From an optimization exercise on the open Yosys and OpenROAD flow, aimed at small area and a short achievable clock period; shortcuts taken in it are not production practice.
RTL that was checked went through simulation tests only; none was proved equivalent to the original.
The series may have gaps, and a smaller design here may also do less where the tests do not look.
Function not checked in run 10: the RTL went through the layout flow alone.

==> design.v <==
module subtractor_16bits(
    input [15:0] a,
    input [15:0] b,
    input bin,
    output [15:0] diff,
    output bout
);
    assign {bout, diff} = a - b - bin;
endmodule
module adder_16bits(
    input [15:0] a,
    input [15:0] b,
    input cin,
    output [15:0] sum,
    output cout
);
    assign {cout, sum} = a + b + cin;
endmodule
module multiplier_16bits(
    input [15:0] a,
    input [15:0] b,
    output [31:0] product
);
    assign product = a * b;
endmodule
module divider_16bits(
    input [15:0] dividend,
    input [15:0] divisor,
    output [15:0] quotient,
    output [15:0] remainder
);
    assign quotient = dividend / divisor;
    assign remainder = dividend % divisor;
endmodule
module dff_16bit (
    input      [15:0] d,
    input             clk,
    input             rstn,
    input             en,
    output reg [15:0] q
);
    always @(posedge clk) begin
        if (!rstn)
            q <= 16'b0;
        else if (en)
            q <= d;
    end
endmodule
module unified_computing_system (
    input      [15:0] d_a,           
    input      [15:0] d_b,           
    input      [1:0]  op_code,       
    input             clk,
    input             rstn,
    input             en_a,           
    input             en_b,           
    input             en_result,      
    input             cin,            
    input             bin,            
    output reg [31:0] result,         
    output reg [15:0] remainder,      
    output reg        cout,           
    output reg        bout,           
    output reg        overflow_flag,  
    output reg        error_flag      
);
    wire [15:0] q_a;            
    wire [15:0] q_b;            
    wire [15:0] sum_result;
    wire        sum_cout;
    wire [15:0] diff_result;
    wire        diff_bout;
    wire [31:0] product_result;
    wire [15:0] quotient_result;
    wire [15:0] remainder_result;
    reg [31:0] temp_result;
    reg [15:0] temp_remainder;
    reg        temp_cout;
    reg        temp_bout;
    reg        temp_overflow;
    reg        temp_error;
    dff_16bit register_a_inst (
        .d   (d_a),
        .clk (clk),
        .rstn(rstn),
        .en  (en_a),
        .q   (q_a)
    );
    dff_16bit register_b_inst (
        .d   (d_b),
        .clk (clk),
        .rstn(rstn),
        .en  (en_b),
        .q   (q_b)
    );
    adder_16bits adder_inst (
        .a   (q_a),
        .b   (q_b),
        .cin (cin),
        .sum (sum_result),
        .cout(sum_cout)
    );
    subtractor_16bits subtractor_inst (
        .a    (q_a),
        .b    (q_b),
        .bin  (bin),
        .diff (diff_result),
        .bout (diff_bout)
    );
    multiplier_16bits multiplier_inst (
        .a      (q_a),
        .b      (q_b),
        .product(product_result)
    );
    divider_16bits divider_inst (
        .dividend (q_a),
        .divisor  (q_b),
        .quotient (quotient_result),
        .remainder(remainder_result)
    );
    always @(*) begin
        temp_result = 32'b0;
        temp_remainder = 16'b0;
        temp_cout = 1'b0;
        temp_bout = 1'b0;
        temp_overflow = 1'b0;
        temp_error = 1'b0;
        case(op_code)
            2'b00: begin  
                temp_result = {16'b0, sum_result};
                temp_cout = sum_cout;
                if ((q_a[15] == q_b[15]) && (sum_result[15] != q_a[15])) begin
                    temp_overflow = 1'b1;
                end
            end
            2'b01: begin  
                temp_result = {16'b0, diff_result};
                temp_bout = diff_bout;
                if ((q_a[15] != q_b[15]) && (diff_result[15] != q_a[15])) begin
                    temp_overflow = 1'b1;
                end
            end
            2'b10: begin  
                temp_result = product_result;
                if (product_result[31:16] != 16'b0 && 
                    product_result[31:16] != 16'hFFFF) begin
                    temp_overflow = 1'b1;
                end
            end
            2'b11: begin  
                if (q_b == 16'b0) begin  
                    temp_result = 32'b0;
                    temp_error = 1'b1;
                end else begin
                    temp_result = {16'b0, quotient_result};  
                    temp_remainder = remainder_result;
                end
            end
            default: begin
            end
        endcase
    end
    always @(posedge clk) begin
        if (!rstn) begin
            result <= 32'b0;
            remainder <= 16'b0;
            cout <= 1'b0;
            bout <= 1'b0;
            overflow_flag <= 1'b0;
            error_flag <= 1'b0;
        end
        else if (en_result) begin
            result <= temp_result;
            remainder <= temp_remainder;
            cout <= temp_cout;
            bout <= temp_bout;
            overflow_flag <= temp_overflow;
            error_flag <= temp_error;
        end
    end
endmodule
==> run.sh <==
#!/bin/bash
# synth_recipe.tcl (not shown) runs the flow's synth.tcl, then flattens the netlist and writes it again
# the make line also repeats each setting of config.mk as NAME=value (left out here)
make -C /OpenROAD-flow-scripts/flow DESIGN_CONFIG=/design/flow/config.mk WORK_HOME=/design/flow/orfs CLKGATE_MAP_FILE= SYNTH_SCRIPT=/design/flow/synth_recipe.tcl finish
==> config.mk <==
export PLATFORM = sky130hd
export DESIGN_NAME = unified_computing_system
export DESIGN_NICKNAME = unified_computing_system
export VERILOG_FILES = /design/flow/design.v
export SDC_FILE = /design/flow/constraint.sdc
export NUM_CORES = 4
export LEC_CHECK = 0
export CAP_MARGIN = 20
export CORE_MARGIN = 2
export CORE_UTILIZATION = 40
export SLEW_MARGIN = 20
==> constraint.sdc <==
create_clock -name core_clock -period 26.0 [get_ports {clk}]
set_input_delay 5.2000 -clock core_clock [delete_from_list [all_inputs] [get_ports {clk}]]
set_output_delay 5.2000 -clock core_clock [all_outputs]
set_load 0.01 [all_outputs]
**Run 1: supply network**

Bar = 50 µm. Pins as bars on the die edge. Tap cells in grey.
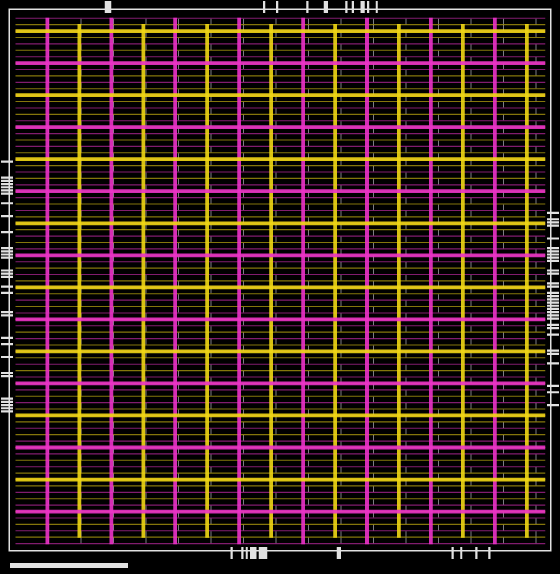
legend:
  VDD:
    colour: yellow
  VSS:
    colour: magenta
met5 straps: 16
signal pins: 93
tap cells: 672
met1 rails: 83
met4 straps: 16

**Run 1: cell classes on the final placement**

Fill, decap, tap and diode cells in grey.
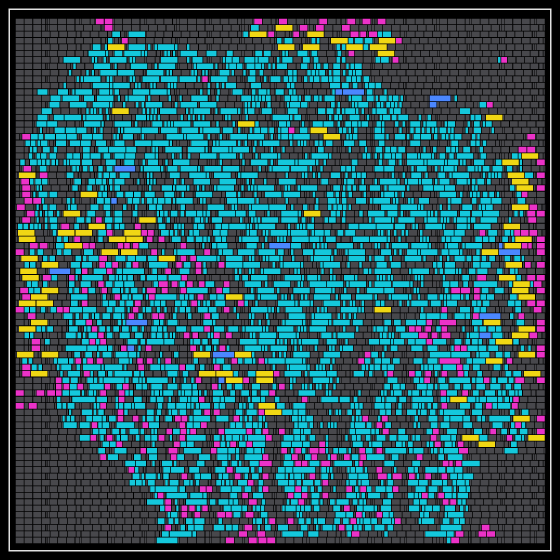
legend:
  clock drivers and dummy loads:
    colour: blue
    cells: 16
    share_of_their_area: 1.2%
  registers:
    colour: yellow
    cells: 84
    share_of_their_area: 6.9%
  remaining logic cells:
    colour: cyan
    cells: 2,387
    share_of_their_area: 79%
  remaining buffers and delay cells:
    colour: magenta
    cells: 366
    share_of_their_area: 13%

**Run 1: clock distribution**

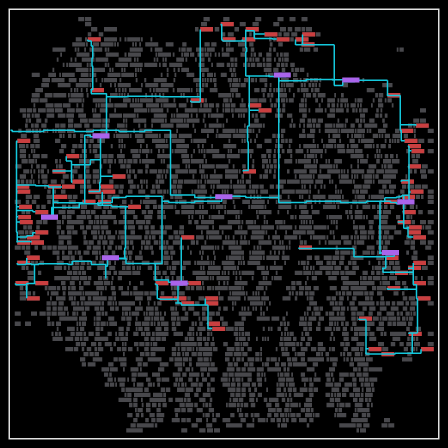
legend:
  clock-net drivers:
    colour: purple
    count: 9
  clock wires:
    colour: cyan
    length: 1,870 µm
  flip-flops:
    colour: red
    count: 84
flops lie: widely spread

**Run 1: wiring by layer**

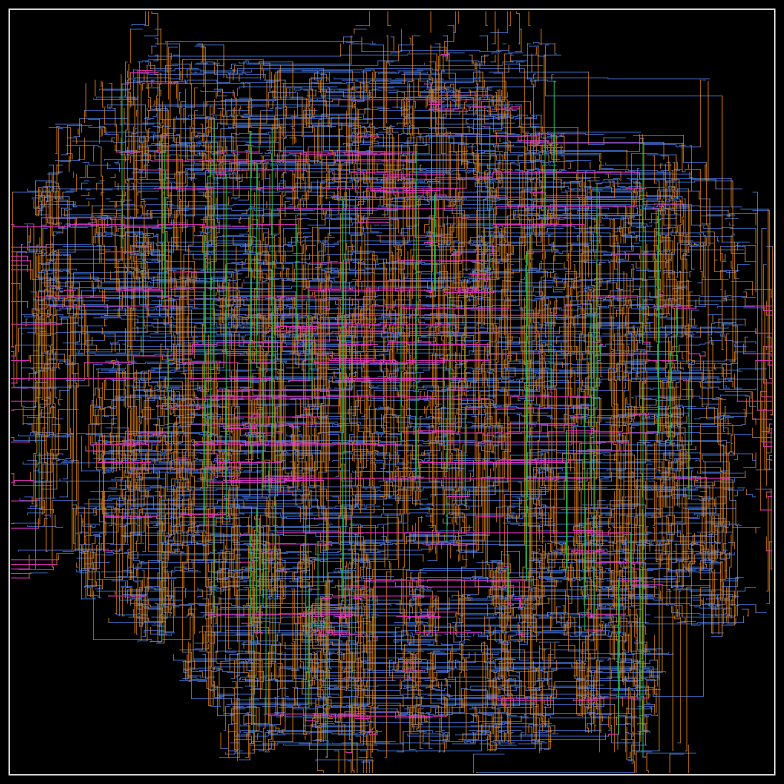
legend:
  M3:
    colour: magenta
    wire_length: 5,100 µm
  M4:
    colour: green
    wire_length: 3,710 µm
  M2:
    colour: orange
    wire_length: 36.1 mm
  M1:
    colour: blue
    wire_length: 34.1 mm

==> run_results.csv, run 1 <==
group,metric,value,unit
outcome,status,"complete, no violations",
synth,syn_nets,3099,
placement,placement.cell_area,23200,µm²
setup_path,worst_path_largest_cell_delay,420,ps
routing,num_vias,20300,
routing,drt.antenna.violating_nets,0,
timing,worst_slew_margin_rel,23.0,%
finish,fin_util,50.4,%
grt,grt-ovfl-total,0,
setup_path,critical_path.reg2reg.endpoint,"remainder[6]",
timing,post-route-period-util,98.1,%
finish,layout.cells.most_common,"sky130_fd_sc_hd__inv_1",
placement,gpl.final_weighted_congestion,1.01,
grt,globalRoute.busiestLayer,"met2",
finish,final.fill_count,4889,
clock_tree,numCtsBuffers,9,
synth,yosys_register_bits,84,
grt,grt_pass1_wl,118000,µm
floorplan,die_height,229,µm
timing,rsz0062_at_grt,"true",
floorplan,design.portCount,93,
routing,avgViaCountPerCell,5.77,
setup_path,worstRegToRegCells,127,
placement,post-dp-hpwl,60300,µm
min_path,hold-path-endpoint,"remainder[1]",
setup_path,cp_num_cells,127,
synth,syn_area_per_cell,7.90,µm²
setup_path,cp_max_fo,7,
finish,antenna-diode-count,0,
finish,layout-area-overhead-vs-synth,24.6,%
finish,finish.net_count,3378,
setup_path,critical_path_arrival,25820,ps
finish,most-common-layout-cells,"316 x sky130_fd_sc_hd__inv_1, 280 x sky130_fd_sc_hd__nand2_1, 267 x sky130_fd_sc_hd__ha_1, 255 x sky130_fd_sc_hd__buf_4, 217 x sky130_fd_sc_hd__nor2_1",
grt,first_global_vias,20000,
grt,grt_antenna_before_repair,0,
grt,groute.layer.met1.usage,39.2,%
finish,final_layout_size_suffix_gt1_share,17.9,%
setup_path,timing.critical_path.buf_inv,10,
synth,synth_ff_type,"sky130_fd_sc_hd__dfxtp_1",
setup_path,crit_path_top_delay_cell,"sky130_fd_sc_hd__or3b_4",
timing,maximum_clock_rate,39.2,MHz
timing,worst-slew-pin-transition,1150,ps
floorplan,fp-row-count,82,
timing,timing.final.max_slew_violations,0,
setup_path,critPathMostFrequentCell,"sky130_fd_sc_hd__o21a_1",
clock_tree,clk_pin_slew,80,ps
grt,met2_usage,48.2,%
clock_tree,cts-root-buf,"sky130_fd_sc_hd__clkbuf_16",
clock_tree,tritoncts,"yes",
routing,drt-pass1-iter-count,8,
min_path,class_of_the_worst_hold_path,"reg2reg",
setup_path,setup.worst_path.start_class,"flop",
setup_path,worst_setup_path_end_kind,"flop",
synth,synthCells,2569,
timing,timing_hold_violations_final,0,
clock_tree,ctsHtreeMaxLevel,3,
synth,share_of_the_yosys_chip_area_belonging_to_registers,8.28,%
clock_tree,ctsLongestPathBuffers,2,
min_path,hp-start,"remainder[1]",
floorplan,dieWidth,229,µm
setup_path,timing_worst_setup_path_type,"reg2reg",
grt,grt_util_met3,4.15,%
finish,fin_area,25300,µm²
routing,post-route-drc-count,0,
floorplan,overall_die_area,52600,µm²
setup_path,r2r_slack,490,ps
min_path,min_delay_path_depth,2,
floorplan,core-area,50200,µm²
synth,synthDistinctLibCells,83,
grt,grt_start_max_net_pins,69,
timing,finalSetupViolations,0,
synth,post_synth_instance_area,20300,µm²
setup_path,cp.required,26310,ps
placement,dpl.cell_count,3425,
timing,worst_clock_skew,25.6,ps
routing,first_iter_violations,1690,
flow_run,drv_cap,0,
routing,detail_route.wirelength,79000,µm
placement,buffers_on_ports,92,
grt,overall_global_routing_usage,29.4,%
timing,layout_min_cycle_time,25510,ps
synth,synth_edf_count,0,
clock_tree,insertion_delay,420,ps
floorplan,start_util,40.5,%
setup_path,timing.rr.start,"register_b_inst.q[14]",
setup_path,path_delay_family,"compound AO/OA/AOI/OAI gates",
routing,detail_route.wl_per_cell,22.4,µm
synth,yosys_warnings,2,
finish,layoutNonFillerInstCount,3525,
synth,proportion_of_register_bits_with_asynchronous_set_or_reset_after_synthesis,0,%
clock_tree,clock_sink_count,84,
-- run 1: worst max-delay path by stage --
| stage | start | to | slack [ps] |
|---|---|---|---|
| 5_1_grt | register_b_inst.q[14] | remainder[4] | -520 |
| 2_1_floorplan | register_b_inst.q[15] | remainder[6] | 30 |
| 6_report | register_b_inst.q[14] | remainder[6] | 490 |
| 3_3_place_gp | register_b_inst.q[10] | remainder[10] | -220 |
| 4_1_cts | register_b_inst.q[10] | remainder[4] | 20 |
| 3_5_place_dp | register_b_inst.q[10] | remainder[10] | -730 |
-- run 1: final cells by class --
| cell class | count | area [µm²] | area share (%) |
|---|---|---|---|
| inverter | 327 | 1230 | 4.87 |
| clock buffer | 10 | 239 | 0.945 |
| tap | 672 | 841 | 3.32 |
| clock inverter | 6 | 46.3 | 0.183 |
| timing repair buffer | 366 | 3060 | 12.1 |
| sequential | 84 | 1680 | 6.65 |
| multi-input combinational | 2060 | 18200 | 71.9 |
-- run 1: state kept, by name (all words and copies together), names as in the netlist --
register           flops
result                32
register_a_inst.q     16
register_b_inst.q     16
remainder             16
bout                   1
cout                   1
error_flag             1
overflow_flag          1
-- run 1: metal layers --
layer,routed length (µm),share of wire (%)
met1,34100,43
met2,36100,46
met3,5100,6.5
met4,3710,4.7
met5,0,0
-- run 1: stage by stage --
stage	TNS (ps)	setup WS [ps]	hold slack [ps]
floorplan	0	29.1	484
global placement	-2170	-219	439
detailed placement	-10970	-730	443
CTS	0	24.1	462
global route	-8040	-517	496
finish	0	490	455
-- run 1: worst reg2reg max path: cells and delay by family, from the launching register on --
kind / cells / cell delay (ps)
AOI/OAI and AO/OA: 72 / 13190
adders and majority gates: 15 / 3560
buffers and inverters: 10 / 1170
DFF: 1 / 320
muxes: 5 / 1570
and+or+nand+nor: 25 / 5630
-- run 1: cell families (layout without fill, tap and decap cells) --
kind of cell	after synthesis	in the layout	share of synthesized area [%]
adders and majority gates	489	489	37.5
DFF	84	84	8.28
AOI/OAI and AO/OA	577	577	19.4
muxes	64	64	3.32
buffers and inverters	425	709	7.90
and+or+nand+nor	812	812	18.5
xor gates and xnor gates	118	118	5.09
-- run 1: cells in the mapped netlist, types with 18 or more instances --
| library cell | instances | area (µm²) |
|---|---|---|
| sky130_fd_sc_hd__a21boi_0 | 18 | 135 |
| sky130_fd_sc_hd__a21o_1 | 49 | 368 |
| sky130_fd_sc_hd__a21oi_1 | 116 | 581 |
| sky130_fd_sc_hd__a31oi_1 | 22 | 138 |
| sky130_fd_sc_hd__clkbuf_1 | 92 | 345 |
| sky130_fd_sc_hd__dfxtp_1 | 84 | 1680 |
| sky130_fd_sc_hd__fa_1 | 199 | 3980 |
| sky130_fd_sc_hd__ha_1 | 290 | 3630 |
| sky130_fd_sc_hd__inv_1 | 321 | 1200 |
| sky130_fd_sc_hd__mux2_2 | 19 | 214 |
| sky130_fd_sc_hd__mux2i_1 | 43 | 430 |
| sky130_fd_sc_hd__nand2_1 | 288 | 1080 |
| sky130_fd_sc_hd__nand2b_1 | 20 | 125 |
| sky130_fd_sc_hd__nand3_1 | 35 | 175 |
| sky130_fd_sc_hd__nor2_1 | 226 | 848 |
| sky130_fd_sc_hd__nor2b_1 | 70 | 438 |
| sky130_fd_sc_hd__nor3_1 | 71 | 355 |
| sky130_fd_sc_hd__o211ai_1 | 21 | 158 |
| sky130_fd_sc_hd__o21a_1 | 67 | 503 |
| sky130_fd_sc_hd__o21ai_0 | 102 | 510 |
| sky130_fd_sc_hd__o31ai_1 | 18 | 135 |
| sky130_fd_sc_hd__or3_1 | 28 | 175 |
| sky130_fd_sc_hd__xnor2_1 | 75 | 657 |
| sky130_fd_sc_hd__xor2_1 | 43 | 377 |
-- run 1: repair_timing --
action                                  in CTS  in global routing
hold endpoints to repair                     0                  0
cloned                                       0                  3
endpoints found under the setup margin      17                 17
gates resized for setup                     54                189
pin swaps                                   18                111
setup buffers                               16                 66
hold buffers                                 0                  0
**Run 1: routing congestion**

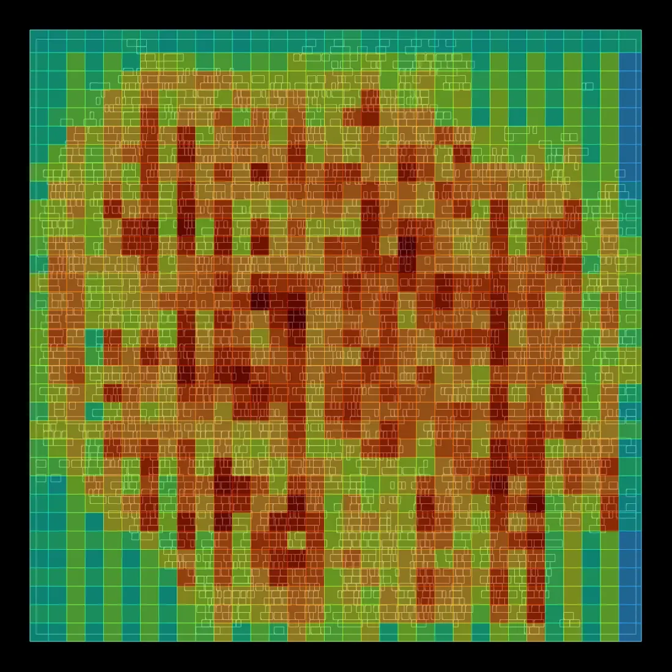

==> run 2: too many edits to list; what changed since run 1 <==
design.v: 181 -> 2330 lines; modules unchanged: 0
  unified_computing_system: edited, 133 -> 2330 lines
  removed: subtractor_16bits, adder_16bits, multiplier_16bits, divider_16bits, dff_16bit
--- a/config.mk
+++ b/config.mk
@@ -8,4 +8,5 @@
 export CAP_MARGIN = 20
 export CORE_MARGIN = 2
-export CORE_UTILIZATION = 40
+export CORE_UTILIZATION = 60
+export SETUP_SLACK_MARGIN = 5
 export SLEW_MARGIN = 20
**Run 2: routing congestion**

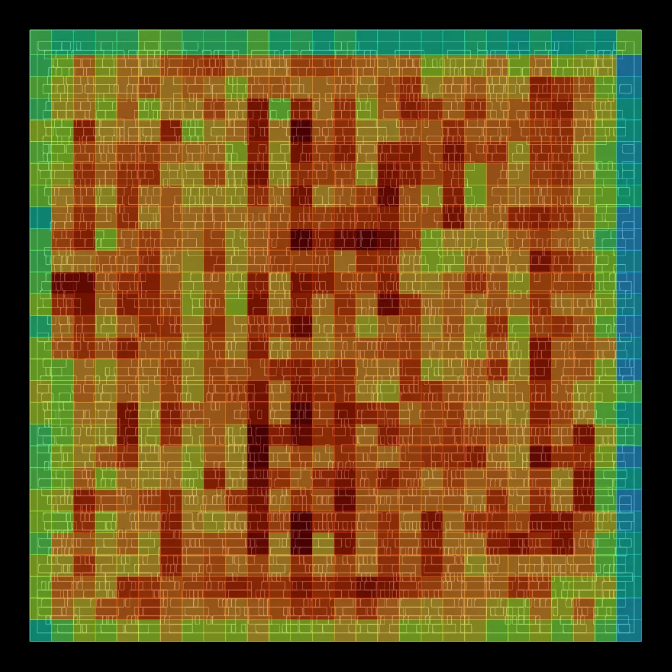
wire length per cell after detailed routing: 24.9 µm
final design utilization: 67.1%
met3 routing resource usage after global routing: 11.4%

**Run 2: clock distribution**

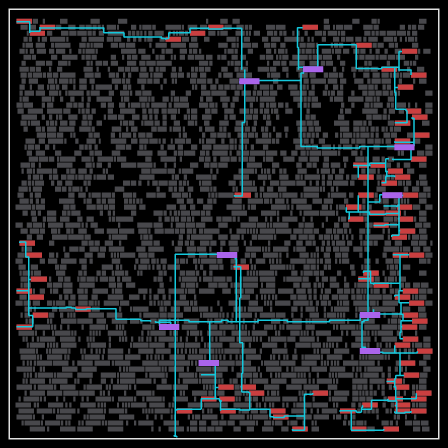
legend:
  clock wires:
    colour: cyan
    length: 1,570 µm
  flip-flops:
    colour: red
    count: 84
  clock-net drivers:
    colour: purple
    count: 9
routed clock nets: 10

==> run_results.csv, run 2 <==
group,metric,value,unit
floorplan,fp-row-count,69,
grt,grt_start_max_net_pins,54,
finish,largest_register_ffs,32,
clock_tree,clock_sink_count,84,
placement,buffers_on_ports,92,
synth,share_of_the_yosys_chip_area_belonging_to_registers,7.75,%
grt,overall_global_routing_usage,41.0,%
setup_path,setup.worst_path.start_class,"flop",
timing,post-route-period-util,76.7,%
finish,regArea,1690,µm²
outcome,status,"complete, no violations",
synth,synth.area.top_cells,"sky130_fd_sc_hd__fa_1 29%, sky130_fd_sc_hd__ha_1 15%, sky130_fd_sc_hd__dfxtp_1 7.8%",
placement,gpl.final_weighted_congestion,1.01,
floorplan,core-area,35600,µm²
timing,worst-slew-pin-transition,1000,ps
finish,final.fill_count,3060,
clock_tree,clk_pin_slew,90,ps
setup_path,worst_path_largest_cell_delay,550,ps
grt,first_global_vias,19800,
min_path,hp-start,"cout",
synth,post_synth_most_frequent_cells,"329 x sky130_fd_sc_hd__inv_1, 326 x sky130_fd_sc_hd__nor2_1, 311 x sky130_fd_sc_hd__fa_1",
synth,synth_edf_count,0,
synth,post_synth_instance_area,21700,µm²
routing,drt.antenna.violating_nets,0,
synth,synth_ff_type,"sky130_fd_sc_hd__dfxtp_1",
grt,grt_antenna_before_repair,2,
synth,yosys_register_bits,84,
synth,synthCells,2559,
routing,detail_route.wirelength,77200,µm
setup_path,timing.rr.start,"qb[7]",
grt,grt-ovfl-total,0,
clock_tree,numCtsBuffers,9,
clock_tree,holdBufCountCts,0,
clock_tree,tritoncts,"yes",
floorplan,start_util,61.0,%
finish,most-common-layout-cells,"325 x sky130_fd_sc_hd__inv_1, 322 x sky130_fd_sc_hd__nor2_1, 311 x sky130_fd_sc_hd__fa_1, 259 x sky130_fd_sc_hd__ha_1, 175 x sky130_fd_sc_hd__nand2_1",
clock_tree,ctsLongestPathBuffers,2,
routing,first_iter_violations,1842,
routing,num_vias,19900,
min_path,class_of_the_worst_hold_path,"reg2reg",
synth,syn_area_per_cell,8.48,µm²
synth,syn_nets,3173,
finish,antenna-diode-count,0,
timing,rsz0062_at_grt,"false",
synth,synth_area_leader_cell,"sky130_fd_sc_hd__fa_1",
timing,timing.final.max_slew_violations,0,
setup_path,critical_path_arrival,20220,ps
timing,timing_hold_violations_final,0,
timing,maximum_clock_rate,50.1,MHz
setup_path,worst_setup_path_end_kind,"flop",
finish,multi_input_combinational_cell_area,18600,µm²
setup_path,cp_max_fo,25,
timing,worst_slew_margin_rel,33.0,%
timing,layout_min_cycle_time,19950,ps
placement,post-dp-hpwl,59500,µm
finish,final_layout_size_suffix_gt1_share,6.25,%
synth,synthDistinctLibCells,89,
finish,finish.net_count,3247,
floorplan,dieWidth,194,µm
routing,avgViaCountPerCell,6.42,
finish,layout-area-overhead-vs-synth,10.0,%
clock_tree,cts-root-buf,"sky130_fd_sc_hd__clkbuf_16",
placement,dpl_worst_slack,4470,ps
setup_path,cp.required,26270,ps
routing,drt-pass1-iter-count,8,
timing,finalSetupViolations,0,
setup_path,critPathLaunch,"qb[7]",
synth,synthMostInstantiatedCell,"sky130_fd_sc_hd__inv_1",
setup_path,crit_path_top_delay_cell,"sky130_fd_sc_hd__or3_1",
floorplan,overall_die_area,37700,µm²
setup_path,timing_worst_setup_path_type,"reg2reg",
timing,final_critical_path_setup_slack,6050,ps
flow_run,drv_cap,0,
synth,yosys_warnings,1,
floorplan,design.portCount,93,
routing,post-route-drc-count,0,
clock_tree,insertion_delay,400,ps
finish,layout.cells.most_common,"sky130_fd_sc_hd__inv_1",
timing,final_sum_of_negative_setup_slack,0,ps
grt,grt_pass1_wl,118000,µm
timing,worst_clock_skew,24.9,ps
floorplan,die_height,194,µm
synth,synth_top_cell_area_share,28.7,%
timing,hold-worst-slack,456,ps
-- run 2: cells by family (layout without fill, tap and decap cells) --
group                      count (synthesis)  in the layout  share of synthesized area, %
xor gates and xnor gates                 126            126                          5.09
AOI/OAI and AO/OA                        536            536                          16.7
buffers and inverters                    430            509                          7.58
muxes                                     87             87                          4.16
DFF                                       84             84                          7.75
adders and majority gates                573            573                          43.8
and+or+nand+nor                          723            723                          14.9
-- run 2: area by class of cell --
class	count	area share, %
clock inverter	7	0.440
timing repair buffer	157	6.04
sequential	84	7.06
inverter	336	5.35
clock buffer	9	0.944
tap	461	2.42
multi-input combinational	2045	77.7
-- run 2: what timing repair did --
| action | in CTS | in global routing |
|---|---|---|
| endpoints found under the setup margin | 17 | 18 |
| resized for setup | 6 | 53 |
| endpoints found under the hold margin | 0 | 0 |
| setup buffers | 0 | 6 |
| pin swaps | 0 | 1 |
-- run 2: worst max-delay path: cells and delay by family, from the launching register on --
kind,cells,cell delay (ps)
simple gates,15,3990
compound gates,35,7350
mux,6,2200
fa+ha+maj,11,4070
buf+inv,10,1800
flops,1,300
-- run 2: per-stage QoR --
step	std cells	utilization [%]	cell area, µm²
finish	3099	67.1	23900
global route	3099	67.1	23900
CTS	3092	66.4	23600
detailed placement	3076	65.4	23300
global placement	3076	65.4	23200
floorplan	2559	-	21700
-- run 2: path summary, 6_finish.rpt --
kind / slack [ps] / to / cells after the start
setup / recovery: 6050 / remainder[7] / 77
hold / removal: 460 / cout / 2
setup reg to reg: 6050 / remainder[7] / 77
hold reg to reg: 460 / cout / 2
-- run 2: routing by layer --
layer / track usage, % / share of wire (%)
met1: 57.2 / 41
met2: 59.6 / 41
met3: 11.4 / 13
met4: 17.7 / 5.1
met5: 0 / 0.017
**Run 2: wiring by layer**

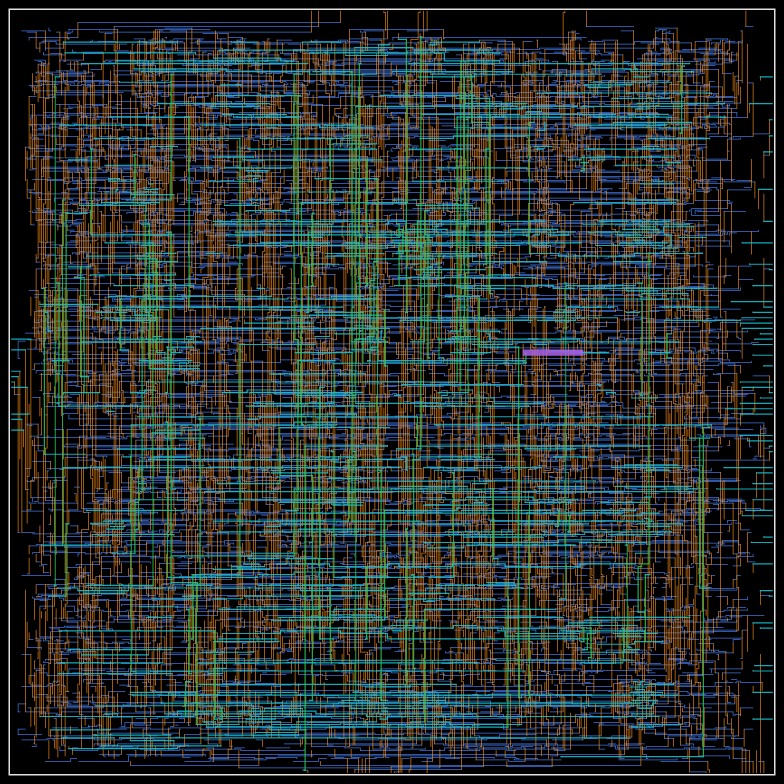

--- run 3 (diff from run 2) ---
--- a/config.mk
+++ b/config.mk
@@ -8,5 +8,4 @@
 export CAP_MARGIN = 20
 export CORE_MARGIN = 2
 export CORE_UTILIZATION = 60
-export SETUP_SLACK_MARGIN = 5
 export SLEW_MARGIN = 20
**Run 3: wiring by layer**

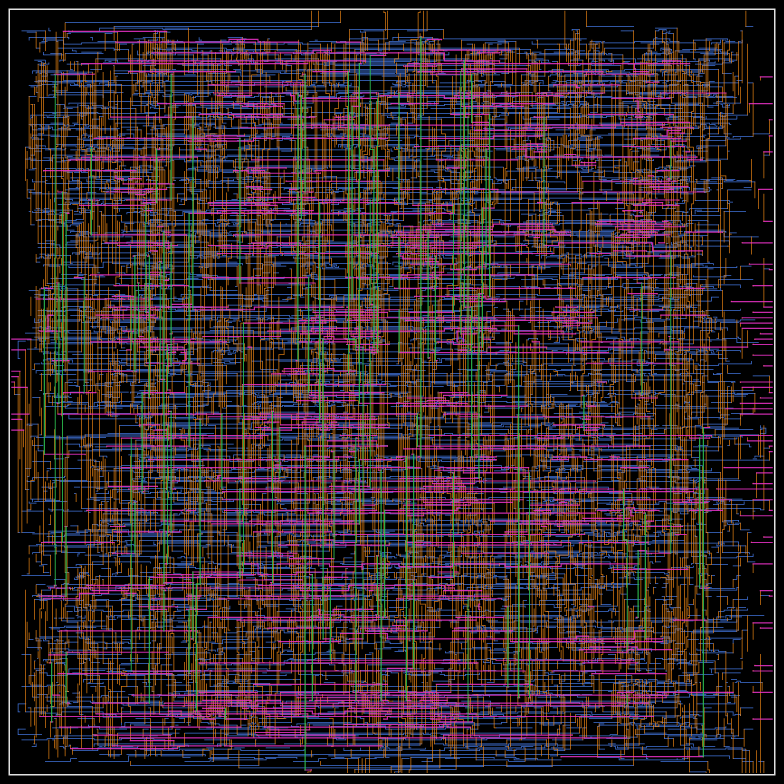
legend:
  M3:
    colour: magenta
    wire_length: 9,700 µm
  M2:
    colour: orange
    wire_length: 31.7 mm
  M4:
    colour: green
    wire_length: 3,860 µm
  M1:
    colour: blue
    wire_length: 31.5 mm

**Run 3: cell classes on the final placement**

Fill, decap, tap and diode cells in grey.
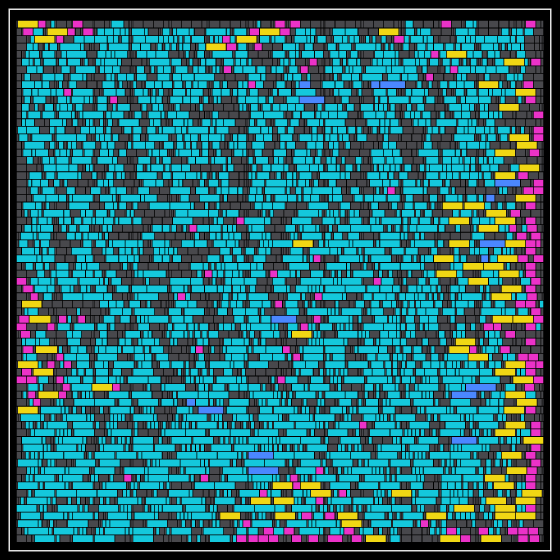
legend:
  remaining buffers and delay cells:
    colour: magenta
    cells: 151
    share_of_their_area: 5.9%
  remaining logic cells:
    colour: cyan
    cells: 2,381
    share_of_their_area: 85%
  clock drivers and dummy loads:
    colour: blue
    cells: 16
    share_of_their_area: 1.4%
  registers:
    colour: yellow
    cells: 84
    share_of_their_area: 7.3%

==> run_results.csv, run 3 <==
group,metric,value,unit
outcome,status,"complete, no violations",
grt,grt_antenna_before_repair,1,
clock_tree,ctsLongestPathBuffers,2,
clock_tree,post_cts_buffers,0,
routing,drt-pass1-iter-count,6,
routing,post-route-drc-count,0,
clock_tree,clk_pin_slew,70,ps
finish,layoutNonFillerInstCount,3093,
synth,synth_edf_count,0,
timing,rsz0062_at_grt,"false",
routing,avgViaCountPerCell,6.42,
synth,synthDistinctLibCells,89,
synth,synth_area_leader_cell,"sky130_fd_sc_hd__fa_1",
grt,first_global_vias,19800,
setup_path,worst_setup_path_end_kind,"flop",
synth,yosys_register_bits,84,
setup_path,cp_max_fo,25,
timing,worst_clock_skew,24.1,ps
synth,share_of_the_yosys_chip_area_belonging_to_registers,7.75,%
timing,finalSetupViolations,0,
finish,final_layout_size_suffix_gt1_share,4.64,%
timing,timing.final.max_slew_violations,0,
routing,first_iter_violations,1915,
flow_run,drv_cap,0,
floorplan,start_util,61.0,%
grt,grt_pass1_wl,118000,µm
synth,synth_top_cell_area_share,28.7,%
placement,buffers_on_ports,92,
timing,post-route-period-util,84.9,%
finish,largest_register_ffs,32,
placement,gpl.final_weighted_congestion,1.01,
floorplan,die_height,194,µm
finish,regArea,1680,µm²
clock_tree,numCtsBuffers,9,
clock_tree,number_of_gates_given_a_new_drive_strength_after_cts,0,
timing,worst_slew_margin_rel,23.6,%
finish,layout-area-overhead-vs-synth,8.79,%
grt,grt_start_max_net_pins,54,
synth,synthCells,2559,
synth,syn_area_per_cell,8.48,µm²
finish,multi_input_combinational_cell_area,18400,µm²
setup_path,critical_path_arrival,22340,ps
synth,post_synth_instance_area,21700,µm²
floorplan,core-area,35600,µm²
routing,drt.antenna.violating_nets,0,
min_path,class_of_the_worst_hold_path,"reg2reg",
routing,detail_route.wirelength,76900,µm
synth,synth_ff_type,"sky130_fd_sc_hd__dfxtp_1",
routing,num_vias,19800,
-- run 3: cell types whose count changed in the layout (fill, tap and decap cells not counted), sizes merged --
cell      previous run  this run
buf                 66        60
clkinvlp             5         1
inv                328       332
-- run 3: cell families (layout without fill, tap and decap cells) --
family | Yosys count | count (layout) | share of synthesized area (%)
multiplexers | 87 | 87 | 4.16
flip-flops | 84 | 84 | 7.75
AO/OA/AOI/OAI | 536 | 536 | 16.7
buffers and inverters | 430 | 503 | 7.58
AND/OR/NAND/NOR | 723 | 723 | 14.9
adder cells (fa/ha/maj) | 573 | 573 | 43.8
XOR/XNOR | 126 | 126 | 5.09
-- run 3: per-stage QoR --
| stage | cell area (µm²) | util, % |
|---|---|---|
| floorplan | 21700 | - |
| global placement | 23200 | 65.4 |
| detailed placement | 23300 | 65.4 |
| CTS | 23600 | 66.3 |
| global route | 23600 | 66.4 |
| finish | 23600 | 66.4 |
-- run 3: worst max-delay path, delay by kind of cell (launching register included) --
| kind | cells | cell delay, ps |
|---|---|---|
| DFF | 1 | 310 |
| buffers and inverters | 10 | 2020 |
| adders and majority gates | 12 | 4860 |
| muxes | 3 | 1000 |
| and+or+nand+nor | 11 | 3380 |
| AOI/OAI and AO/OA | 38 | 10360 |
-- run 3: layout make-up --
cell class                      count  area share, %
Sequential cell                    84           7.14
Clock buffer                        9          0.954
Clock inverter                      7          0.445
Multi-Input combinational cell   2045           77.9
Timing Repair Buffer              151           5.79
Inverter                          336           5.35
Tap cell                          461           2.44
-- run 3: layer usage --
| layer | GRT usage [%] | share of wire (%) | vias up |
|---|---|---|---|
| li1 | - | - | 8749 |
| met1 | 57.3 | 41 | 9658 |
| met2 | 59.7 | 41 | 1212 |
| met3 | 11.4 | 13 | 225 |
| met4 | 17.6 | 5.0 | 0 |
| met5 | 0 | 0 | - |
-- run 3: worst paths after layout --
check                                     to  cells past startpoint  slack [ps]   from
worst min-delay path                    cout                      2         460   cout
worst max-delay path            remainder[4]                     74        3930  qb[1]
worst min register to register          cout                      2         460   cout
worst max register to register  remainder[4]                     74        3930  qb[1]
**Run 3: finished layout with every layer on**

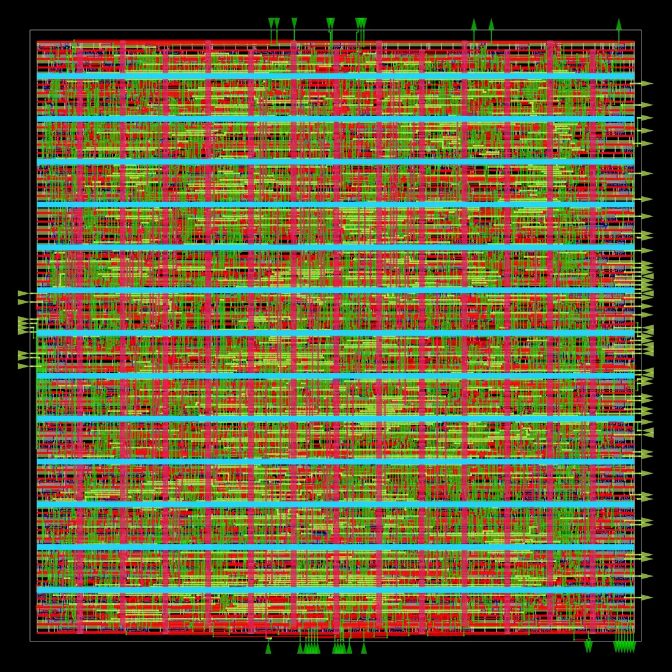

--- run 4 (diff from run 3) ---
--- a/config.mk
+++ b/config.mk
@@ -7,5 +7,5 @@
 export LEC_CHECK = 0
 export CAP_MARGIN = 20
 export CORE_MARGIN = 2
-export CORE_UTILIZATION = 60
+export CORE_UTILIZATION = 40
 export SLEW_MARGIN = 20
**Run 4: finished layout with every layer on**

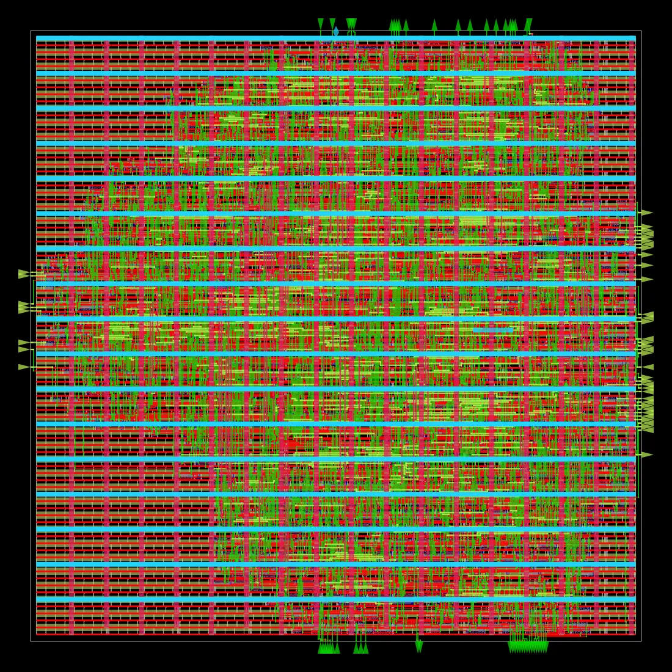
Die X: 237 µm
final design utilization: 44.4%

**Run 4: supply network**

Bar = 50 µm. Pins as bars on the die edge. Tap cells in grey.
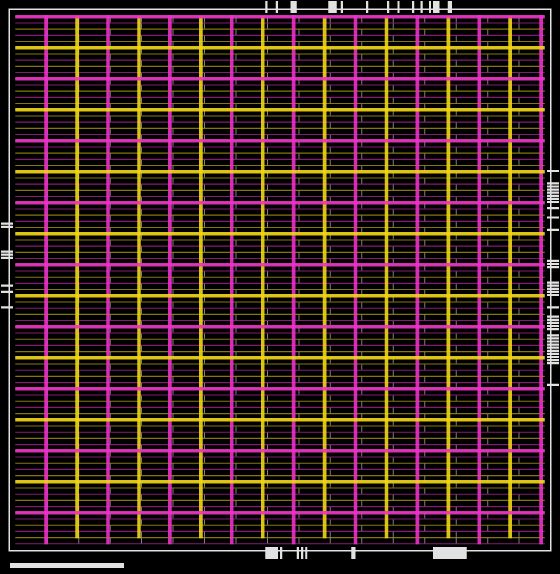
legend:
  VSS:
    colour: magenta
  VDD:
    colour: yellow
met1 rails: 86
met4 straps: 17
signal pins: 93

==> run_results.csv, run 4 <==
group,metric,value,unit
synth,syn_nets,3173,
setup_path,critical_path.reg2reg.endpoint,"remainder[14]",
grt,grt_start_max_net_pins,54,
timing,timing_hold_violations_final,0,
setup_path,critical_path_arrival,22790,ps
setup_path,timing.rr.start,"qb[1]",
placement,gpl.final_weighted_congestion,0.966,
setup_path,worst_path_largest_cell_delay,850,ps
grt,overall_global_routing_usage,28.8,%
clock_tree,cts-root-buf,"sky130_fd_sc_hd__clkbuf_16",
synth,yosys_warnings,1,
synth,proportion_of_register_bits_with_asynchronous_set_or_reset_after_synthesis,0,%
synth,post_synthesis_adder_cell_area_fraction,43.8,%
clock_tree,post_cts_buffers,0,
routing,post-route-drc-count,0,
finish,finish.net_count,3241,
synth,post_synth_xor_area_fraction,5.09,%
clock_tree,ctsLongestPathBuffers,2,
timing,rsz0062_at_grt,"false",
timing,timing.final.max_slew_violations,0,
clock_tree,holdBufCountCts,0,
synth,syn_area_per_cell,8.48,µm²
finish,largest_register_ffs,32,
synth,yosys_register_bits,84,
grt,grt_pass1_wl,122000,µm
clock_tree,clk_pin_slew,80,ps
routing,drt.antenna.violating_nets,0,
setup_path,critPathMostFrequentCell,"sky130_fd_sc_hd__a21oi_1",
timing,worst_slew_margin_rel,23.1,%
clock_tree,tritoncts,"yes",
routing,drt-pass1-iter-count,7,
clock_tree,numCtsBuffers,9,
grt,grt-ovfl-total,0,
routing,avgViaCountPerCell,5.93,
floorplan,start_util,40.4,%
timing,worst_clock_skew,17.4,ps
synth,synth_top_cell_area_share,28.7,%
setup_path,cp_num_cells,72,
routing,detail_route.wl_per_cell,24.2,µm
setup_path,cp_max_fo,25,
setup_path,timing_worst_setup_path_type,"reg2reg",
setup_path,path_delay_family,"compound AO/OA/AOI/OAI gates",
routing,detail_route.wirelength,80500,µm
finish,most-common-layout-cells,"326 x sky130_fd_sc_hd__inv_1, 325 x sky130_fd_sc_hd__nor2_1, 311 x sky130_fd_sc_hd__fa_1, 262 x sky130_fd_sc_hd__ha_1, 175 x sky130_fd_sc_hd__nand2_1",
finish,antenna-diode-count,0,
routing,first_iter_violations,1853,
setup_path,worstSetupEndpoint,"remainder[14]",
placement,post-dp-hpwl,62400,µm
synth,post_synth_instance_area,21700,µm²
outcome,status,"complete, no violations",
timing,post-route-period-util,86.6,%
placement,buffers_on_ports,92,
setup_path,critPathLaunch,"qb[1]",
finish,layoutNonFillerInstCount,3328,
timing,worst-slew-pin-transition,1140,ps
finish,layout-area-overhead-vs-synth,10.0,%
synth,combinational_family_with_the_most_area_after_synthesis,"adder cells",
grt,first_global_vias,19900,
synth,share_of_the_yosys_chip_area_belonging_to_registers,7.75,%
clock_tree,insertion_delay,400,ps
finish,max_flop_register,"result",
timing,final_sum_of_negative_setup_slack,0,ps
placement,dpl.cell_count,3311,
synth,synthMostInstantiatedCell,"sky130_fd_sc_hd__inv_1",
setup_path,timing.critical_path.buf_inv,8,
clock_tree,number_of_gates_given_a_new_drive_strength_after_cts,0,
synth,synth_simple_gate_area_share,14.9,%
setup_path,worst_setup_path_end_kind,"flop",
synth,synth_ff_type,"sky130_fd_sc_hd__dfxtp_1",
floorplan,fp-row-count,85,
min_path,min_delay_path_depth,2,
finish,final_layout_size_suffix_gt1_share,4.60,%
synth,synth_compound_area_share,16.7,%
floorplan,overall_die_area,56100,µm²
clock_tree,ctsHtreeMaxLevel,3,
timing,maximum_clock_rate,44.4,MHz
setup_path,worstRegToRegCells,72,
flow_run,drv_cap,0,
finish,layout.cells.most_common,"sky130_fd_sc_hd__inv_1",
setup_path,cp.required,26280,ps
synth,post_synth_most_frequent_cells,"329 x sky130_fd_sc_hd__inv_1, 326 x sky130_fd_sc_hd__nor2_1, 311 x sky130_fd_sc_hd__fa_1",
clock_tree,clock_sink_count,84,
timing,finalSetupViolations,0,
timing,layout_min_cycle_time,22510,ps
min_path,class_of_the_worst_hold_path,"reg2reg",
floorplan,design.portCount,93,
setup_path,crit_path_top_delay_cell,"sky130_fd_sc_hd__a41o_1",
synth,synth_area_leader_cell,"sky130_fd_sc_hd__fa_1",
routing,num_vias,19700,
setup_path,r2r_slack,3490,ps
grt,grt_antenna_before_repair,1,
synth,synth_edf_count,0,
setup_path,setup.worst_path.start_class,"flop",
synth,synthDistinctLibCells,89,
synth,muxShareOfSynthArea,4.16,%
floorplan,core-area,53700,µm²
synth,synthCells,2559,
[run 4: cell counts after synthesis]
Identical to the previous run, type by type.
[run 4: worst min path at each step]
stage | from | endpoint
6_report | cout | cout
5_1_grt | cout | cout
4_1_cts | cout | cout
3_5_place_dp | cout | cout
3_3_place_gp | cout | cout
2_1_floorplan | cout | cout
[run 4: metrics by stage]
step                      area, µm²  hold WS (ps)  setup slack (ps)  utilization, %
after floorplan               21700           463              6620               -
after global placement        23500           432              4550            43.8
after detailed placement      23500           436              3980            43.8
after CTS                     23800           445              3890            44.4
after global routing          23900           481              1880            44.4
final                         23900           439              3490            44.4
[run 4: cell families after synthesis]
logic type / count (synthesis)
compound gates: 536
xor+xnor: 126
fa+ha+maj: 573
buf+inv: 430
flops: 84
mux: 87
simple gates: 723
[run 4: layout make-up]
cell class                      instances  area [µm²]
Sequential cell                        84        1680
Fill cell                            5246       29800
Timing Repair Buffer                  151        1370
Multi-Input combinational cell       2045       18400
Tap cell                              696         871
Clock inverter                          5        60.1
Clock buffer                           11         243
Inverter                              336        1260
[run 4: tightest hold or removal path: stages, from the launching register on]
cell and delay [ps]:
sky130_fd_sc_hd__dfxtp_1 310, sky130_fd_sc_hd__nand2_1 50, sky130_fd_sc_hd__nand2_1 40
[run 4: routing by layer]
metal	share of wire, %	vias up	global-route usage [%]
met4	3.9	2	10.3
met3	8.6	145	5.09
met5	0.016	-	0
met1	44	9910	40.1
li1	-	8747	-
met2	44	928	44.9
**Run 4: wiring by layer**

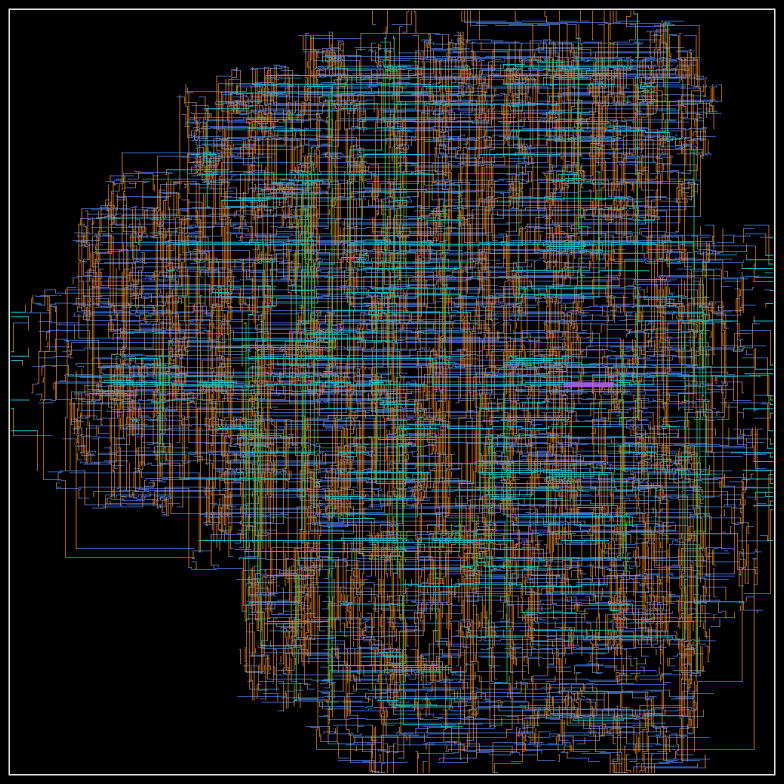

==> run 5: too many edits to list; what changed since run 4 <==
design.v: 2330 -> 2330 lines; modules unchanged: 0
  unified_computing_system: edited, 2330 -> 2330 lines
==> flow/run.sh (new file) <==
#!/bin/bash
# Standard ORFS layout, with a larger setup repair margin and minimum-size port buffers.
set -euo pipefail
bash standard.sh SETUP_SLACK_MARGIN=10 "BUFFER_PORTS_ARGS=-buffer_cell sky130_fd_sc_hd__buf_1" finish > standard_flow.log 2>&1
==> standard.sh (new file) <==
#!/bin/bash
# synth_recipe.tcl (not shown) runs the flow's synth.tcl, then flattens the netlist and writes it again
# the make line also repeats each setting of config.mk as NAME=value (left out here)
make -C /OpenROAD-flow-scripts/flow DESIGN_CONFIG=/design/flow/config.mk WORK_HOME=/design/flow/orfs CLKGATE_MAP_FILE= SYNTH_SCRIPT=/design/flow/synth_recipe.tcl "${@:-finish}"
--- a/config.mk
+++ b/config.mk
@@ -8,4 +8,4 @@
 export CAP_MARGIN = 20
 export CORE_MARGIN = 2
-export CORE_UTILIZATION = 40
+export CORE_UTILIZATION = 60
 export SLEW_MARGIN = 20
removed: run.sh
**Run 5: wiring by layer**

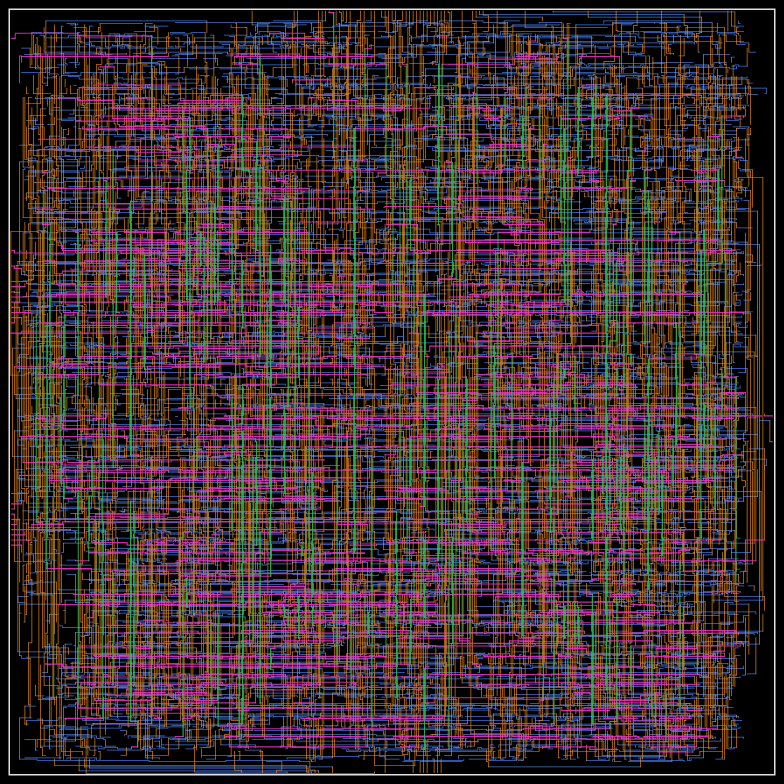
legend:
  M2:
    colour: orange
    wire_length: 42.9 mm
  M3:
    colour: magenta
    wire_length: 14,700 µm
  M4:
    colour: green
    wire_length: 7,900 µm
  M1:
    colour: blue
    wire_length: 35.7 mm

**Run 5: supply network**

Bar = 50 µm. Pins as bars on the die edge. Tap cells in grey.
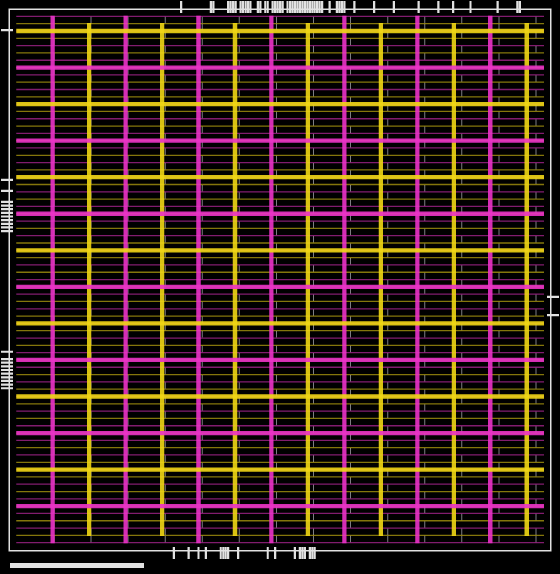
legend:
  VSS:
    colour: magenta
  VDD:
    colour: yellow
rows: 72
tap cells: 518
met4 straps: 14
signal pins: 93
met5 straps: 14

==> run_results.csv, run 5 <==
group,metric,value,unit
outcome,status,"complete, no violations",
routing,detail_route.wl_per_cell,27.3,µm
placement,gpl.final_weighted_congestion,1.01,
finish,multi_input_combinational_cell_area,21900,µm²
finish,finish.net_count,3553,
setup_path,path_delay_family,"compound AO/OA/AOI/OAI gates",
floorplan,design.portCount,93,
grt,grt_start_max_net_pins,62,
setup_path,cp.required,26290,ps
floorplan,fp-row-count,72,
setup_path,critical_path_arrival,16170,ps
clock_tree,ctsHtreeMaxLevel,3,
timing,layout_min_cycle_time,15880,ps
synth,proportion_of_register_bits_with_asynchronous_set_or_reset_after_synthesis,0,%
grt,grt_antenna_before_repair,3,
timing,timing_hold_violations_final,0,
setup_path,worst_path_largest_cell_delay,600,ps
synth,post_synth_most_frequent_cells,"302 x sky130_fd_sc_hd__nor2_1, 287 x sky130_fd_sc_hd__inv_1, 263 x sky130_fd_sc_hd__fa_1",
synth,syn_nets,3347,
routing,avgViaCountPerCell,6.90,
setup_path,crit_path_top_delay_cell,"sky130_fd_sc_hd__or4_4",
routing,drt-pass1-iter-count,8,
finish,final.fill_count,2866,
setup_path,setup.worst_path.start_class,"flop",
clock_tree,numCtsBuffers,9,
synth,synth_ff_type,"sky130_fd_sc_hd__dfxtp_1",
timing,worst_clock_skew,13.7,ps
setup_path,timing.rr.start,"qb[12]",
clock_tree,insertion_delay,400,ps
placement,post-dp-hpwl,65400,µm
synth,synthMostInstantiatedCell,"sky130_fd_sc_hd__nor2_1",
grt,first_global_vias,24200,
clock_tree,cts-root-buf,"sky130_fd_sc_hd__clkbuf_16",
min_path,class_of_the_worst_hold_path,"reg2reg",
timing,post-route-period-util,61.1,%
setup_path,r2r_slack,10120,ps
finish,fin_util,75.2,%
synth,yosys_register_bits,84,
routing,num_vias,25500,
routing,first_iter_violations,3230,
grt,met2_usage,70.2,%
setup_path,timing.critical_path.buf_inv,4,
grt,overall_global_routing_usage,46.4,%
synth,synthDistinctLibCells,134,
finish,layout.cells.most_common,"sky130_fd_sc_hd__nor2_1",
timing,maximum_clock_rate,63.0,MHz
placement,buffers_on_ports,92,
==> run 5: repair_timing <==
action | 4_1_cts | 5_1_grt
resized for setup | 217 | 286
endpoints found under the hold margin | 0 | 0
setup buffers | 74 | 153
pin swaps | 44 | 128
endpoints found under the setup margin | 19 | 19
gates cloned | 8 | 14
hold buffers | 0 | 0
==> run 5: routing by layer <==
metal | vias up | wire length [µm]
met5 | - | 0
met4 | 0 | 7900
met3 | 574 | 14700
met2 | 1968 | 42900
met1 | 12300 | 35700
li1 | 10800 | -
==> run 5: worst min-delay path by stage <==
stage	start	to	slack (ps)	cells after the start
floorplan	remainder[8]	remainder[8]	470	2
global placement	remainder[8]	remainder[8]	430	2
detailed placement	remainder[8]	remainder[8]	440	2
CTS	remainder[8]	remainder[8]	450	2
global route	remainder[8]	remainder[8]	480	2
finish	remainder[8]	remainder[8]	450	2
==> run 5: cell type report <==
type                    instances  share of cell area (%)
clock inverters                 7                   0.363
repair buffers                383                    10.6
clock buffers                   9                   0.778
inverters                     306                    4.19
multi-input cells            2392                    75.8
flip-flops and latches         84                    5.95
well taps                     518                    2.24
repair inverters                1                  0.0303
diodes                          2                  0.0173
==> run 5: kinds of logic (layout without fill, tap and decap cells) <==
| logic type | Yosys count | after routing | synth area share, % |
|---|---|---|---|
| AO/OA/AOI/OAI | 760 | 766 | 24.4 |
| XOR/XNOR | 198 | 198 | 7.61 |
| adder cells (fa/ha/maj) | 394 | 394 | 29.1 |
| buffers and inverters | 503 | 706 | 8.50 |
| flip-flops | 84 | 84 | 7.23 |
| multiplexers | 86 | 86 | 3.76 |
| other | 0 | 2 | 0 |
| AND/OR/NAND/NOR | 946 | 948 | 19.3 |
==> run 5: tightest hold or removal path: cells and delay by family, from the launching register on <==
kind | cells | cell delay (ps)
AND/OR/NAND/NOR | 2 | 100
flip-flops | 1 | 310
==> run 5: metrics by stage <==
step,instance area [µm²],instances,setup slack [ps],hold slack (ps)
floorplan,23300,2971,10090,467
global placement,23900,3435,6450,430
detailed placement,23900,3435,5960,441
CTS,26000,3533,9960,451
global route,28900,3701,9770,482
finish,28900,3702,10120,451
**Run 5: clock distribution**

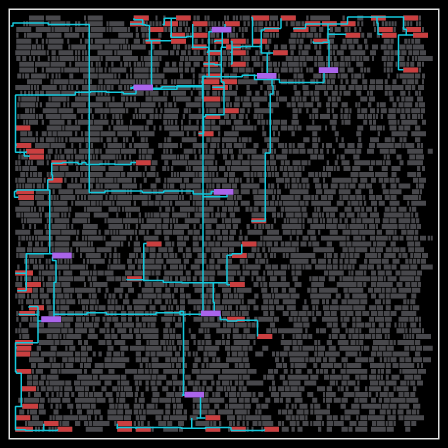

--- run 6 (diff from run 5) ---
==> flow/run.sh (replaced) <==
#!/bin/bash
# Standard ORFS layout, with a larger setup repair margin and minimum-size port buffers.
set -euo pipefail
bash standard.sh SETUP_SLACK_MARGIN=14 "BUFFER_PORTS_ARGS=-buffer_cell sky130_fd_sc_hd__buf_1" finish > standard_flow.log 2>&1
**Run 6: clock distribution**

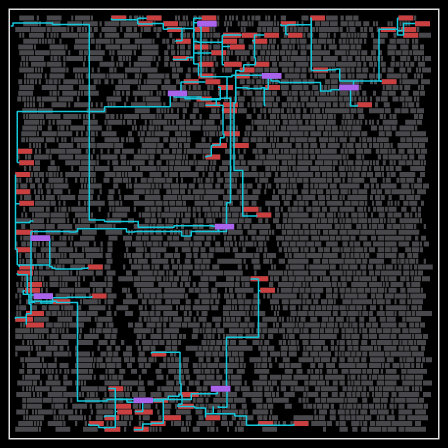
legend:
  clock-net drivers:
    colour: purple
    count: 9
  flip-flops:
    colour: red
    count: 84
  clock wires:
    colour: cyan
    length: 1,840 µm
flops lie: widely spread
routed clock nets: 10

==> run_results.csv, run 6 <==
group,metric,value,unit
outcome,status,"complete, no violations",
timing,layout_min_cycle_time,15950,ps
finish,most-common-layout-cells,"313 x sky130_fd_sc_hd__buf_4, 283 x sky130_fd_sc_hd__nor2_1, 270 x sky130_fd_sc_hd__inv_1, 235 x sky130_fd_sc_hd__fa_1, 233 x sky130_fd_sc_hd__nand2_1",
floorplan,fp-row-count,72,
timing,worst_clock_skew,23.9,ps
placement,gpl.final_weighted_congestion,1.03,
setup_path,timing.critical_path.buf_inv,9,
synth,synth_ff_type,"sky130_fd_sc_hd__dfxtp_1",
setup_path,critical_path_arrival,16240,ps
flow_run,drv_cap,0,
timing,hold-worst-slack,456,ps
timing,final_sum_of_negative_setup_slack,0,ps
synth,synthDistinctLibCells,134,
finish,layout.cells.most_common,"sky130_fd_sc_hd__buf_4",
routing,drt.antenna.violating_nets,0,
placement,post-dp-hpwl,65300,µm
timing,post-route-period-util,61.4,%
setup_path,path_delay_family,"compound AO/OA/AOI/OAI gates",
setup_path,r2r_slack,10050,ps
synth,yosys_warnings,1,
placement,placement.cell_area,24300,µm²
placement,buffers_on_ports,92,
timing,finalSetupViolations,0,
floorplan,design.portCount,93,
clock_tree,clk_pin_slew,80,ps
min_path,class_of_the_worst_hold_path,"reg2reg",
finish,final_layout_size_suffix_gt1_share,29.3,%
synth,post_synth_instance_area,23300,µm²
grt,grt_pass1_wl,158000,µm
setup_path,critPathMostFrequentCell,"sky130_fd_sc_hd__buf_4",
grt,grt_antenna_before_repair,3,
clock_tree,insertion_delay,420,ps
synth,synth_edf_count,0,
finish,finish.net_count,3628,
synth,synth_area_leader_cell,"sky130_fd_sc_hd__fa_1",
synth,proportion_of_register_bits_with_asynchronous_set_or_reset_after_synthesis,0,%
floorplan,start_util,60.5,%
setup_path,worst_setup_path_end_kind,"flop",
clock_tree,tritoncts,"yes",
setup_path,crit_path_top_delay_cell,"sky130_fd_sc_hd__o211ai_1",
clock_tree,numCtsBuffers,9,
finish,largest_register_ffs,32,
timing,timing.final.max_slew_violations,0,
clock_tree,ctsHtreeMaxLevel,3,
setup_path,worst_path_largest_cell_delay,680,ps
setup_path,timing_worst_setup_path_type,"reg2reg",
clock_tree,cts-root-buf,"sky130_fd_sc_hd__clkbuf_16",
synth,share_of_the_yosys_chip_area_belonging_to_registers,7.23,%
timing,rsz0062_at_grt,"true",
clock_tree,clock_sink_count,84,
routing,avgViaCountPerCell,7.23,
grt,overall_global_routing_usage,51.2,%
timing,worst-slew-pin-transition,1250,ps
synth,syn_nets,3347,
synth,synth.area.top_cells,"sky130_fd_sc_hd__fa_1 23%, sky130_fd_sc_hd__dfxtp_1 7.2%, sky130_fd_sc_hd__xnor2_1 6.1%",
timing,timing_hold_violations_final,0,
synth,yosys_register_bits,84,
finish,fin_area,30200,µm²
finish,max_flop_register,"result",
routing,first_iter_violations,4022,
floorplan,overall_die_area,40400,µm²
timing,worst_slew_margin_rel,15.6,%
floorplan,die_height,201,µm
grt,grt-ovfl-total,0,
grt,first_global_vias,27000,
synth,syn_area_per_cell,7.83,µm²
floorplan,core-area,38500,µm²
setup_path,setup.worst_path.start_class,"flop",
clock_tree,ctsLongestPathBuffers,2,
routing,drt-pass1-iter-count,6,
routing,post-route-drc-count,0,
finish,layout-area-overhead-vs-synth,29.9,%
synth,post_synth_most_frequent_cells,"302 x sky130_fd_sc_hd__nor2_1, 287 x sky130_fd_sc_hd__inv_1, 263 x sky130_fd_sc_hd__fa_1",
floorplan,dieWidth,201,µm
setup_path,cp_max_fo,49,
grt,grt_start_max_net_pins,62,
setup_path,cp.required,26280,ps
routing,num_vias,27300,
synth,synthMostInstantiatedCell,"sky130_fd_sc_hd__nor2_1",
routing,detail_route.wl_per_cell,29.0,µm
timing,maximum_clock_rate,62.7,MHz
clock_tree,holdBufCountCts,0,
**Run 6: wiring by layer**

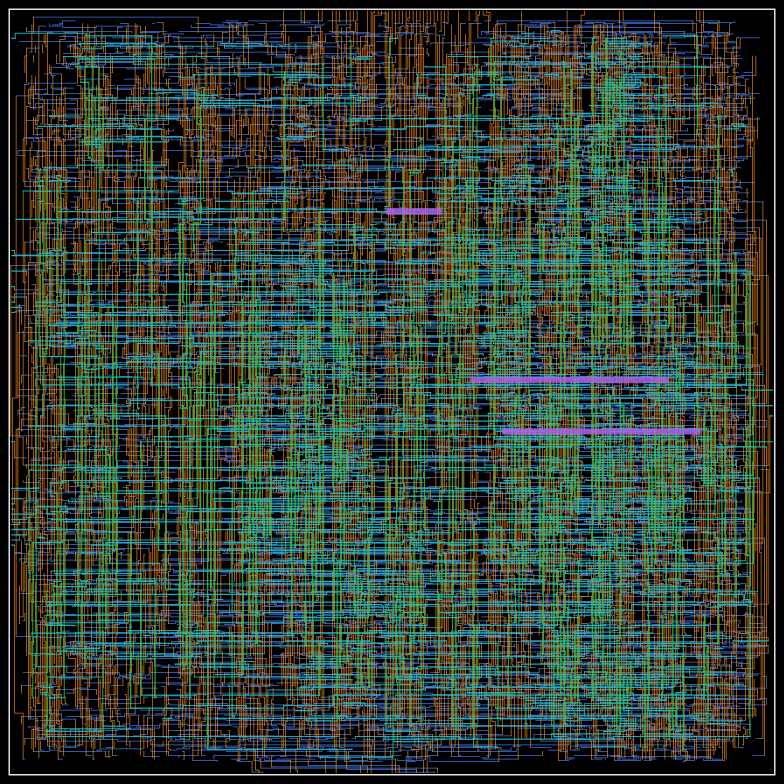
legend:
  M4:
    colour: green
    wire_length: 10,700 µm
  M3:
    colour: cyan
    wire_length: 16,700 µm
  M2:
    colour: orange
    wire_length: 45.9 mm
  M5:
    colour: purple
    wire_length: 114 µm
  M1:
    colour: blue
    wire_length: 36.3 mm

==> run 6: cell counts after synthesis <==
No cell type changed its count.
==> run 6: final timing paths <==
kind | start | endpoint | depth (start not counted)
worst max-delay path | qb[2] | remainder[5] | 63
worst min-delay path | remainder[8] | remainder[8] | 2
worst max register to register | qb[2] | remainder[5] | 63
worst min register to register | remainder[8] | remainder[8] | 2
==> run 6: what timing repair did <==
item / in CTS / in global routing
pin swaps: 155 / 161
cloned: 17 / 2
gates resized for setup: 409 / 188
setup buffers: 224 / 79
endpoints found under the setup margin: 28 / 25
==> run 6: kinds of logic after synthesis <==
| group | share of synthesized area, % |
|---|---|
| AOI/OAI and AO/OA | 24.4 |
| and+or+nand+nor | 19.3 |
| muxes | 3.76 |
| adders and majority gates | 29.1 |
| xor gates and xnor gates | 7.61 |
| buffers and inverters | 8.50 |
| DFF | 7.23 |
==> run 6: layout make-up <==
| type | instances | area [µm²] |
|---|---|---|
| clock inverter | 7 | 81.3 |
| tap | 518 | 648 |
| sequential | 84 | 1730 |
| multi-input combinational | 2390 | 22600 |
| clock buffer | 9 | 225 |
| fill | 2609 | 8240 |
| timing repair inverter | 4 | 35.0 |
| antenna | 4 | 10.0 |
| inverter | 306 | 1290 |
| timing repair buffer | 457 | 3590 |
==> run 6: per-layer routing <==
layer  share of wire [%]  wire [µm]  global-route usage [%]  up-vias
met4                 9.8      10700                    38.0        6
met1                  33      36300                    61.1    12900
li1                    -          -                       -    10900
met2                  42      45900                    77.6     2587
met3                  15      16700                    16.3      918
met5                0.10        114                       0        -
==> run 6: worst reg2reg max path: cells and delay by family (launching register included) <==
family | cells | cell delay [ps]
adder cells (fa/ha/maj) | 4 | 1530
AO/OA/AOI/OAI | 31 | 7270
XOR/XNOR | 1 | 160
multiplexers | 4 | 960
flip-flops | 1 | 380
buffers and inverters | 9 | 1750
AND/OR/NAND/NOR | 14 | 3780
==> run 6: stage by stage <==
stage / instances / setup slack (ps) / util, %
after floorplan: 2971 / 11400 / -
after global placement: 3437 / 7000 / 63.2
after detailed placement: 3437 / 6170 / 63.2
after CTS: 3694 / 11110 / 74.5
after global routing: 3775 / 9890 / 78.6
final: 3779 / 10050 / 78.6
**Run 6: supply network**

Bar = 50 µm. Pins as bars on the die edge. Tap cells in grey.
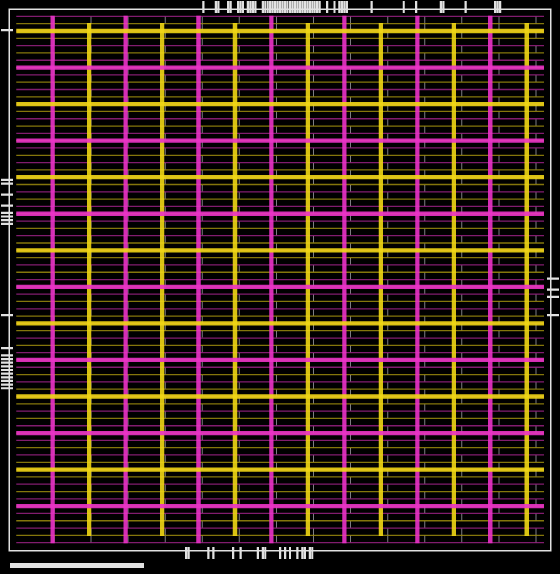

--- run 7 (diff from run 6) ---
==> flow/run.sh (replaced) <==
#!/bin/bash
# Standard ORFS layout, with a larger setup repair margin and minimum-size port buffers.
set -euo pipefail
bash standard.sh SETUP_SLACK_MARGIN=14 "BUFFER_PORTS_ARGS=-buffer_cell sky130_fd_sc_hd__buf_1" "SYNTH_ARGS=-noabc" finish > standard_flow.log 2>&1
--- a/config.mk
+++ b/config.mk
@@ -5,6 +5,7 @@
 export SDC_FILE = /design/flow/constraint.sdc
 export NUM_CORES = 4
 export LEC_CHECK = 0
+export ABC_AREA = 1
 export CAP_MARGIN = 20
 export CORE_MARGIN = 2
 export CORE_UTILIZATION = 60
**Run 7: supply network**

Bar = 50 µm. Pins as bars on the die edge. Tap cells in grey.
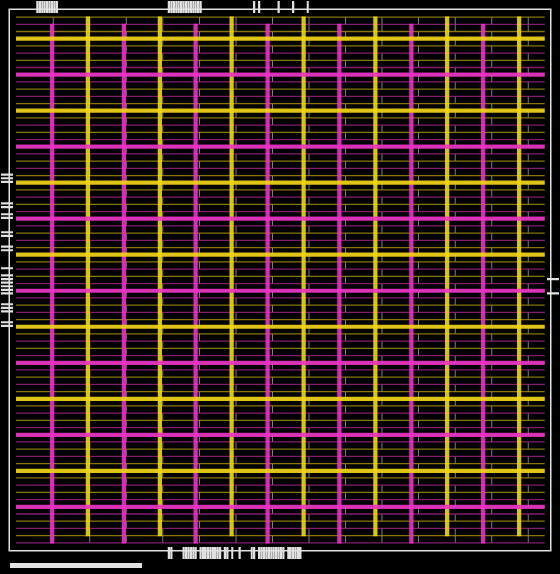
legend:
  VSS:
    colour: magenta
  VDD:
    colour: yellow
met4 straps: 14
met5 straps: 14
met1 rails: 74
tap cells: 525
rows: 73

**Run 7: wiring by layer**

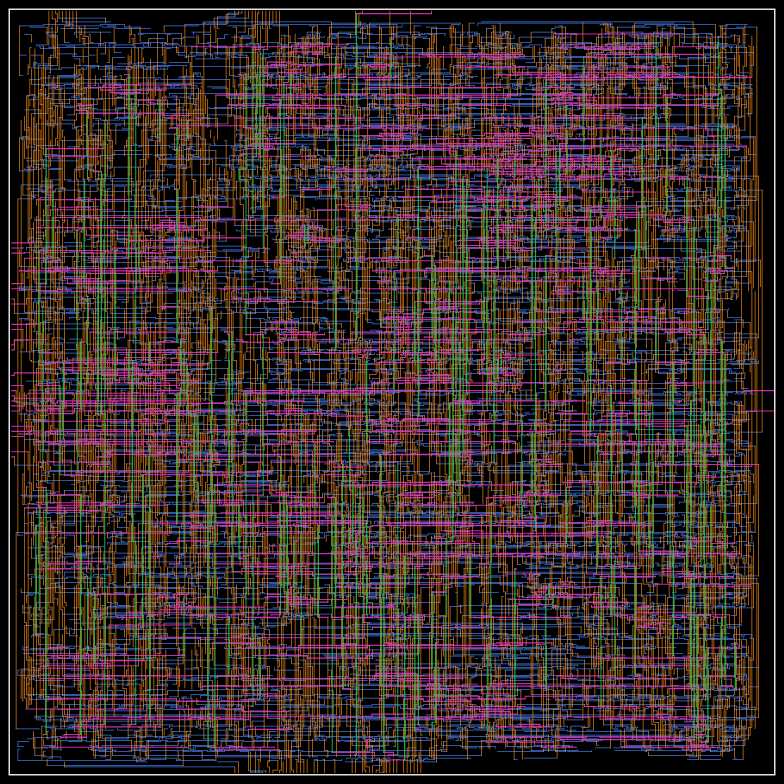
legend:
  M1:
    colour: blue
    wire_length: 34.0 mm
  M4:
    colour: green
    wire_length: 6,350 µm
  M2:
    colour: orange
    wire_length: 40.9 mm
  M3:
    colour: magenta
    wire_length: 10,500 µm

==> run_results.csv, run 7 <==
group,metric,value,unit
outcome,status,"complete, no violations",
synth,yosys_register_bits,84,
clock_tree,holdBufCountCts,0,
timing,finalSetupViolations,0,
clock_tree,ctsHtreeMaxLevel,3,
routing,first_iter_violations,2911,
finish,most-common-layout-cells,"1,281 x sky130_fd_sc_hd__nand2_1, 513 x sky130_fd_sc_hd__inv_1, 449 x sky130_fd_sc_hd__nand3_1, 235 x sky130_fd_sc_hd__fa_1, 161 x sky130_fd_sc_hd__nor2_1",
finish,largest_register_ffs,32,
grt,overall_global_routing_usage,42.2,%
setup_path,crit_path_top_delay_cell,"sky130_fd_sc_hd__fa_1",
routing,detail_route.wl_per_cell,20.4,µm
synth,synth_area_leader_cell,"sky130_fd_sc_hd__fa_1",
grt,grt_util_met3,7.06,%
clock_tree,numCtsBuffers,9,
synth,synthMostInstantiatedCell,"sky130_fd_sc_hd__nand2_1",
timing,worst_clock_skew,11.2,ps
setup_path,cp.required,26230,ps
grt,groute.layer.met1.usage,53.4,%
synth,yosys_warnings,1,
synth,share_of_the_yosys_chip_area_belonging_to_registers,7.01,%
floorplan,core-area,39600,µm²
synth,synth.area.top_cells,"sky130_fd_sc_hd__fa_1 22%, sky130_fd_sc_hd__nand2_1 20%, sky130_fd_sc_hd__nand3_1 9.6%",
clock_tree,cts-root-buf,"sky130_fd_sc_hd__clkbuf_16",
synth,post_synthesis_adder_cell_area_fraction,26.1,%
floorplan,start_util,60.5,%
setup_path,setup.worst_path.start_class,"flop",
setup_path,critical_path_arrival,12440,ps
grt,globalRoute.busiestLayer,"met2",
finish,fin_area,27000,µm²
timing,rsz0062_at_grt,"true",
routing,drt.antenna.violating_nets,0,
synth,muxShareOfSynthArea,0,%
timing,timing.final.max_slew_violations,0,
setup_path,critPathMostFrequentCell,"sky130_fd_sc_hd__fa_2",
finish,max_flop_register,"result",
min_path,class_of_the_worst_hold_path,"reg2reg",
clock_tree,tritoncts,"yes",
floorplan,overall_die_area,41600,µm²
floorplan,design.portCount,93,
finish,fin_util,68.1,%
placement,dpl_worst_slack,12640,ps
timing,post-route-period-util,47.0,%
setup_path,cp_max_fo,41,
synth,synth_edf_count,0,
placement,post-dp-hpwl,63700,µm
finish,layoutNonFillerInstCount,4501,
grt,met2_usage,68.1,%
synth,syn_nets,4233,
placement,gpl.final_weighted_congestion,0.952,
grt,first_global_vias,25400,
finish,antenna-diode-count,0,
setup_path,worst_path_largest_cell_delay,540,ps
routing,post-route-drc-count,0,
finish,final_layout_size_suffix_gt1_share,15.5,%
finish,finish.net_count,4355,
routing,avgViaCountPerCell,5.98,
clock_tree,clk_pin_slew,70,ps
floorplan,dieWidth,204,µm
-- run 7: cell types whose count changed in the layout (fill, tap and decap cells not counted), moves of 51 or more --
cell,before,now
sky130_fd_sc_hd__nor2_1,283,161
sky130_fd_sc_hd__xor2_1,29,86
sky130_fd_sc_hd__inv_1,270,513
sky130_fd_sc_hd__mux2i_1,54,0
sky130_fd_sc_hd__nand2_2,14,101
sky130_fd_sc_hd__buf_4,313,150
sky130_fd_sc_hd__nand3_1,67,449
sky130_fd_sc_hd__and2_1,93,3
sky130_fd_sc_hd__nand3_2,10,61
sky130_fd_sc_hd__xnor2_1,150,5
sky130_fd_sc_hd__nand2_1,233,1281
-- run 7: cell families (layout without fill, tap and decap cells) --
logic type / after synthesis / in the layout
AND/OR/NAND/NOR: 2207 / 2218
buffers and inverters: 755 / 869
AO/OA/AOI/OAI: 370 / 371
adder cells (fa/ha/maj): 342 / 342
XOR/XNOR: 92 / 92
flip-flops: 84 / 84
-- run 7: layout make-up --
class                           instances  area (µm²)
Timing Repair Buffer                  271        2010
Sequential cell                        84        1720
Fill cell                            3618       12700
Clock buffer                           11         243
Tap cell                              525         657
Inverter                              583        2260
Multi-Input combinational cell       3023       20000
Clock inverter                          4        50.0
-- run 7: what timing repair did --
action | CTS | global route
setup buffers | 33 | 103
gates resized for setup | 59 | 145
pin swaps | 10 | 49
setup endpoints to repair | 22 | 20
cloned | 1 | 14
-- run 7: worst paths after layout --
path,cells past startpoint,slack [ps],to,startpoint
max,36,13790,overflow_flag,qb[4]
min,2,470,result[31],result[31]
max reg2reg,36,13790,overflow_flag,qb[4]
min reg2reg,2,470,result[31],result[31]
-- run 7: layer usage --
layer / share of wire (%) / up-vias
li1: - / 12300
met1: 37 / 12500
met2: 45 / 1660
met3: 11 / 443
met4: 6.9 / 0
met5: 0 / -
-- run 7: worst max-delay path: cells and delay by family (launching register included) --
kind	cells	cell delay, ps
compound gates	1	100
flops	1	360
buf+inv	2	400
fa+ha+maj	29	10580
simple gates	4	550
**Run 7: routing congestion**

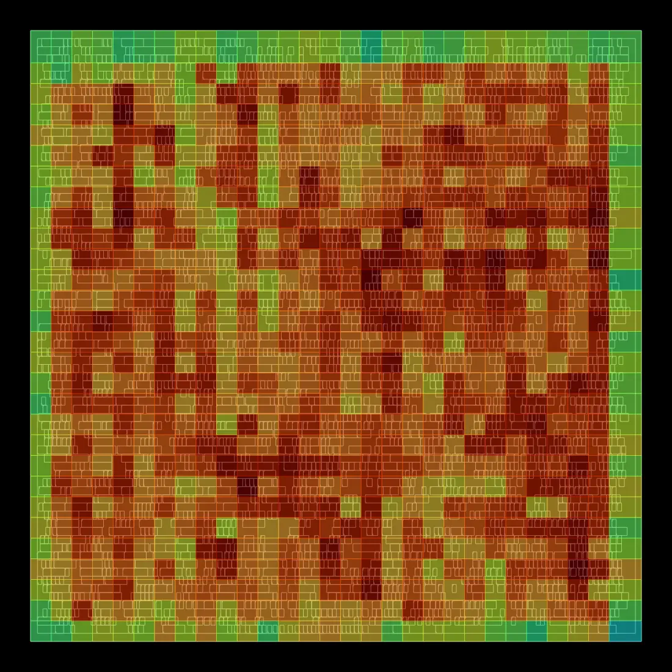

--- run 8 (diff from run 7) ---
==> flow/run.sh (replaced) <==
#!/bin/bash
# Standard ORFS layout, with a larger setup repair margin and minimum-size port buffers.
set -euo pipefail
bash standard.sh SETUP_SLACK_MARGIN=10 "BUFFER_PORTS_ARGS=-buffer_cell sky130_fd_sc_hd__buf_1" "SYNTH_ARGS=-noabc" finish > standard_flow.log 2>&1
**Run 8: routing congestion**

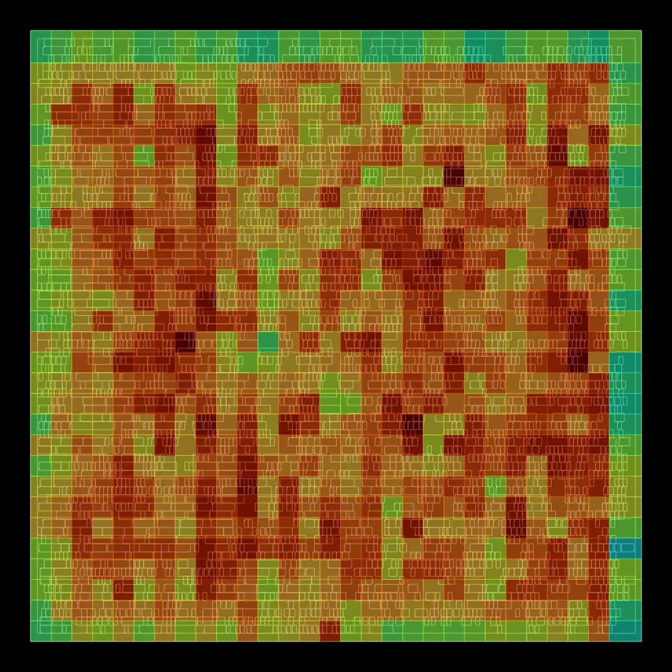
peak-usage layer in the global routing report: met2
wire length per cell after detailed routing: 19.3 µm
Overall Global Routing Usage: 40.8%
fraction of met2 tracks used by global routing: 66.7%
final design utilization: 62.4%

==> run_results.csv, run 8 <==
group,metric,value,unit
clock_tree,holdBufCountCts,0,
synth,post_synthesis_adder_cell_area_fraction,26.1,%
clock_tree,cts-root-buf,"sky130_fd_sc_hd__clkbuf_16",
clock_tree,clk_pin_slew,70,ps
synth,synthMostInstantiatedCell,"sky130_fd_sc_hd__nand2_1",
min_path,hold-path-endpoint,"remainder[12]",
outcome,status,"complete, no violations",
timing,post-route-period-util,54.1,%
setup_path,critical_path.reg2reg.endpoint,"overflow_flag",
synth,synth_area_leader_cell,"sky130_fd_sc_hd__fa_1",
timing,worst_clock_skew,28.7,ps
clock_tree,tritoncts,"yes",
finish,max_flop_register,"result",
synth,yosys_register_bits,84,
floorplan,dieWidth,204,µm
setup_path,r2r_slack,11930,ps
setup_path,worst_path_largest_cell_delay,880,ps
synth,synth_edf_count,0,
setup_path,critical_path_arrival,14320,ps
setup_path,critPathMostFrequentCell,"sky130_fd_sc_hd__fa_1",
synth,synth_top_cell_area_share,22.0,%
placement,post-dp-hpwl,63700,µm
setup_path,crit_path_top_delay_cell,"sky130_fd_sc_hd__dfxtp_1",
timing,final_sum_of_negative_setup_slack,0,ps
min_path,min_delay_path_depth,2,
timing,timing.final.max_slew_violations,0,
floorplan,overall_die_area,41600,µm²
setup_path,cp.required,26250,ps
timing,finalSetupViolations,0,
finish,final_layout_size_suffix_gt1_share,9.16,%
placement,gpl.final_weighted_congestion,0.966,
clock_tree,numCtsBuffers,9,
clock_tree,post_cts_buffers,0,
grt,grt_pass1_wl,133000,µm
grt,grt_util_met3,7.06,%
routing,post-route-drc-count,0,
finish,largest_register_ffs,32,
synth,yosys_warnings,1,
routing,drt.antenna.violating_nets,0,
setup_path,cp_max_fo,20,
floorplan,design.portCount,93,
routing,first_iter_violations,2805,
floorplan,core-area,39600,µm²
finish,most-common-layout-cells,"1,304 x sky130_fd_sc_hd__nand2_1, 530 x sky130_fd_sc_hd__inv_1, 462 x sky130_fd_sc_hd__nand3_1, 264 x sky130_fd_sc_hd__fa_1, 167 x sky130_fd_sc_hd__nor2_1",
synth,syn_nets,4233,
finish,final.fill_count,3805,
synth,synth.area.top_cells,"sky130_fd_sc_hd__fa_1 22%, sky130_fd_sc_hd__nand2_1 20%, sky130_fd_sc_hd__nand3_1 9.6%",
clock_tree,ctsHtreeMaxLevel,3,
clock_tree,number_of_gates_given_a_new_drive_strength_after_cts,0,
floorplan,start_util,60.5,%
timing,rsz0062_at_grt,"false",
synth,proportion_of_register_bits_with_asynchronous_set_or_reset_after_synthesis,0,%
synth,muxShareOfSynthArea,0,%
min_path,class_of_the_worst_hold_path,"reg2reg",
setup_path,timing.rr.start,"qa[4]",
synth,post_synth_most_frequent_cells,"1,304 x sky130_fd_sc_hd__nand2_1, 530 x sky130_fd_sc_hd__inv_1, 462 x sky130_fd_sc_hd__nand3_1",
routing,avgViaCountPerCell,5.93,
setup_path,worstRegToRegCells,35,
synth,share_of_the_yosys_chip_area_belonging_to_registers,7.01,%
setup_path,timing.critical_path.buf_inv,0,
grt,groute.layer.met1.usage,52.3,%
grt,first_global_vias,25000,
setup_path,path_delay_family,"adder cells",
min_path,hp-start,"remainder[12]",
finish,finish.net_count,4209,
setup_path,setup.worst_path.start_class,"flop",
**Run 8: cell classes on the final placement**

Fill, decap, tap and diode cells in grey.
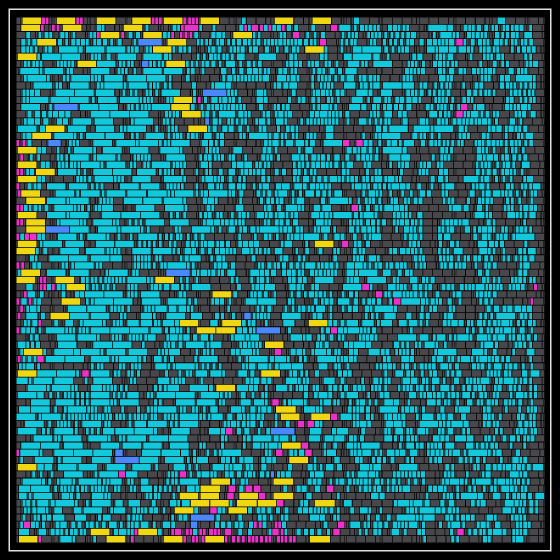
legend:
  registers:
    colour: yellow
    cells: 84
    share_of_their_area: 7.0%
  clock drivers and dummy loads:
    colour: blue
    cells: 16
    share_of_their_area: 1.2%
  remaining logic cells:
    colour: cyan
    cells: 3,594
    share_of_their_area: 89%
  remaining buffers and delay cells:
    colour: magenta
    cells: 137
    share_of_their_area: 2.9%

==> run 8: how the worst max path moves through the flow <==
| stage | start | to | slack [ps] | cells past startpoint |
|---|---|---|---|---|
| CTS | qa[4] | overflow_flag | 11950 | 35 |
| finish | qa[4] | overflow_flag | 11930 | 35 |
| global placement | qa[4] | overflow_flag | 12220 | 35 |
| floorplan | qb[2] | overflow_flag | 11960 | 39 |
| global route | qb[1] | remainder[0] | 10780 | 81 |
| detailed placement | qa[4] | overflow_flag | 12000 | 35 |
==> run 8: metrics by stage <==
step	setup slack (ps)	utilization (%)	cell area, µm²	instances
global placement	12220	61.6	24400	4339
CTS	11950	62.3	24700	4355
floorplan	11960	-	24000	3850
finish	11930	62.4	24700	4357
detailed placement	12000	61.6	24400	4339
global route	10780	62.3	24700	4356
==> run 8: worst reg2reg max path, delay by kind of cell, from the launching register on <==
kind,cells,cell delay [ps]
AO/OA/AOI/OAI,1,80
flip-flops,1,880
adder cells (fa/ha/maj),31,12430
AND/OR/NAND/NOR,3,520
==> run 8: cell type report <==
type / count / area, µm² / share of cell area, %
clock inverters: 5 / 36.3 / 0.147
flip-flops and latches: 84 / 1690 / 6.84
clock buffers: 11 / 243 / 0.982
repair buffers: 137 / 693 / 2.80
inverters: 583 / 2190 / 8.87
diodes: 1 / 2.50 / 0.0101
well taps: 525 / 657 / 2.66
multi-input cells: 3011 / 19200 / 77.7
==> run 8: logic make-up after synthesis <==
kind of cell | Yosys count
adders and majority gates | 342
buffers and inverters | 755
AOI/OAI and AO/OA | 370
DFF | 84
and+or+nand+nor | 2207
xor gates and xnor gates | 92
==> run 8: routing by layer <==
layer / part of all wire (%) / vias to the layer above
li1: - / 12000
met1: 39 / 12200
met2: 46 / 1403
met3: 10 / 279
met4: 5.2 / 0
met5: 0 / -
**Run 8: supply network**

Bar = 50 µm. Pins as bars on the die edge. Tap cells in grey.
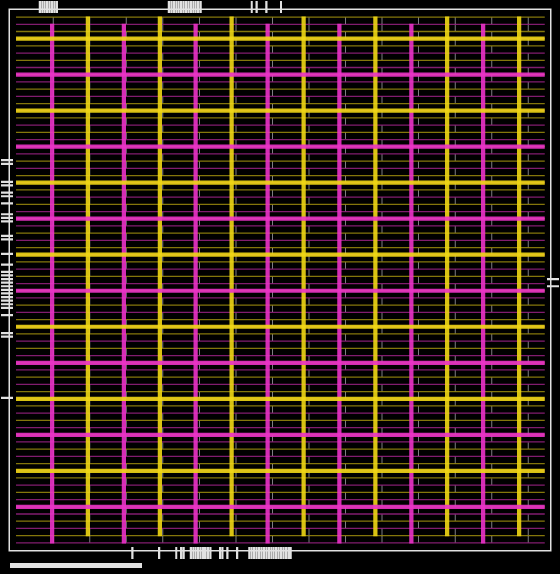

--- run 9 (diff from run 8) ---
==> flow/run.sh (replaced) <==
#!/bin/bash
# Standard ORFS layout with: a custom ABC mapping script in synthesis (registers untouched),
# a larger setup repair margin, and minimum-size port buffers.
set -euo pipefail
W=$(pwd)
bash standard.sh "SYNTH_SCRIPT=$W/flow/synth_custom_abc.tcl" "CUSTOM_ABC_SCRIPT=$W/flow/abc_map.script" SYNTH_ARGS=-noabc SETUP_SLACK_MARGIN=10 "BUFFER_PORTS_ARGS=-buffer_cell sky130_fd_sc_hd__buf_1" finish > standard_flow.log 2>&1
==> flow/abc_map.script (new file) <==
strash
dch
map -B 0.9
topo
dnsize -c
==> flow/synth_custom_abc.tcl (new file) <==
# The standard synthesis script (synth_recipe.tcl), except that the final ABC
# technology mapping uses flow/abc_map.script instead of ORFS's ABC script.
proc synth {args} { yosys synth -nofsm -noshare {*}$args }
proc abc {args} {
  set i [lsearch -exact $args -script]
  if {$i >= 0} { lset args [expr {$i+1}] $::env(CUSTOM_ABC_SCRIPT) }
  yosys abc {*}$args
}
source $::env(SCRIPTS_DIR)/synth.tcl
# left out here: clear keep_hierarchy, flatten, clean up, hide names made inside functions, write 1_2_yosys.v
**Run 9: supply network**

Bar = 50 µm. Pins as bars on the die edge. Tap cells in grey.
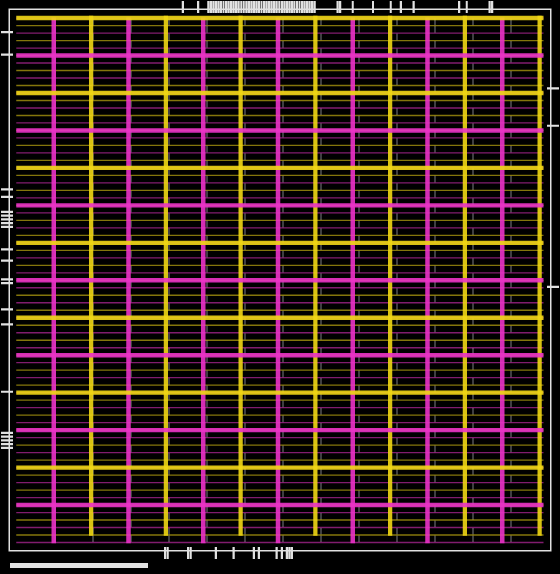
legend:
  VSS:
    colour: magenta
  VDD:
    colour: yellow
met5 straps: 14
rows: 70

==> run_results.csv, run 9 <==
group,metric,value,unit
setup_path,worst_path_largest_cell_delay,570,ps
timing,final_critical_path_setup_slack,11240,ps
synth,syn_nets,4061,
floorplan,design.portCount,93,
min_path,min_delay_path_depth,2,
clock_tree,holdBufCountCts,0,
synth,muxShareOfSynthArea,0,%
timing,post-route-period-util,56.8,%
clock_tree,cts-root-buf,"sky130_fd_sc_hd__clkbuf_16",
finish,largest_register_ffs,32,
min_path,class_of_the_worst_hold_path,"reg2reg",
timing,worst_clock_skew,19.5,ps
finish,regArea,1690,µm²
placement,gpl.final_weighted_congestion,1.03,
setup_path,crit_path_top_delay_cell,"sky130_fd_sc_hd__clkinv_1",
synth,synthMostInstantiatedCell,"sky130_fd_sc_hd__nand2_1",
clock_tree,clk_pin_slew,70,ps
timing,finalSetupViolations,0,
setup_path,cp.required,26310,ps
timing,rsz0062_at_grt,"false",
finish,final.fill_count,3346,
timing,timing.final.max_slew_violations,0,
placement,dpl_worst_slack,9150,ps
routing,post-route-drc-count,0,
setup_path,critPathMostFrequentCell,"sky130_fd_sc_hd__nand2_1",
synth,proportion_of_register_bits_with_asynchronous_set_or_reset_after_synthesis,0,%
finish,fin_util,66.1,%
timing,final_sum_of_negative_setup_slack,0,ps
synth,synth_edf_count,0,
synth,post_synth_most_frequent_cells,"1,424 x sky130_fd_sc_hd__nand2_1, 583 x sky130_fd_sc_hd__clkinv_1, 520 x sky130_fd_sc_hd__nand3_1",
routing,drt.antenna.violating_nets,0,
synth,synth.area.top_cells,"sky130_fd_sc_hd__nand2_1 24%, sky130_fd_sc_hd__fa_1 24%, sky130_fd_sc_hd__nand3_1 12%",
grt,overall_global_routing_usage,44.8,%
routing,detail_route.wl_per_cell,19.7,µm
finish,multi_input_combinational_cell_area,18400,µm²
outcome,status,"complete, no violations",
setup_path,timing.critical_path.buf_inv,13,
finish,final_layout_size_suffix_gt1_share,3.68,%
synth,share_of_the_yosys_chip_area_belonging_to_registers,7.60,%
**Run 9: cell classes on the final placement**

Fill, decap, tap and diode cells in grey.
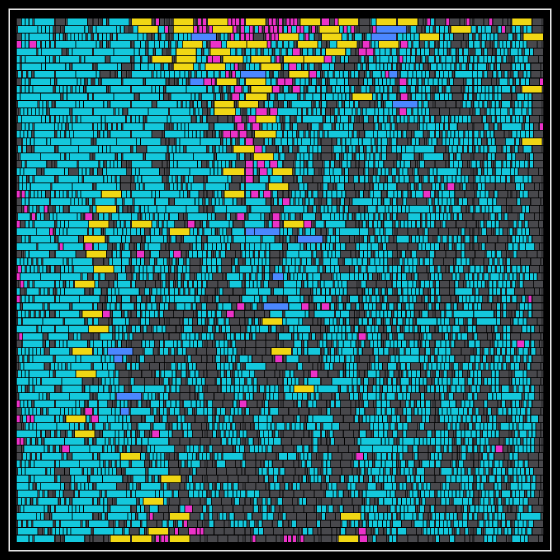
legend:
  remaining logic cells:
    colour: cyan
    cells: 3,594
    share_of_their_area: 88%
  registers:
    colour: yellow
    cells: 84
    share_of_their_area: 7.2%
  remaining buffers and delay cells:
    colour: magenta
    cells: 165
    share_of_their_area: 3.8%
  clock drivers and dummy loads:
    colour: blue
    cells: 16
    share_of_their_area: 1.3%

[run 9: cell count changes in the layout (fill, tap and decap cells not counted), moves of 11 or more]
cell | before | now
sky130_fd_sc_hd__o21ai_1 | 31 | 1
sky130_fd_sc_hd__buf_4 | 44 | 71
sky130_fd_sc_hd__inv_1 | 530 | 0
sky130_fd_sc_hd__inv_2 | 44 | 1
sky130_fd_sc_hd__nand3_1 | 462 | 518
sky130_fd_sc_hd__o21ai_0 | 119 | 155
sky130_fd_sc_hd__nor2_2 | 13 | 1
sky130_fd_sc_hd__nand2_1 | 1304 | 1412
sky130_fd_sc_hd__nand3_2 | 54 | 0
sky130_fd_sc_hd__nand2_4 | 16 | 3
sky130_fd_sc_hd__nand2_2 | 104 | 7
sky130_fd_sc_hd__a21oi_1 | 130 | 141
sky130_fd_sc_hd__clkinv_1 | 8 | 572
sky130_fd_sc_hd__nor2_1 | 167 | 183
[run 9: cell type report]
class	instances	area share (%)
multi-input cells	3011	76.3
inverters	583	9.23
flip-flops and latches	84	7.02
repair buffers	165	3.75
well taps	468	2.43
clock buffers	10	0.992
clock inverters	6	0.317
diodes	1	0.0104
[run 9: timing repair]
| action | 4_1_cts | 5_1_grt |
|---|---|---|
| buffers inserted | 0 | 5 |
| pin swaps | 0 | 0 |
| gates resized for setup | 5 | 34 |
| endpoints found under the setup margin | 17 | 18 |
[run 9: metal layers]
metal / vias to the layer above / routed length, µm / track usage, %
li1: 12000 / - / -
met1: 11900 / 30700 / 52.3
met2: 1659 / 38800 / 74.1
met3: 492 / 9040 / 8.73
met4: 0 / 6830 / 32.0
met5: - / 0 / 0
[run 9: how the worst max path moves through the flow]
| stage | startpoint | end | cells past startpoint |
|---|---|---|---|
| floorplan | qb[2] | remainder[3] | 80 |
| global placement | qb[3] | remainder[13] | 85 |
| detailed placement | qb[14] | remainder[13] | 85 |
| CTS | qb[15] | remainder[7] | 84 |
| global route | qb[14] | remainder[13] | 93 |
| finish | qb[10] | remainder[4] | 87 |
[run 9: worst reg2reg max path: cells and delay by family (launching register included)]
family | cells | cell delay, ps
buffers and inverters | 13 | 2880
adders and majority gates | 1 | 490
and+or+nand+nor | 67 | 10040
DFF | 1 | 310
AOI/OAI and AO/OA | 6 | 980
[run 9: cell families after synthesis]
group | Yosys count
AO/OA/AOI/OAI | 370
XOR/XNOR | 92
adder cells (fa/ha/maj) | 342
buffers and inverters | 583
flip-flops | 84
AND/OR/NAND/NOR | 2207
[run 9: through the flow]
stage	cells	hold slack, ps	area [µm²]
after floorplan	3678	490	22100
after CTS	4321	470	23900
after global routing	4327	486	24100
after global placement	4305	451	23600
final	4328	470	24100
after detailed placement	4305	457	23600
**Run 9: clock distribution**

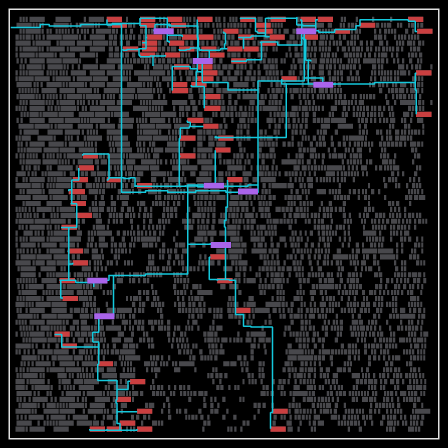

## Run 10: large edit since run 9, in outline
design.v: 2330 -> 2330 lines; modules unchanged: 0
  unified_computing_system: edited, 2330 -> 2330 lines
==> flow/run.sh (replaced) <==
#!/bin/bash
# Standard ORFS layout, with a larger setup repair margin and minimum-size port buffers.
set -euo pipefail
bash standard.sh SETUP_SLACK_MARGIN=10 "BUFFER_PORTS_ARGS=-buffer_cell sky130_fd_sc_hd__buf_1" "SYNTH_ARGS=-noabc" finish > standard_flow.log 2>&1
--- a/config.mk
+++ b/config.mk
@@ -6,5 +6,4 @@
 export NUM_CORES = 4
 export LEC_CHECK = 0
-export ABC_AREA = 1
 export CAP_MARGIN = 20
 export CORE_MARGIN = 2
removed: flow/abc_map.script
removed: flow/synth_custom_abc.tcl
**Run 10: clock distribution**

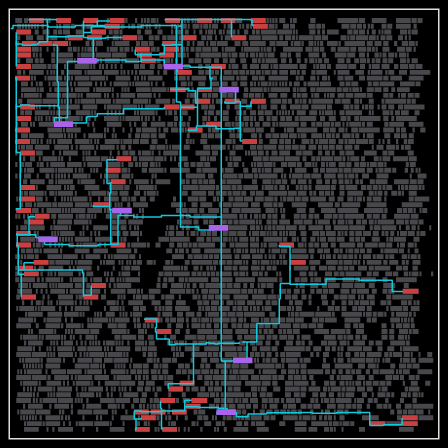
legend:
  clock-net drivers:
    colour: purple
    count: 9
  clock wires:
    colour: cyan
    length: 1,790 µm
  flip-flops:
    colour: red
    count: 84
routed clock nets: 10

==> run_results.csv, run 10 <==
group,metric,value,unit
timing,final_sum_of_negative_setup_slack,0,ps
timing,finalSetupViolations,0,
finish,fin_area,29200,µm²
synth,synth.area.top_cells,"sky130_fd_sc_hd__fa_1 22%, sky130_fd_sc_hd__dfxtp_1 7.1%, sky130_fd_sc_hd__inv_1 5.9%",
placement,placement.cell_area,24300,µm²
finish,antenna-diode-count,0,
finish,layoutNonFillerInstCount,3739,
min_path,hold-path-endpoint,"remainder[9]",
finish,fin_util,75.4,%
placement,dpl_worst_slack,6380,ps
synth,proportion_of_register_bits_with_asynchronous_set_or_reset_after_synthesis,0,%
synth,yosys_warnings,1,
synth,synth_edf_count,0,
routing,num_vias,25700,
finish,largest_register_ffs,32,
timing,rsz0062_at_grt,"false",
timing,post-route-period-util,62.2,%
synth,post_synth_most_frequent_cells,"368 x sky130_fd_sc_hd__inv_1, 362 x sky130_fd_sc_hd__nand2_1, 264 x sky130_fd_sc_hd__fa_1",
synth,synthMostInstantiatedCell,"sky130_fd_sc_hd__inv_1",
timing,timing.final.max_slew_violations,0,
min_path,class_of_the_worst_hold_path,"reg2reg",
synth,share_of_the_yosys_chip_area_belonging_to_registers,7.14,%
placement,gpl.final_weighted_congestion,1.00,
synth,syn_nets,3373,
clock_tree,cts-root-buf,"sky130_fd_sc_hd__clkbuf_16",
setup_path,cp.required,26260,ps
routing,detail_route.wl_per_cell,26.3,µm
setup_path,crit_path_top_delay_cell,"sky130_fd_sc_hd__or4_4",
finish,final.fill_count,2852,
clock_tree,holdBufCountCts,0,
routing,drt-pass1-iter-count,8,
setup_path,worst_path_largest_cell_delay,630,ps
grt,overall_global_routing_usage,45.1,%
outcome,status,"complete, no violations",
clock_tree,clk_pin_slew,80,ps
placement,dpl.cell_count,3479,
finish,final_layout_size_suffix_gt1_share,24.0,%
routing,post-route-drc-count,0,
setup_path,critPathMostFrequentCell,"sky130_fd_sc_hd__buf_4",
timing,final_critical_path_setup_slack,9840,ps
min_path,min_delay_path_depth,2,
timing,hold-worst-slack,456,ps
**Run 10: finished layout with every layer on**

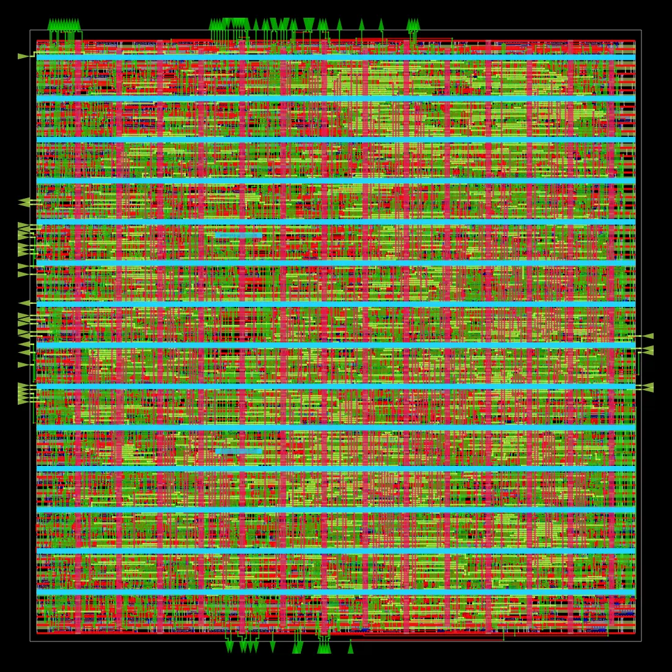
Die X: 202 µm
I/O pins: 93
Routed WL: 98,500 µm

## run 10: cell types whose count changed in the layout (fill, tap and decap cells not counted), sizes merged, moves of 31 or more
cell / change
xor2: -53
nand2: -1062
xnor2: +153
and2: +31
maj3: +86
mux2i: +87
nor3: +49
nand3: -469
nor2b: +57
a211oi: +35
o21ai: -35
buf: +225
clkinv: -567
inv: +369
## run 10: how the worst max path moves through the flow
stage | from | to | depth (start not counted)
2_1_floorplan | qb[4] | remainder[0] | 65
3_3_place_gp | qb[1] | remainder[0] | 57
3_5_place_dp | qb[1] | remainder[0] | 56
4_1_cts | qb[7] | remainder[0] | 61
5_1_grt | qb[5] | remainder[10] | 64
6_report | qb[5] | remainder[10] | 64
## run 10: metal layers
layer / wire (µm) / GRT usage, % / up-vias
li1: - / - / 10800
met1: 34600 / 56.7 / 12300
met2: 43200 / 70.2 / 1977
met3: 12700 / 9.55 / 601
met4: 7900 / 29.9 / 4
met5: 27 / 0 / -
## run 10: timing repair
item	CTS	global route
buffers inserted	73	157
hold endpoints to repair	0	0
gates cloned	6	8
setup endpoints to repair	20	18
pin swaps	46	145
gates resized for setup	181	296
## run 10: logic make-up after synthesis
kind of cell | Yosys count | share of synthesized area, %
adders and majority gates | 428 | 30.3
AOI/OAI and AO/OA | 707 | 23.2
buffers and inverters | 577 | 9.53
and+or+nand+nor | 907 | 18.4
DFF | 84 | 7.14
xor gates and xnor gates | 189 | 7.25
muxes | 98 | 4.24
## run 10: cell type report
cell class,instances,area (µm²),share of cell area (%)
multi-input combinational,2339,22100,75.7
timing repair buffer,395,2950,10.1
sequential,84,1690,5.80
inverter,387,1510,5.16
tap,518,648,2.22
clock buffer,10,229,0.784
clock inverter,6,70.1,0.240
## run 10: critical path, delay by kind of cell, from the launching register on
kind | cells | cell delay (ps)
compound gates | 29 | 6840
mux | 4 | 1090
flops | 1 | 350
fa+ha+maj | 4 | 1320
xor+xnor | 2 | 490
simple gates | 14 | 3860
buf+inv | 11 | 2020
**Run 10: routing congestion**

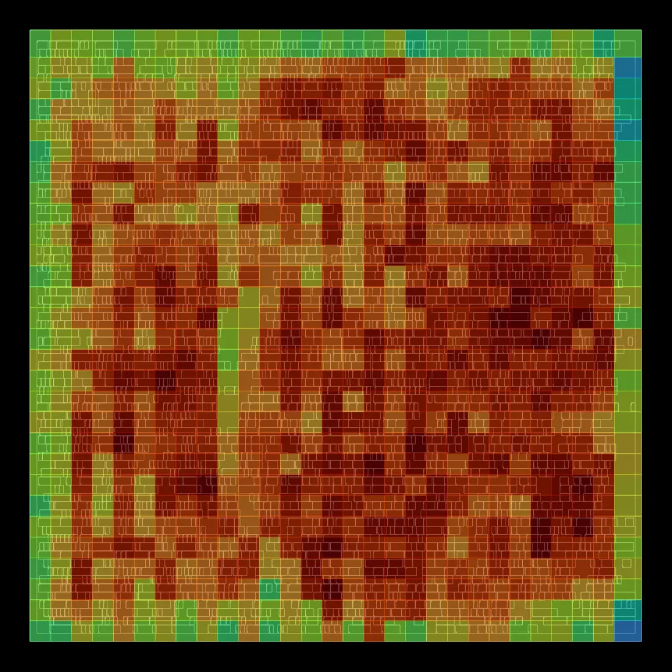

--- run 11: outline of the changes from run 10 ---
design.v: 2330 -> 2510 lines; modules unchanged: 0
  unified_computing_system: edited, 2330 -> 2510 lines
==> flow/run.sh (replaced) <==
#!/bin/bash
# Standard ORFS layout, with a larger setup repair margin and minimum-size port buffers.
set -euo pipefail
bash standard.sh SETUP_SLACK_MARGIN=18 "BUFFER_PORTS_ARGS=-buffer_cell sky130_fd_sc_hd__buf_1" "SYNTH_ARGS=-noabc" finish > standard_flow.log 2>&1
--- a/config.mk
+++ b/config.mk
@@ -6,4 +6,5 @@
 export NUM_CORES = 4
 export LEC_CHECK = 0
+export ABC_AREA = 1
 export CAP_MARGIN = 20
 export CORE_MARGIN = 2
**Run 11: routing congestion**

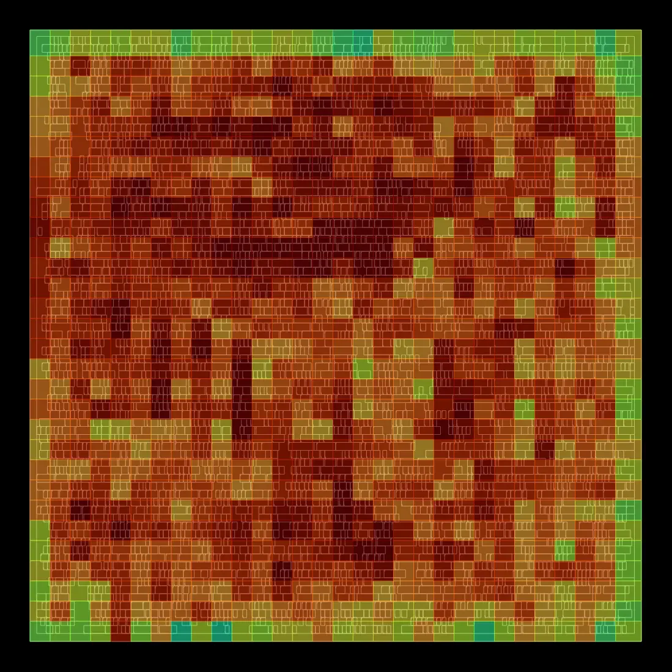
Overall Global Routing Usage: 46.3%
GR Layer Usage met1: 55.4%
fraction of met2 tracks used by global routing: 73.9%
final design utilization: 81.5%

==> run_results.csv, run 11 <==
group,metric,value,unit
placement,dpl_worst_slack,13260,ps
synth,synth_edf_count,0,
timing,timing.final.max_slew_violations,0,
grt,grt-ovfl-total,0,
synth,post_synth_xor_area_fraction,3.79,%
synth,share_of_the_yosys_chip_area_belonging_to_registers,6.67,%
routing,first_iter_violations,4784,
timing,post-route-period-util,44.0,%
timing,hold-worst-slack,468,ps
synth,synthMostInstantiatedCell,"sky130_fd_sc_hd__nand2_1",
setup_path,cp_max_fo,8,
synth,syn_nets,4413,
synth,combinational_family_with_the_most_area_after_synthesis,"simple AND/OR/NAND/NOR gates",
finish,multi_input_combinational_cell_area,23900,µm²
clock_tree,holdBufCountCts,0,
timing,rsz0062_at_grt,"true",
routing,num_vias,31700,
synth,synth.area.top_cells,"sky130_fd_sc_hd__nand2_1 19%, sky130_fd_sc_hd__fa_1 19%, sky130_fd_sc_hd__inv_1 8.6%",
clock_tree,clk_pin_slew,110,ps
synth,post_synth_most_frequent_cells,"1,285 x sky130_fd_sc_hd__nand2_1, 576 x sky130_fd_sc_hd__inv_1, 385 x sky130_fd_sc_hd__nand3_1",
placement,gpl.final_weighted_congestion,0.998,
setup_path,crit_path_top_delay_cell,"sky130_fd_sc_hd__fa_2",
placement,dpl.cell_count,4503,
routing,drt-pass1-iter-count,11,
routing,drt.antenna.violating_nets,0,
synth,post_synthesis_adder_cell_area_fraction,25.7,%
finish,layout.cells.most_common,"sky130_fd_sc_hd__nand2_1",
floorplan,design.portCount,93,
timing,finalSetupViolations,0,
setup_path,worst_path_largest_cell_delay,510,ps
synth,yosys_warnings,1,
synth,muxShareOfSynthArea,0,%
finish,final_layout_size_suffix_gt1_share,34.2,%
synth,synth_ff_type,"sky130_fd_sc_hd__dfxtp_1",
clock_tree,cts-root-buf,"sky130_fd_sc_hd__clkbuf_16",
finish,layoutNonFillerInstCount,4962,
floorplan,fp-row-count,75,
grt,grt_antenna_before_repair,6,
timing,final_critical_path_setup_slack,14570,ps
min_path,class_of_the_worst_hold_path,"reg2reg",
outcome,status,"complete, no violations",
finish,final.fill_count,2652,
routing,detail_route.wirelength,116000,µm
timing,final_sum_of_negative_setup_slack,0,ps
finish,regArea,1740,µm²
floorplan,dieWidth,209,µm
finish,largest_register_ffs,32,
synth,proportion_of_register_bits_with_asynchronous_set_or_reset_after_synthesis,0,%
setup_path,critPathMostFrequentCell,"sky130_fd_sc_hd__nand2_4",
routing,post-route-drc-count,0,
placement,buffers_on_ports,92,
setup_path,cp.required,26240,ps
synth,synth_simple_gate_area_share,39.9,%
timing,worst_clock_skew,43.4,ps
clock_tree,numCtsBuffers,9,
routing,detail_route.wl_per_cell,23.3,µm
timing,worst-slew-pin-transition,1070,ps
synth,synth_compound_area_share,9.47,%
**Run 11: cell classes on the final placement**

Fill, decap, tap and diode cells in grey.
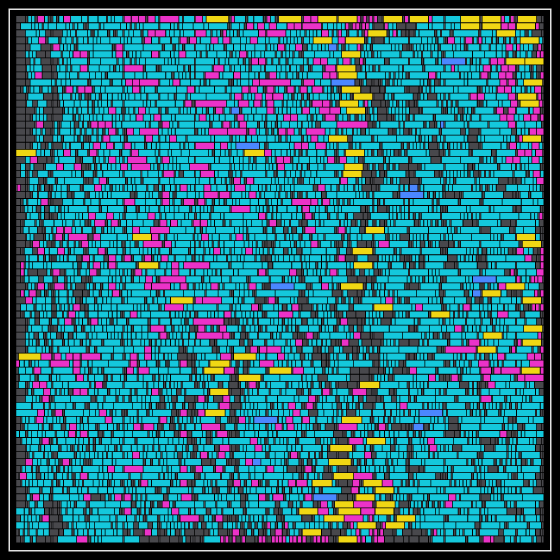
legend:
  registers:
    colour: yellow
    cells: 84
    share_of_their_area: 5.2%
  remaining buffers and delay cells:
    colour: magenta
    cells: 551
    share_of_their_area: 14%
  remaining logic cells:
    colour: cyan
    cells: 3,770
    share_of_their_area: 80%
  clock drivers and dummy loads:
    colour: blue
    cells: 16
    share_of_their_area: 0.85%

-- run 11: changes by cell type in the layout (fill, tap and decap cells not counted), moves of 71 or more --
cell	previous run	this run
sky130_fd_sc_hd__nand2_4	2	151
sky130_fd_sc_hd__buf_4	273	367
sky130_fd_sc_hd__nand3_1	40	241
sky130_fd_sc_hd__nand3_2	8	161
sky130_fd_sc_hd__xnor2_1	138	11
sky130_fd_sc_hd__inv_1	361	542
sky130_fd_sc_hd__nand2_1	351	1027
sky130_fd_sc_hd__mux2i_1	71	0
sky130_fd_sc_hd__nand2_2	9	248
-- run 11: critical path, delay by kind of cell (launching register included) --
kind	cells	cell delay [ps]
AO/OA/AOI/OAI	5	670
adder cells (fa/ha/maj)	2	650
buffers and inverters	18	2120
flip-flops	1	370
AND/OR/NAND/NOR	65	7340
-- run 11: worst paths after layout --
path	to	slack, ps	depth (start not counted)	startpoint
min	remainder[13]	470	2	remainder[13]
max reg2reg	remainder[8]	14570	90	qb[14]
max	remainder[8]	14570	90	qb[14]
min reg2reg	remainder[13]	470	2	remainder[13]
-- run 11: metal layers --
layer | up-vias | wire length [µm] | GRT usage, %
met5 | - | 43 | 0
met4 | 6 | 11200 | 31.7
li1 | 13200 | - | -
met1 | 14700 | 38100 | 55.4
met2 | 2743 | 49400 | 73.9
met3 | 1079 | 17200 | 10.8
-- run 11: per-stage QoR --
step                instance area, µm²  util (%)
floorplan                        25600         -
global placement                 25700      61.8
detailed placement               25700      61.8
CTS                              31000      74.3
global route                     33900      81.5
finish                           33900      81.5
-- run 11: repair_timing --
action / 4_1_cts / 5_1_grt
setup endpoints to repair: 34 / 37
resized for setup: 520 / 493
pin swaps: 268 / 270
cloned: 26 / 2
buffers inserted: 293 / 118
-- run 11: logic make-up (layout without fill, tap and decap cells) --
group	Yosys count	after routing
adder cells (fa/ha/maj)	374	374
buffers and inverters	825	1228
AO/OA/AOI/OAI	404	404
XOR/XNOR	109	109
flip-flops	84	84
other	0	2
AND/OR/NAND/NOR	2202	2222
-- run 11: layout make-up --
class	count	share of cell area (%)
Multi-Input combinational cell	3109	70.4
Timing Repair Buffer	551	13.6
Inverter	660	7.99
Sequential cell	84	5.12
Tap cell	539	1.99
Clock buffer	10	0.674
Clock inverter	6	0.162
Timing Repair inverter	1	0.0332
Antenna cell	2	0.0147
--- run 12 (diff from run 11) ---
==> flow/run.sh (replaced) <==
#!/bin/bash
# Standard ORFS layout, with a larger setup repair margin and minimum-size port buffers.
set -euo pipefail
bash standard.sh SETUP_SLACK_MARGIN=16 "BUFFER_PORTS_ARGS=-buffer_cell sky130_fd_sc_hd__buf_1" "SYNTH_ARGS=-noabc" finish > standard_flow.log 2>&1
--- a/config.mk
+++ b/config.mk
@@ -8,5 +8,5 @@
 export ABC_AREA = 1
 export CAP_MARGIN = 20
 export CORE_MARGIN = 2
-export CORE_UTILIZATION = 60
+export CORE_UTILIZATION = 70
 export SLEW_MARGIN = 20
==> run_results.csv, run 12 <==
group,metric,value,unit
clock_tree,cts-root-buf,"sky130_fd_sc_hd__clkbuf_16",
synth,share_of_the_yosys_chip_area_belonging_to_registers,6.67,%
synth,synth_edf_count,0,
synth,synth_compound_area_share,9.47,%
clock_tree,ctsHtreeMaxLevel,3,
synth,synthCells,3998,
outcome,halt_point_of_the_flow,"global routing (5_1_grt)",
synth,post_synth_xor_area_fraction,3.79,%
timing,grt_worst_setup_endpoint,"remainder[8]$_SDFFE_PN0P_/D",
synth,synthDistinctLibCells,64,
synth,synth_area_leader_cell,"sky130_fd_sc_hd__nand2_1",
clock_tree,numCtsBuffers,9,
synth,synth_simple_gate_area_share,39.9,%
synth,muxShareOfSynthArea,0,%
placement,gpl.final_weighted_congestion,1.00,
floorplan,dieWidth,194,µm
placement,post-dp-hpwl,64700,µm
synth,post_synth_instance_area,25200,µm²
synth,syn_nets,4413,
synth,synth.area.top_cells,"sky130_fd_sc_hd__nand2_1 19%, sky130_fd_sc_hd__fa_1 19%, sky130_fd_sc_hd__inv_1 8.6%",
synth,syn_area_per_cell,6.30,µm²
placement,buffers_on_ports,92,
synth,synth_top_cell_area_share,19.1,%
synth,synth_ff_type,"sky130_fd_sc_hd__dfxtp_1",
floorplan,start_util,71.0,%
placement,dpl.cell_count,4429,
synth,combinational_family_with_the_most_area_after_synthesis,"simple AND/OR/NAND/NOR gates",
synth,yosys_register_bits,84,
timing,endpoint_type,"sequential cell input",
synth,yosys_warnings,1,
grt,overall_global_routing_usage,91.2,%
synth,proportion_of_register_bits_with_asynchronous_set_or_reset_after_synthesis,0,%
floorplan,die_height,194,µm
grt,grt-ovfl-total,1024,
outcome,status,"stopped before the end",
synth,synthMostInstantiatedCell,"sky130_fd_sc_hd__nand2_1",
outcome,firstError,"[ERROR GRT-0232] Routing congestion too high. Check the congestion heatmap in the GUI.",
grt,grt_start_max_net_pins,52,
synth,post_synth_most_frequent_cells,"1,285 x sky130_fd_sc_hd__nand2_1, 576 x sky130_fd_sc_hd__inv_1, 385 x sky130_fd_sc_hd__nand3_1",
placement,dpl_worst_slack,13110,ps
clock_tree,ctsLongestPathBuffers,2,
clock_tree,clock_sink_count,84,
synth,post_synthesis_adder_cell_area_fraction,25.7,%
floorplan,design.portCount,93,
floorplan,fp-row-count,69,
run 12: cell counts after synthesis:
No cell type changed its count.
run 12: worst max path at each step:
| stage | startpoint | to | slack (ps) |
|---|---|---|---|
| after CTS | qb[14] | remainder[13] | 15740 |
| after detailed placement | qb[0] | remainder[10] | 13110 |
| after global placement | qb[0] | remainder[0] | 13440 |
| after floorplan | qb[4] | remainder[9] | 16090 |
run 12: repair_timing:
item	CTS
hold buffers	0
endpoints found under the setup margin	20
endpoints found under the hold margin	0
pin swaps	169
setup buffers	218
cloned	29
resized for setup	480
run 12: logic make-up after synthesis:
group,count (synthesis)
compound gates,404
xor+xnor,109
flops,84
buf+inv,825
simple gates,2202
fa+ha+maj,374
run 12: stage by stage:
stage,instance area [µm²]
after floorplan,25200
after global placement,25300
after detailed placement,25300
after CTS,29800
run 12: per-layer routing:
| layer | overflow | global-route usage (%) |
|---|---|---|
| met5 | 18 | 61.0 |
| met4 | 255 | 91.5 |
| met3 | 70 | 80.8 |
| met2 | 613 | 105 |
| met1 | 68 | 88.8 |
--- run 13 (diff from run 12) ---
==> flow/run.sh (replaced) <==
#!/bin/bash
# Standard ORFS layout, with a larger setup repair margin and minimum-size port buffers.
set -euo pipefail
bash standard.sh SETUP_SLACK_MARGIN=14 "BUFFER_PORTS_ARGS=-buffer_cell sky130_fd_sc_hd__buf_1" "SYNTH_ARGS=-noabc" finish > standard_flow.log 2>&1
**Run 13: cell classes on the final placement**

Fill, decap, tap and diode cells in grey.
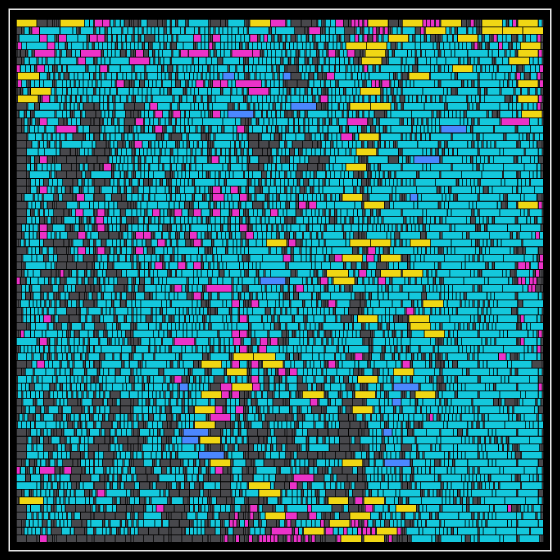
legend:
  registers:
    colour: yellow
    cells: 84
    share_of_their_area: 6.3%
  remaining logic cells:
    colour: cyan
    cells: 3,760
    share_of_their_area: 86%
  clock drivers and dummy loads:
    colour: blue
    cells: 16
    share_of_their_area: 1.1%
  remaining buffers and delay cells:
    colour: magenta
    cells: 241
    share_of_their_area: 6.4%

==> run_results.csv, run 13 <==
group,metric,value,unit
placement,post-dp-hpwl,64700,µm
setup_path,critical_path_arrival,12010,ps
timing,post-route-period-util,44.9,%
setup_path,cp_max_fo,34,
finish,finish.net_count,4511,
routing,detail_route.wl_per_cell,20.0,µm
synth,synth_area_leader_cell,"sky130_fd_sc_hd__nand2_1",
setup_path,worst_path_largest_cell_delay,990,ps
finish,fin_area,27300,µm²
synth,proportion_of_register_bits_with_asynchronous_set_or_reset_after_synthesis,0,%
timing,final_sum_of_negative_setup_slack,0,ps
timing,finalSetupViolations,0,
clock_tree,ctsLongestPathBuffers,2,
floorplan,die_height,194,µm
placement,dpl.cell_count,4429,
clock_tree,clk_pin_slew,100,ps
finish,max_flop_register,"result",
timing,worst_clock_skew,24.3,ps
clock_tree,insertion_delay,390,ps
clock_tree,holdBufCountCts,0,
grt,grt-ovfl-total,0,
synth,synth_top_cell_area_share,19.1,%
grt,grt_pass1_wl,137000,µm
setup_path,worst_setup_path_end_kind,"flop",
finish,largest_register_ffs,32,
synth,yosys_warnings,1,
routing,avgViaCountPerCell,6.20,
placement,gpl.final_weighted_congestion,1.00,
synth,post_synth_most_frequent_cells,"1,285 x sky130_fd_sc_hd__nand2_1, 576 x sky130_fd_sc_hd__inv_1, 385 x sky130_fd_sc_hd__nand3_1",
routing,drt.antenna.violating_nets,0,
finish,layoutNonFillerInstCount,4565,
setup_path,cp.required,26340,ps
grt,grt_start_max_net_pins,52,
synth,synthDistinctLibCells,64,
clock_tree,clock_sink_count,84,
setup_path,timing_worst_setup_path_type,"reg2reg",
routing,first_iter_violations,3836,
finish,most-common-layout-cells,"1,266 x sky130_fd_sc_hd__nand2_1, 563 x sky130_fd_sc_hd__inv_1, 370 x sky130_fd_sc_hd__nand3_1, 239 x sky130_fd_sc_hd__fa_1, 202 x sky130_fd_sc_hd__nor2_1",
finish,final_layout_size_suffix_gt1_share,15.2,%
floorplan,overall_die_area,37500,µm²
synth,synthMostInstantiatedCell,"sky130_fd_sc_hd__nand2_1",
synth,syn_area_per_cell,6.30,µm²
floorplan,dieWidth,194,µm
timing,rsz0062_at_grt,"false",
clock_tree,tritoncts,"yes",
outcome,status,"complete, no violations",
routing,num_vias,28300,
clock_tree,numCtsBuffers,9,
synth,syn_nets,4413,
flow_run,drv_cap,0,
placement,buffers_on_ports,92,
floorplan,core-area,35500,µm²
setup_path,setup.worst_path.start_class,"flop",
synth,synth_ff_type,"sky130_fd_sc_hd__dfxtp_1",
timing,timing_hold_violations_final,0,
synth,synth.area.top_cells,"sky130_fd_sc_hd__nand2_1 19%, sky130_fd_sc_hd__fa_1 19%, sky130_fd_sc_hd__inv_1 8.6%",
floorplan,start_util,71.0,%
synth,yosys_register_bits,84,
setup_path,critPathMostFrequentCell,"sky130_fd_sc_hd__nand2_1",
timing,maximum_clock_rate,85.6,MHz
timing,layout_min_cycle_time,11680,ps
clock_tree,cts-root-buf,"sky130_fd_sc_hd__clkbuf_16",
synth,share_of_the_yosys_chip_area_belonging_to_registers,6.67,%
routing,drt-pass1-iter-count,8,
floorplan,fp-row-count,69,
routing,post-route-drc-count,0,
clock_tree,ctsHtreeMaxLevel,3,
placement,placement.cell_area,25300,µm²
timing,worst-slew-pin-transition,1280,ps
grt,overall_global_routing_usage,45.8,%
synth,synth_edf_count,0,
floorplan,design.portCount,93,
grt,first_global_vias,26900,
timing,worst_slew_margin_rel,14.7,%
finish,layout.cells.most_common,"sky130_fd_sc_hd__nand2_1",
min_path,class_of_the_worst_hold_path,"reg2reg",
synth,post_synth_instance_area,25200,µm²
synth,synthCells,3998,
routing,detail_route.wirelength,91400,µm
timing,hold-worst-slack,469,ps
timing,timing.final.max_slew_violations,0,
setup_path,crit_path_top_delay_cell,"sky130_fd_sc_hd__fa_1",
grt,grt_antenna_before_repair,3,
finish,layout-area-overhead-vs-synth,8.44,%
**Run 13: supply network**

Bar = 50 µm. Pins as bars on the die edge. Tap cells in grey.
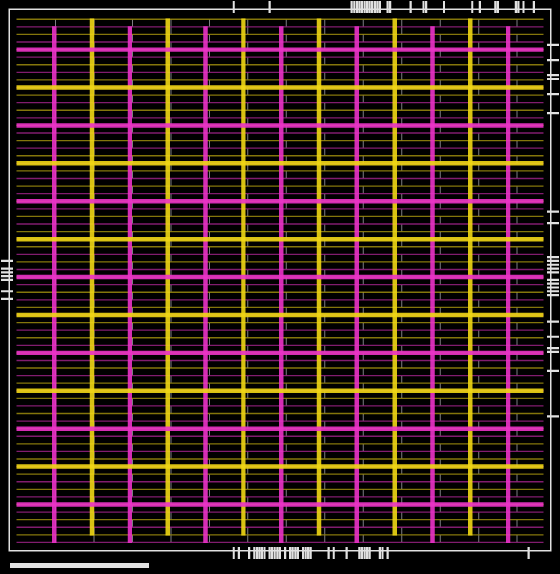
legend:
  VDD:
    colour: yellow
  VSS:
    colour: magenta
rows: 69
tap cells: 461

==> run 13: cell counts after synthesis <==
Identical to the previous run, type by type.
==> run 13: kinds of logic after synthesis <==
kind of cell / Yosys count / synth area share [%]
buffers and inverters: 825 / 14.5
flip-flops: 84 / 6.67
AND/OR/NAND/NOR: 2202 / 39.9
XOR/XNOR: 109 / 3.79
adder cells (fa/ha/maj): 374 / 25.7
AO/OA/AOI/OAI: 404 / 9.47
==> run 13: what timing repair did <==
item                                    4_1_cts  5_1_grt
endpoints found under the setup margin       18       18
gates resized for setup                      21      150
setup buffers                                17       86
cloned                                        1       12
pin swaps                                     3       38
==> run 13: metal layers <==
| layer | vias to the layer above | track usage [%] | part of all wire (%) |
|---|---|---|---|
| met5 | - | 0 | 0 |
| met4 | 0 | 30.8 | 8.5 |
| met3 | 636 | 8.58 | 13 |
| met2 | 2146 | 74.3 | 44 |
| met1 | 12900 | 55.4 | 35 |
| li1 | 12600 | - | - |
==> run 13: critical path, delay by kind of cell, from the launching register on <==
family / cells / cell delay (ps)
and+or+nand+nor: 53 / 5940
adders and majority gates: 6 / 2840
DFF: 1 / 320
buffers and inverters: 9 / 1840
AOI/OAI and AO/OA: 3 / 640
==> run 13: area by class of cell <==
cell class | count | area, µm²
multi-input cells | 3100 | 20500
fillers | 2737 | 8160
inverters | 660 | 2550
repair buffers | 241 | 1700
flip-flops and latches | 84 | 1700
well taps | 461 | 577
clock buffers | 9 | 225
clock inverters | 7 | 68.8
diodes | 3 | 7.51
==> run 13: per-stage QoR <==
step	setup WS (ps)	util, %
2_1_floorplan	16090	-
5_1_grt	13770	77.0
3_5_place_dp	13110	71.3
3_3_place_gp	13440	71.3
6_report	14320	77.0
4_1_cts	14060	72.7
==> run 13: final timing paths <==
kind | depth (start not counted) | to | start | slack (ps)
worst max register to register | 71 | remainder[8] | qb[1] | 14320
worst max-delay path | 71 | remainder[8] | qb[1] | 14320
worst min register to register | 2 | result[25] | result[25] | 470
worst min-delay path | 2 | result[25] | result[25] | 470

port drivers added, routing unchanged:
The results above use ideal ports. As a check the final layouts listed here were re-extracted and re-timed, cells and wires unchanged.
Step 1 assumes that a clkbuf_16 drives the clock port and a buf_2 every other input.
Step 2 adds t to the input delays and takes it off the output delays; t is the mean of the earliest and latest rising clock arrival at the registers after step 1. Input paths then give back, and output paths get back, about the clock's delay inside the block.
a / b / c = no drivers / after step 1 / after step 2; a / b = the first two.
| run | shift t [ns] | setup WS [ns] | hold slack, ns | slew at the worst register clock pin (ns) | cell pins on the clock port's net |
|---|---|---|---|---|---|
| run 1 | 0.454 | 0.490 / 0.490 / 0.490 | 0.455 / 0.455 / 0.455 | 0.09 / 0.09 | 1 |
| run 2 | 0.425 | 6.050 / 6.050 / 6.050 | 0.456 / 0.456 / 0.456 | 0.09 / 0.09 | 1 |
| run 3 | 0.428 | 3.933 / 3.933 / 3.933 | 0.457 / 0.457 / 0.457 | 0.09 / 0.09 | 1 |
| run 4 | 0.451 | 3.495 / 3.495 / 3.495 | 0.439 / 0.439 / 0.439 | 0.08 / 0.08 | 1 |
| run 5 | 0.448 | 10.121 / 10.121 / 10.121 | 0.451 / 0.451 / 0.451 | 0.08 / 0.08 | 1 |
| run 6 | 0.471 | 10.049 / 10.049 / 10.049 | 0.456 / 0.456 / 0.456 | 0.09 / 0.09 | 1 |
| run 7 | 0.415 | 13.790 / 13.790 / 13.790 | 0.468 / 0.468 / 0.468 | 0.07 / 0.07 | 1 |
| run 8 | 0.433 | 11.926 / 11.926 / 11.926 | 0.465 / 0.465 / 0.465 | 0.09 / 0.09 | 1 |
| run 9 | 0.441 | 11.239 / 11.239 / 11.239 | 0.470 / 0.470 / 0.470 | 0.09 / 0.09 | 1 |
| run 10 | 0.452 | 9.841 / 9.841 / 9.841 | 0.456 / 0.456 / 0.456 | 0.09 / 0.09 | 1 |
| run 11 | 0.464 | 14.572 / 14.572 / 14.572 | 0.468 / 0.468 / 0.468 | 0.11 / 0.11 | 1 |
| run 13 | 0.438 | 14.324 / 14.324 / 14.324 | 0.469 / 0.469 / 0.469 | 0.10 / 0.10 | 1 |
After both steps setup and hold are still met in every run listed.
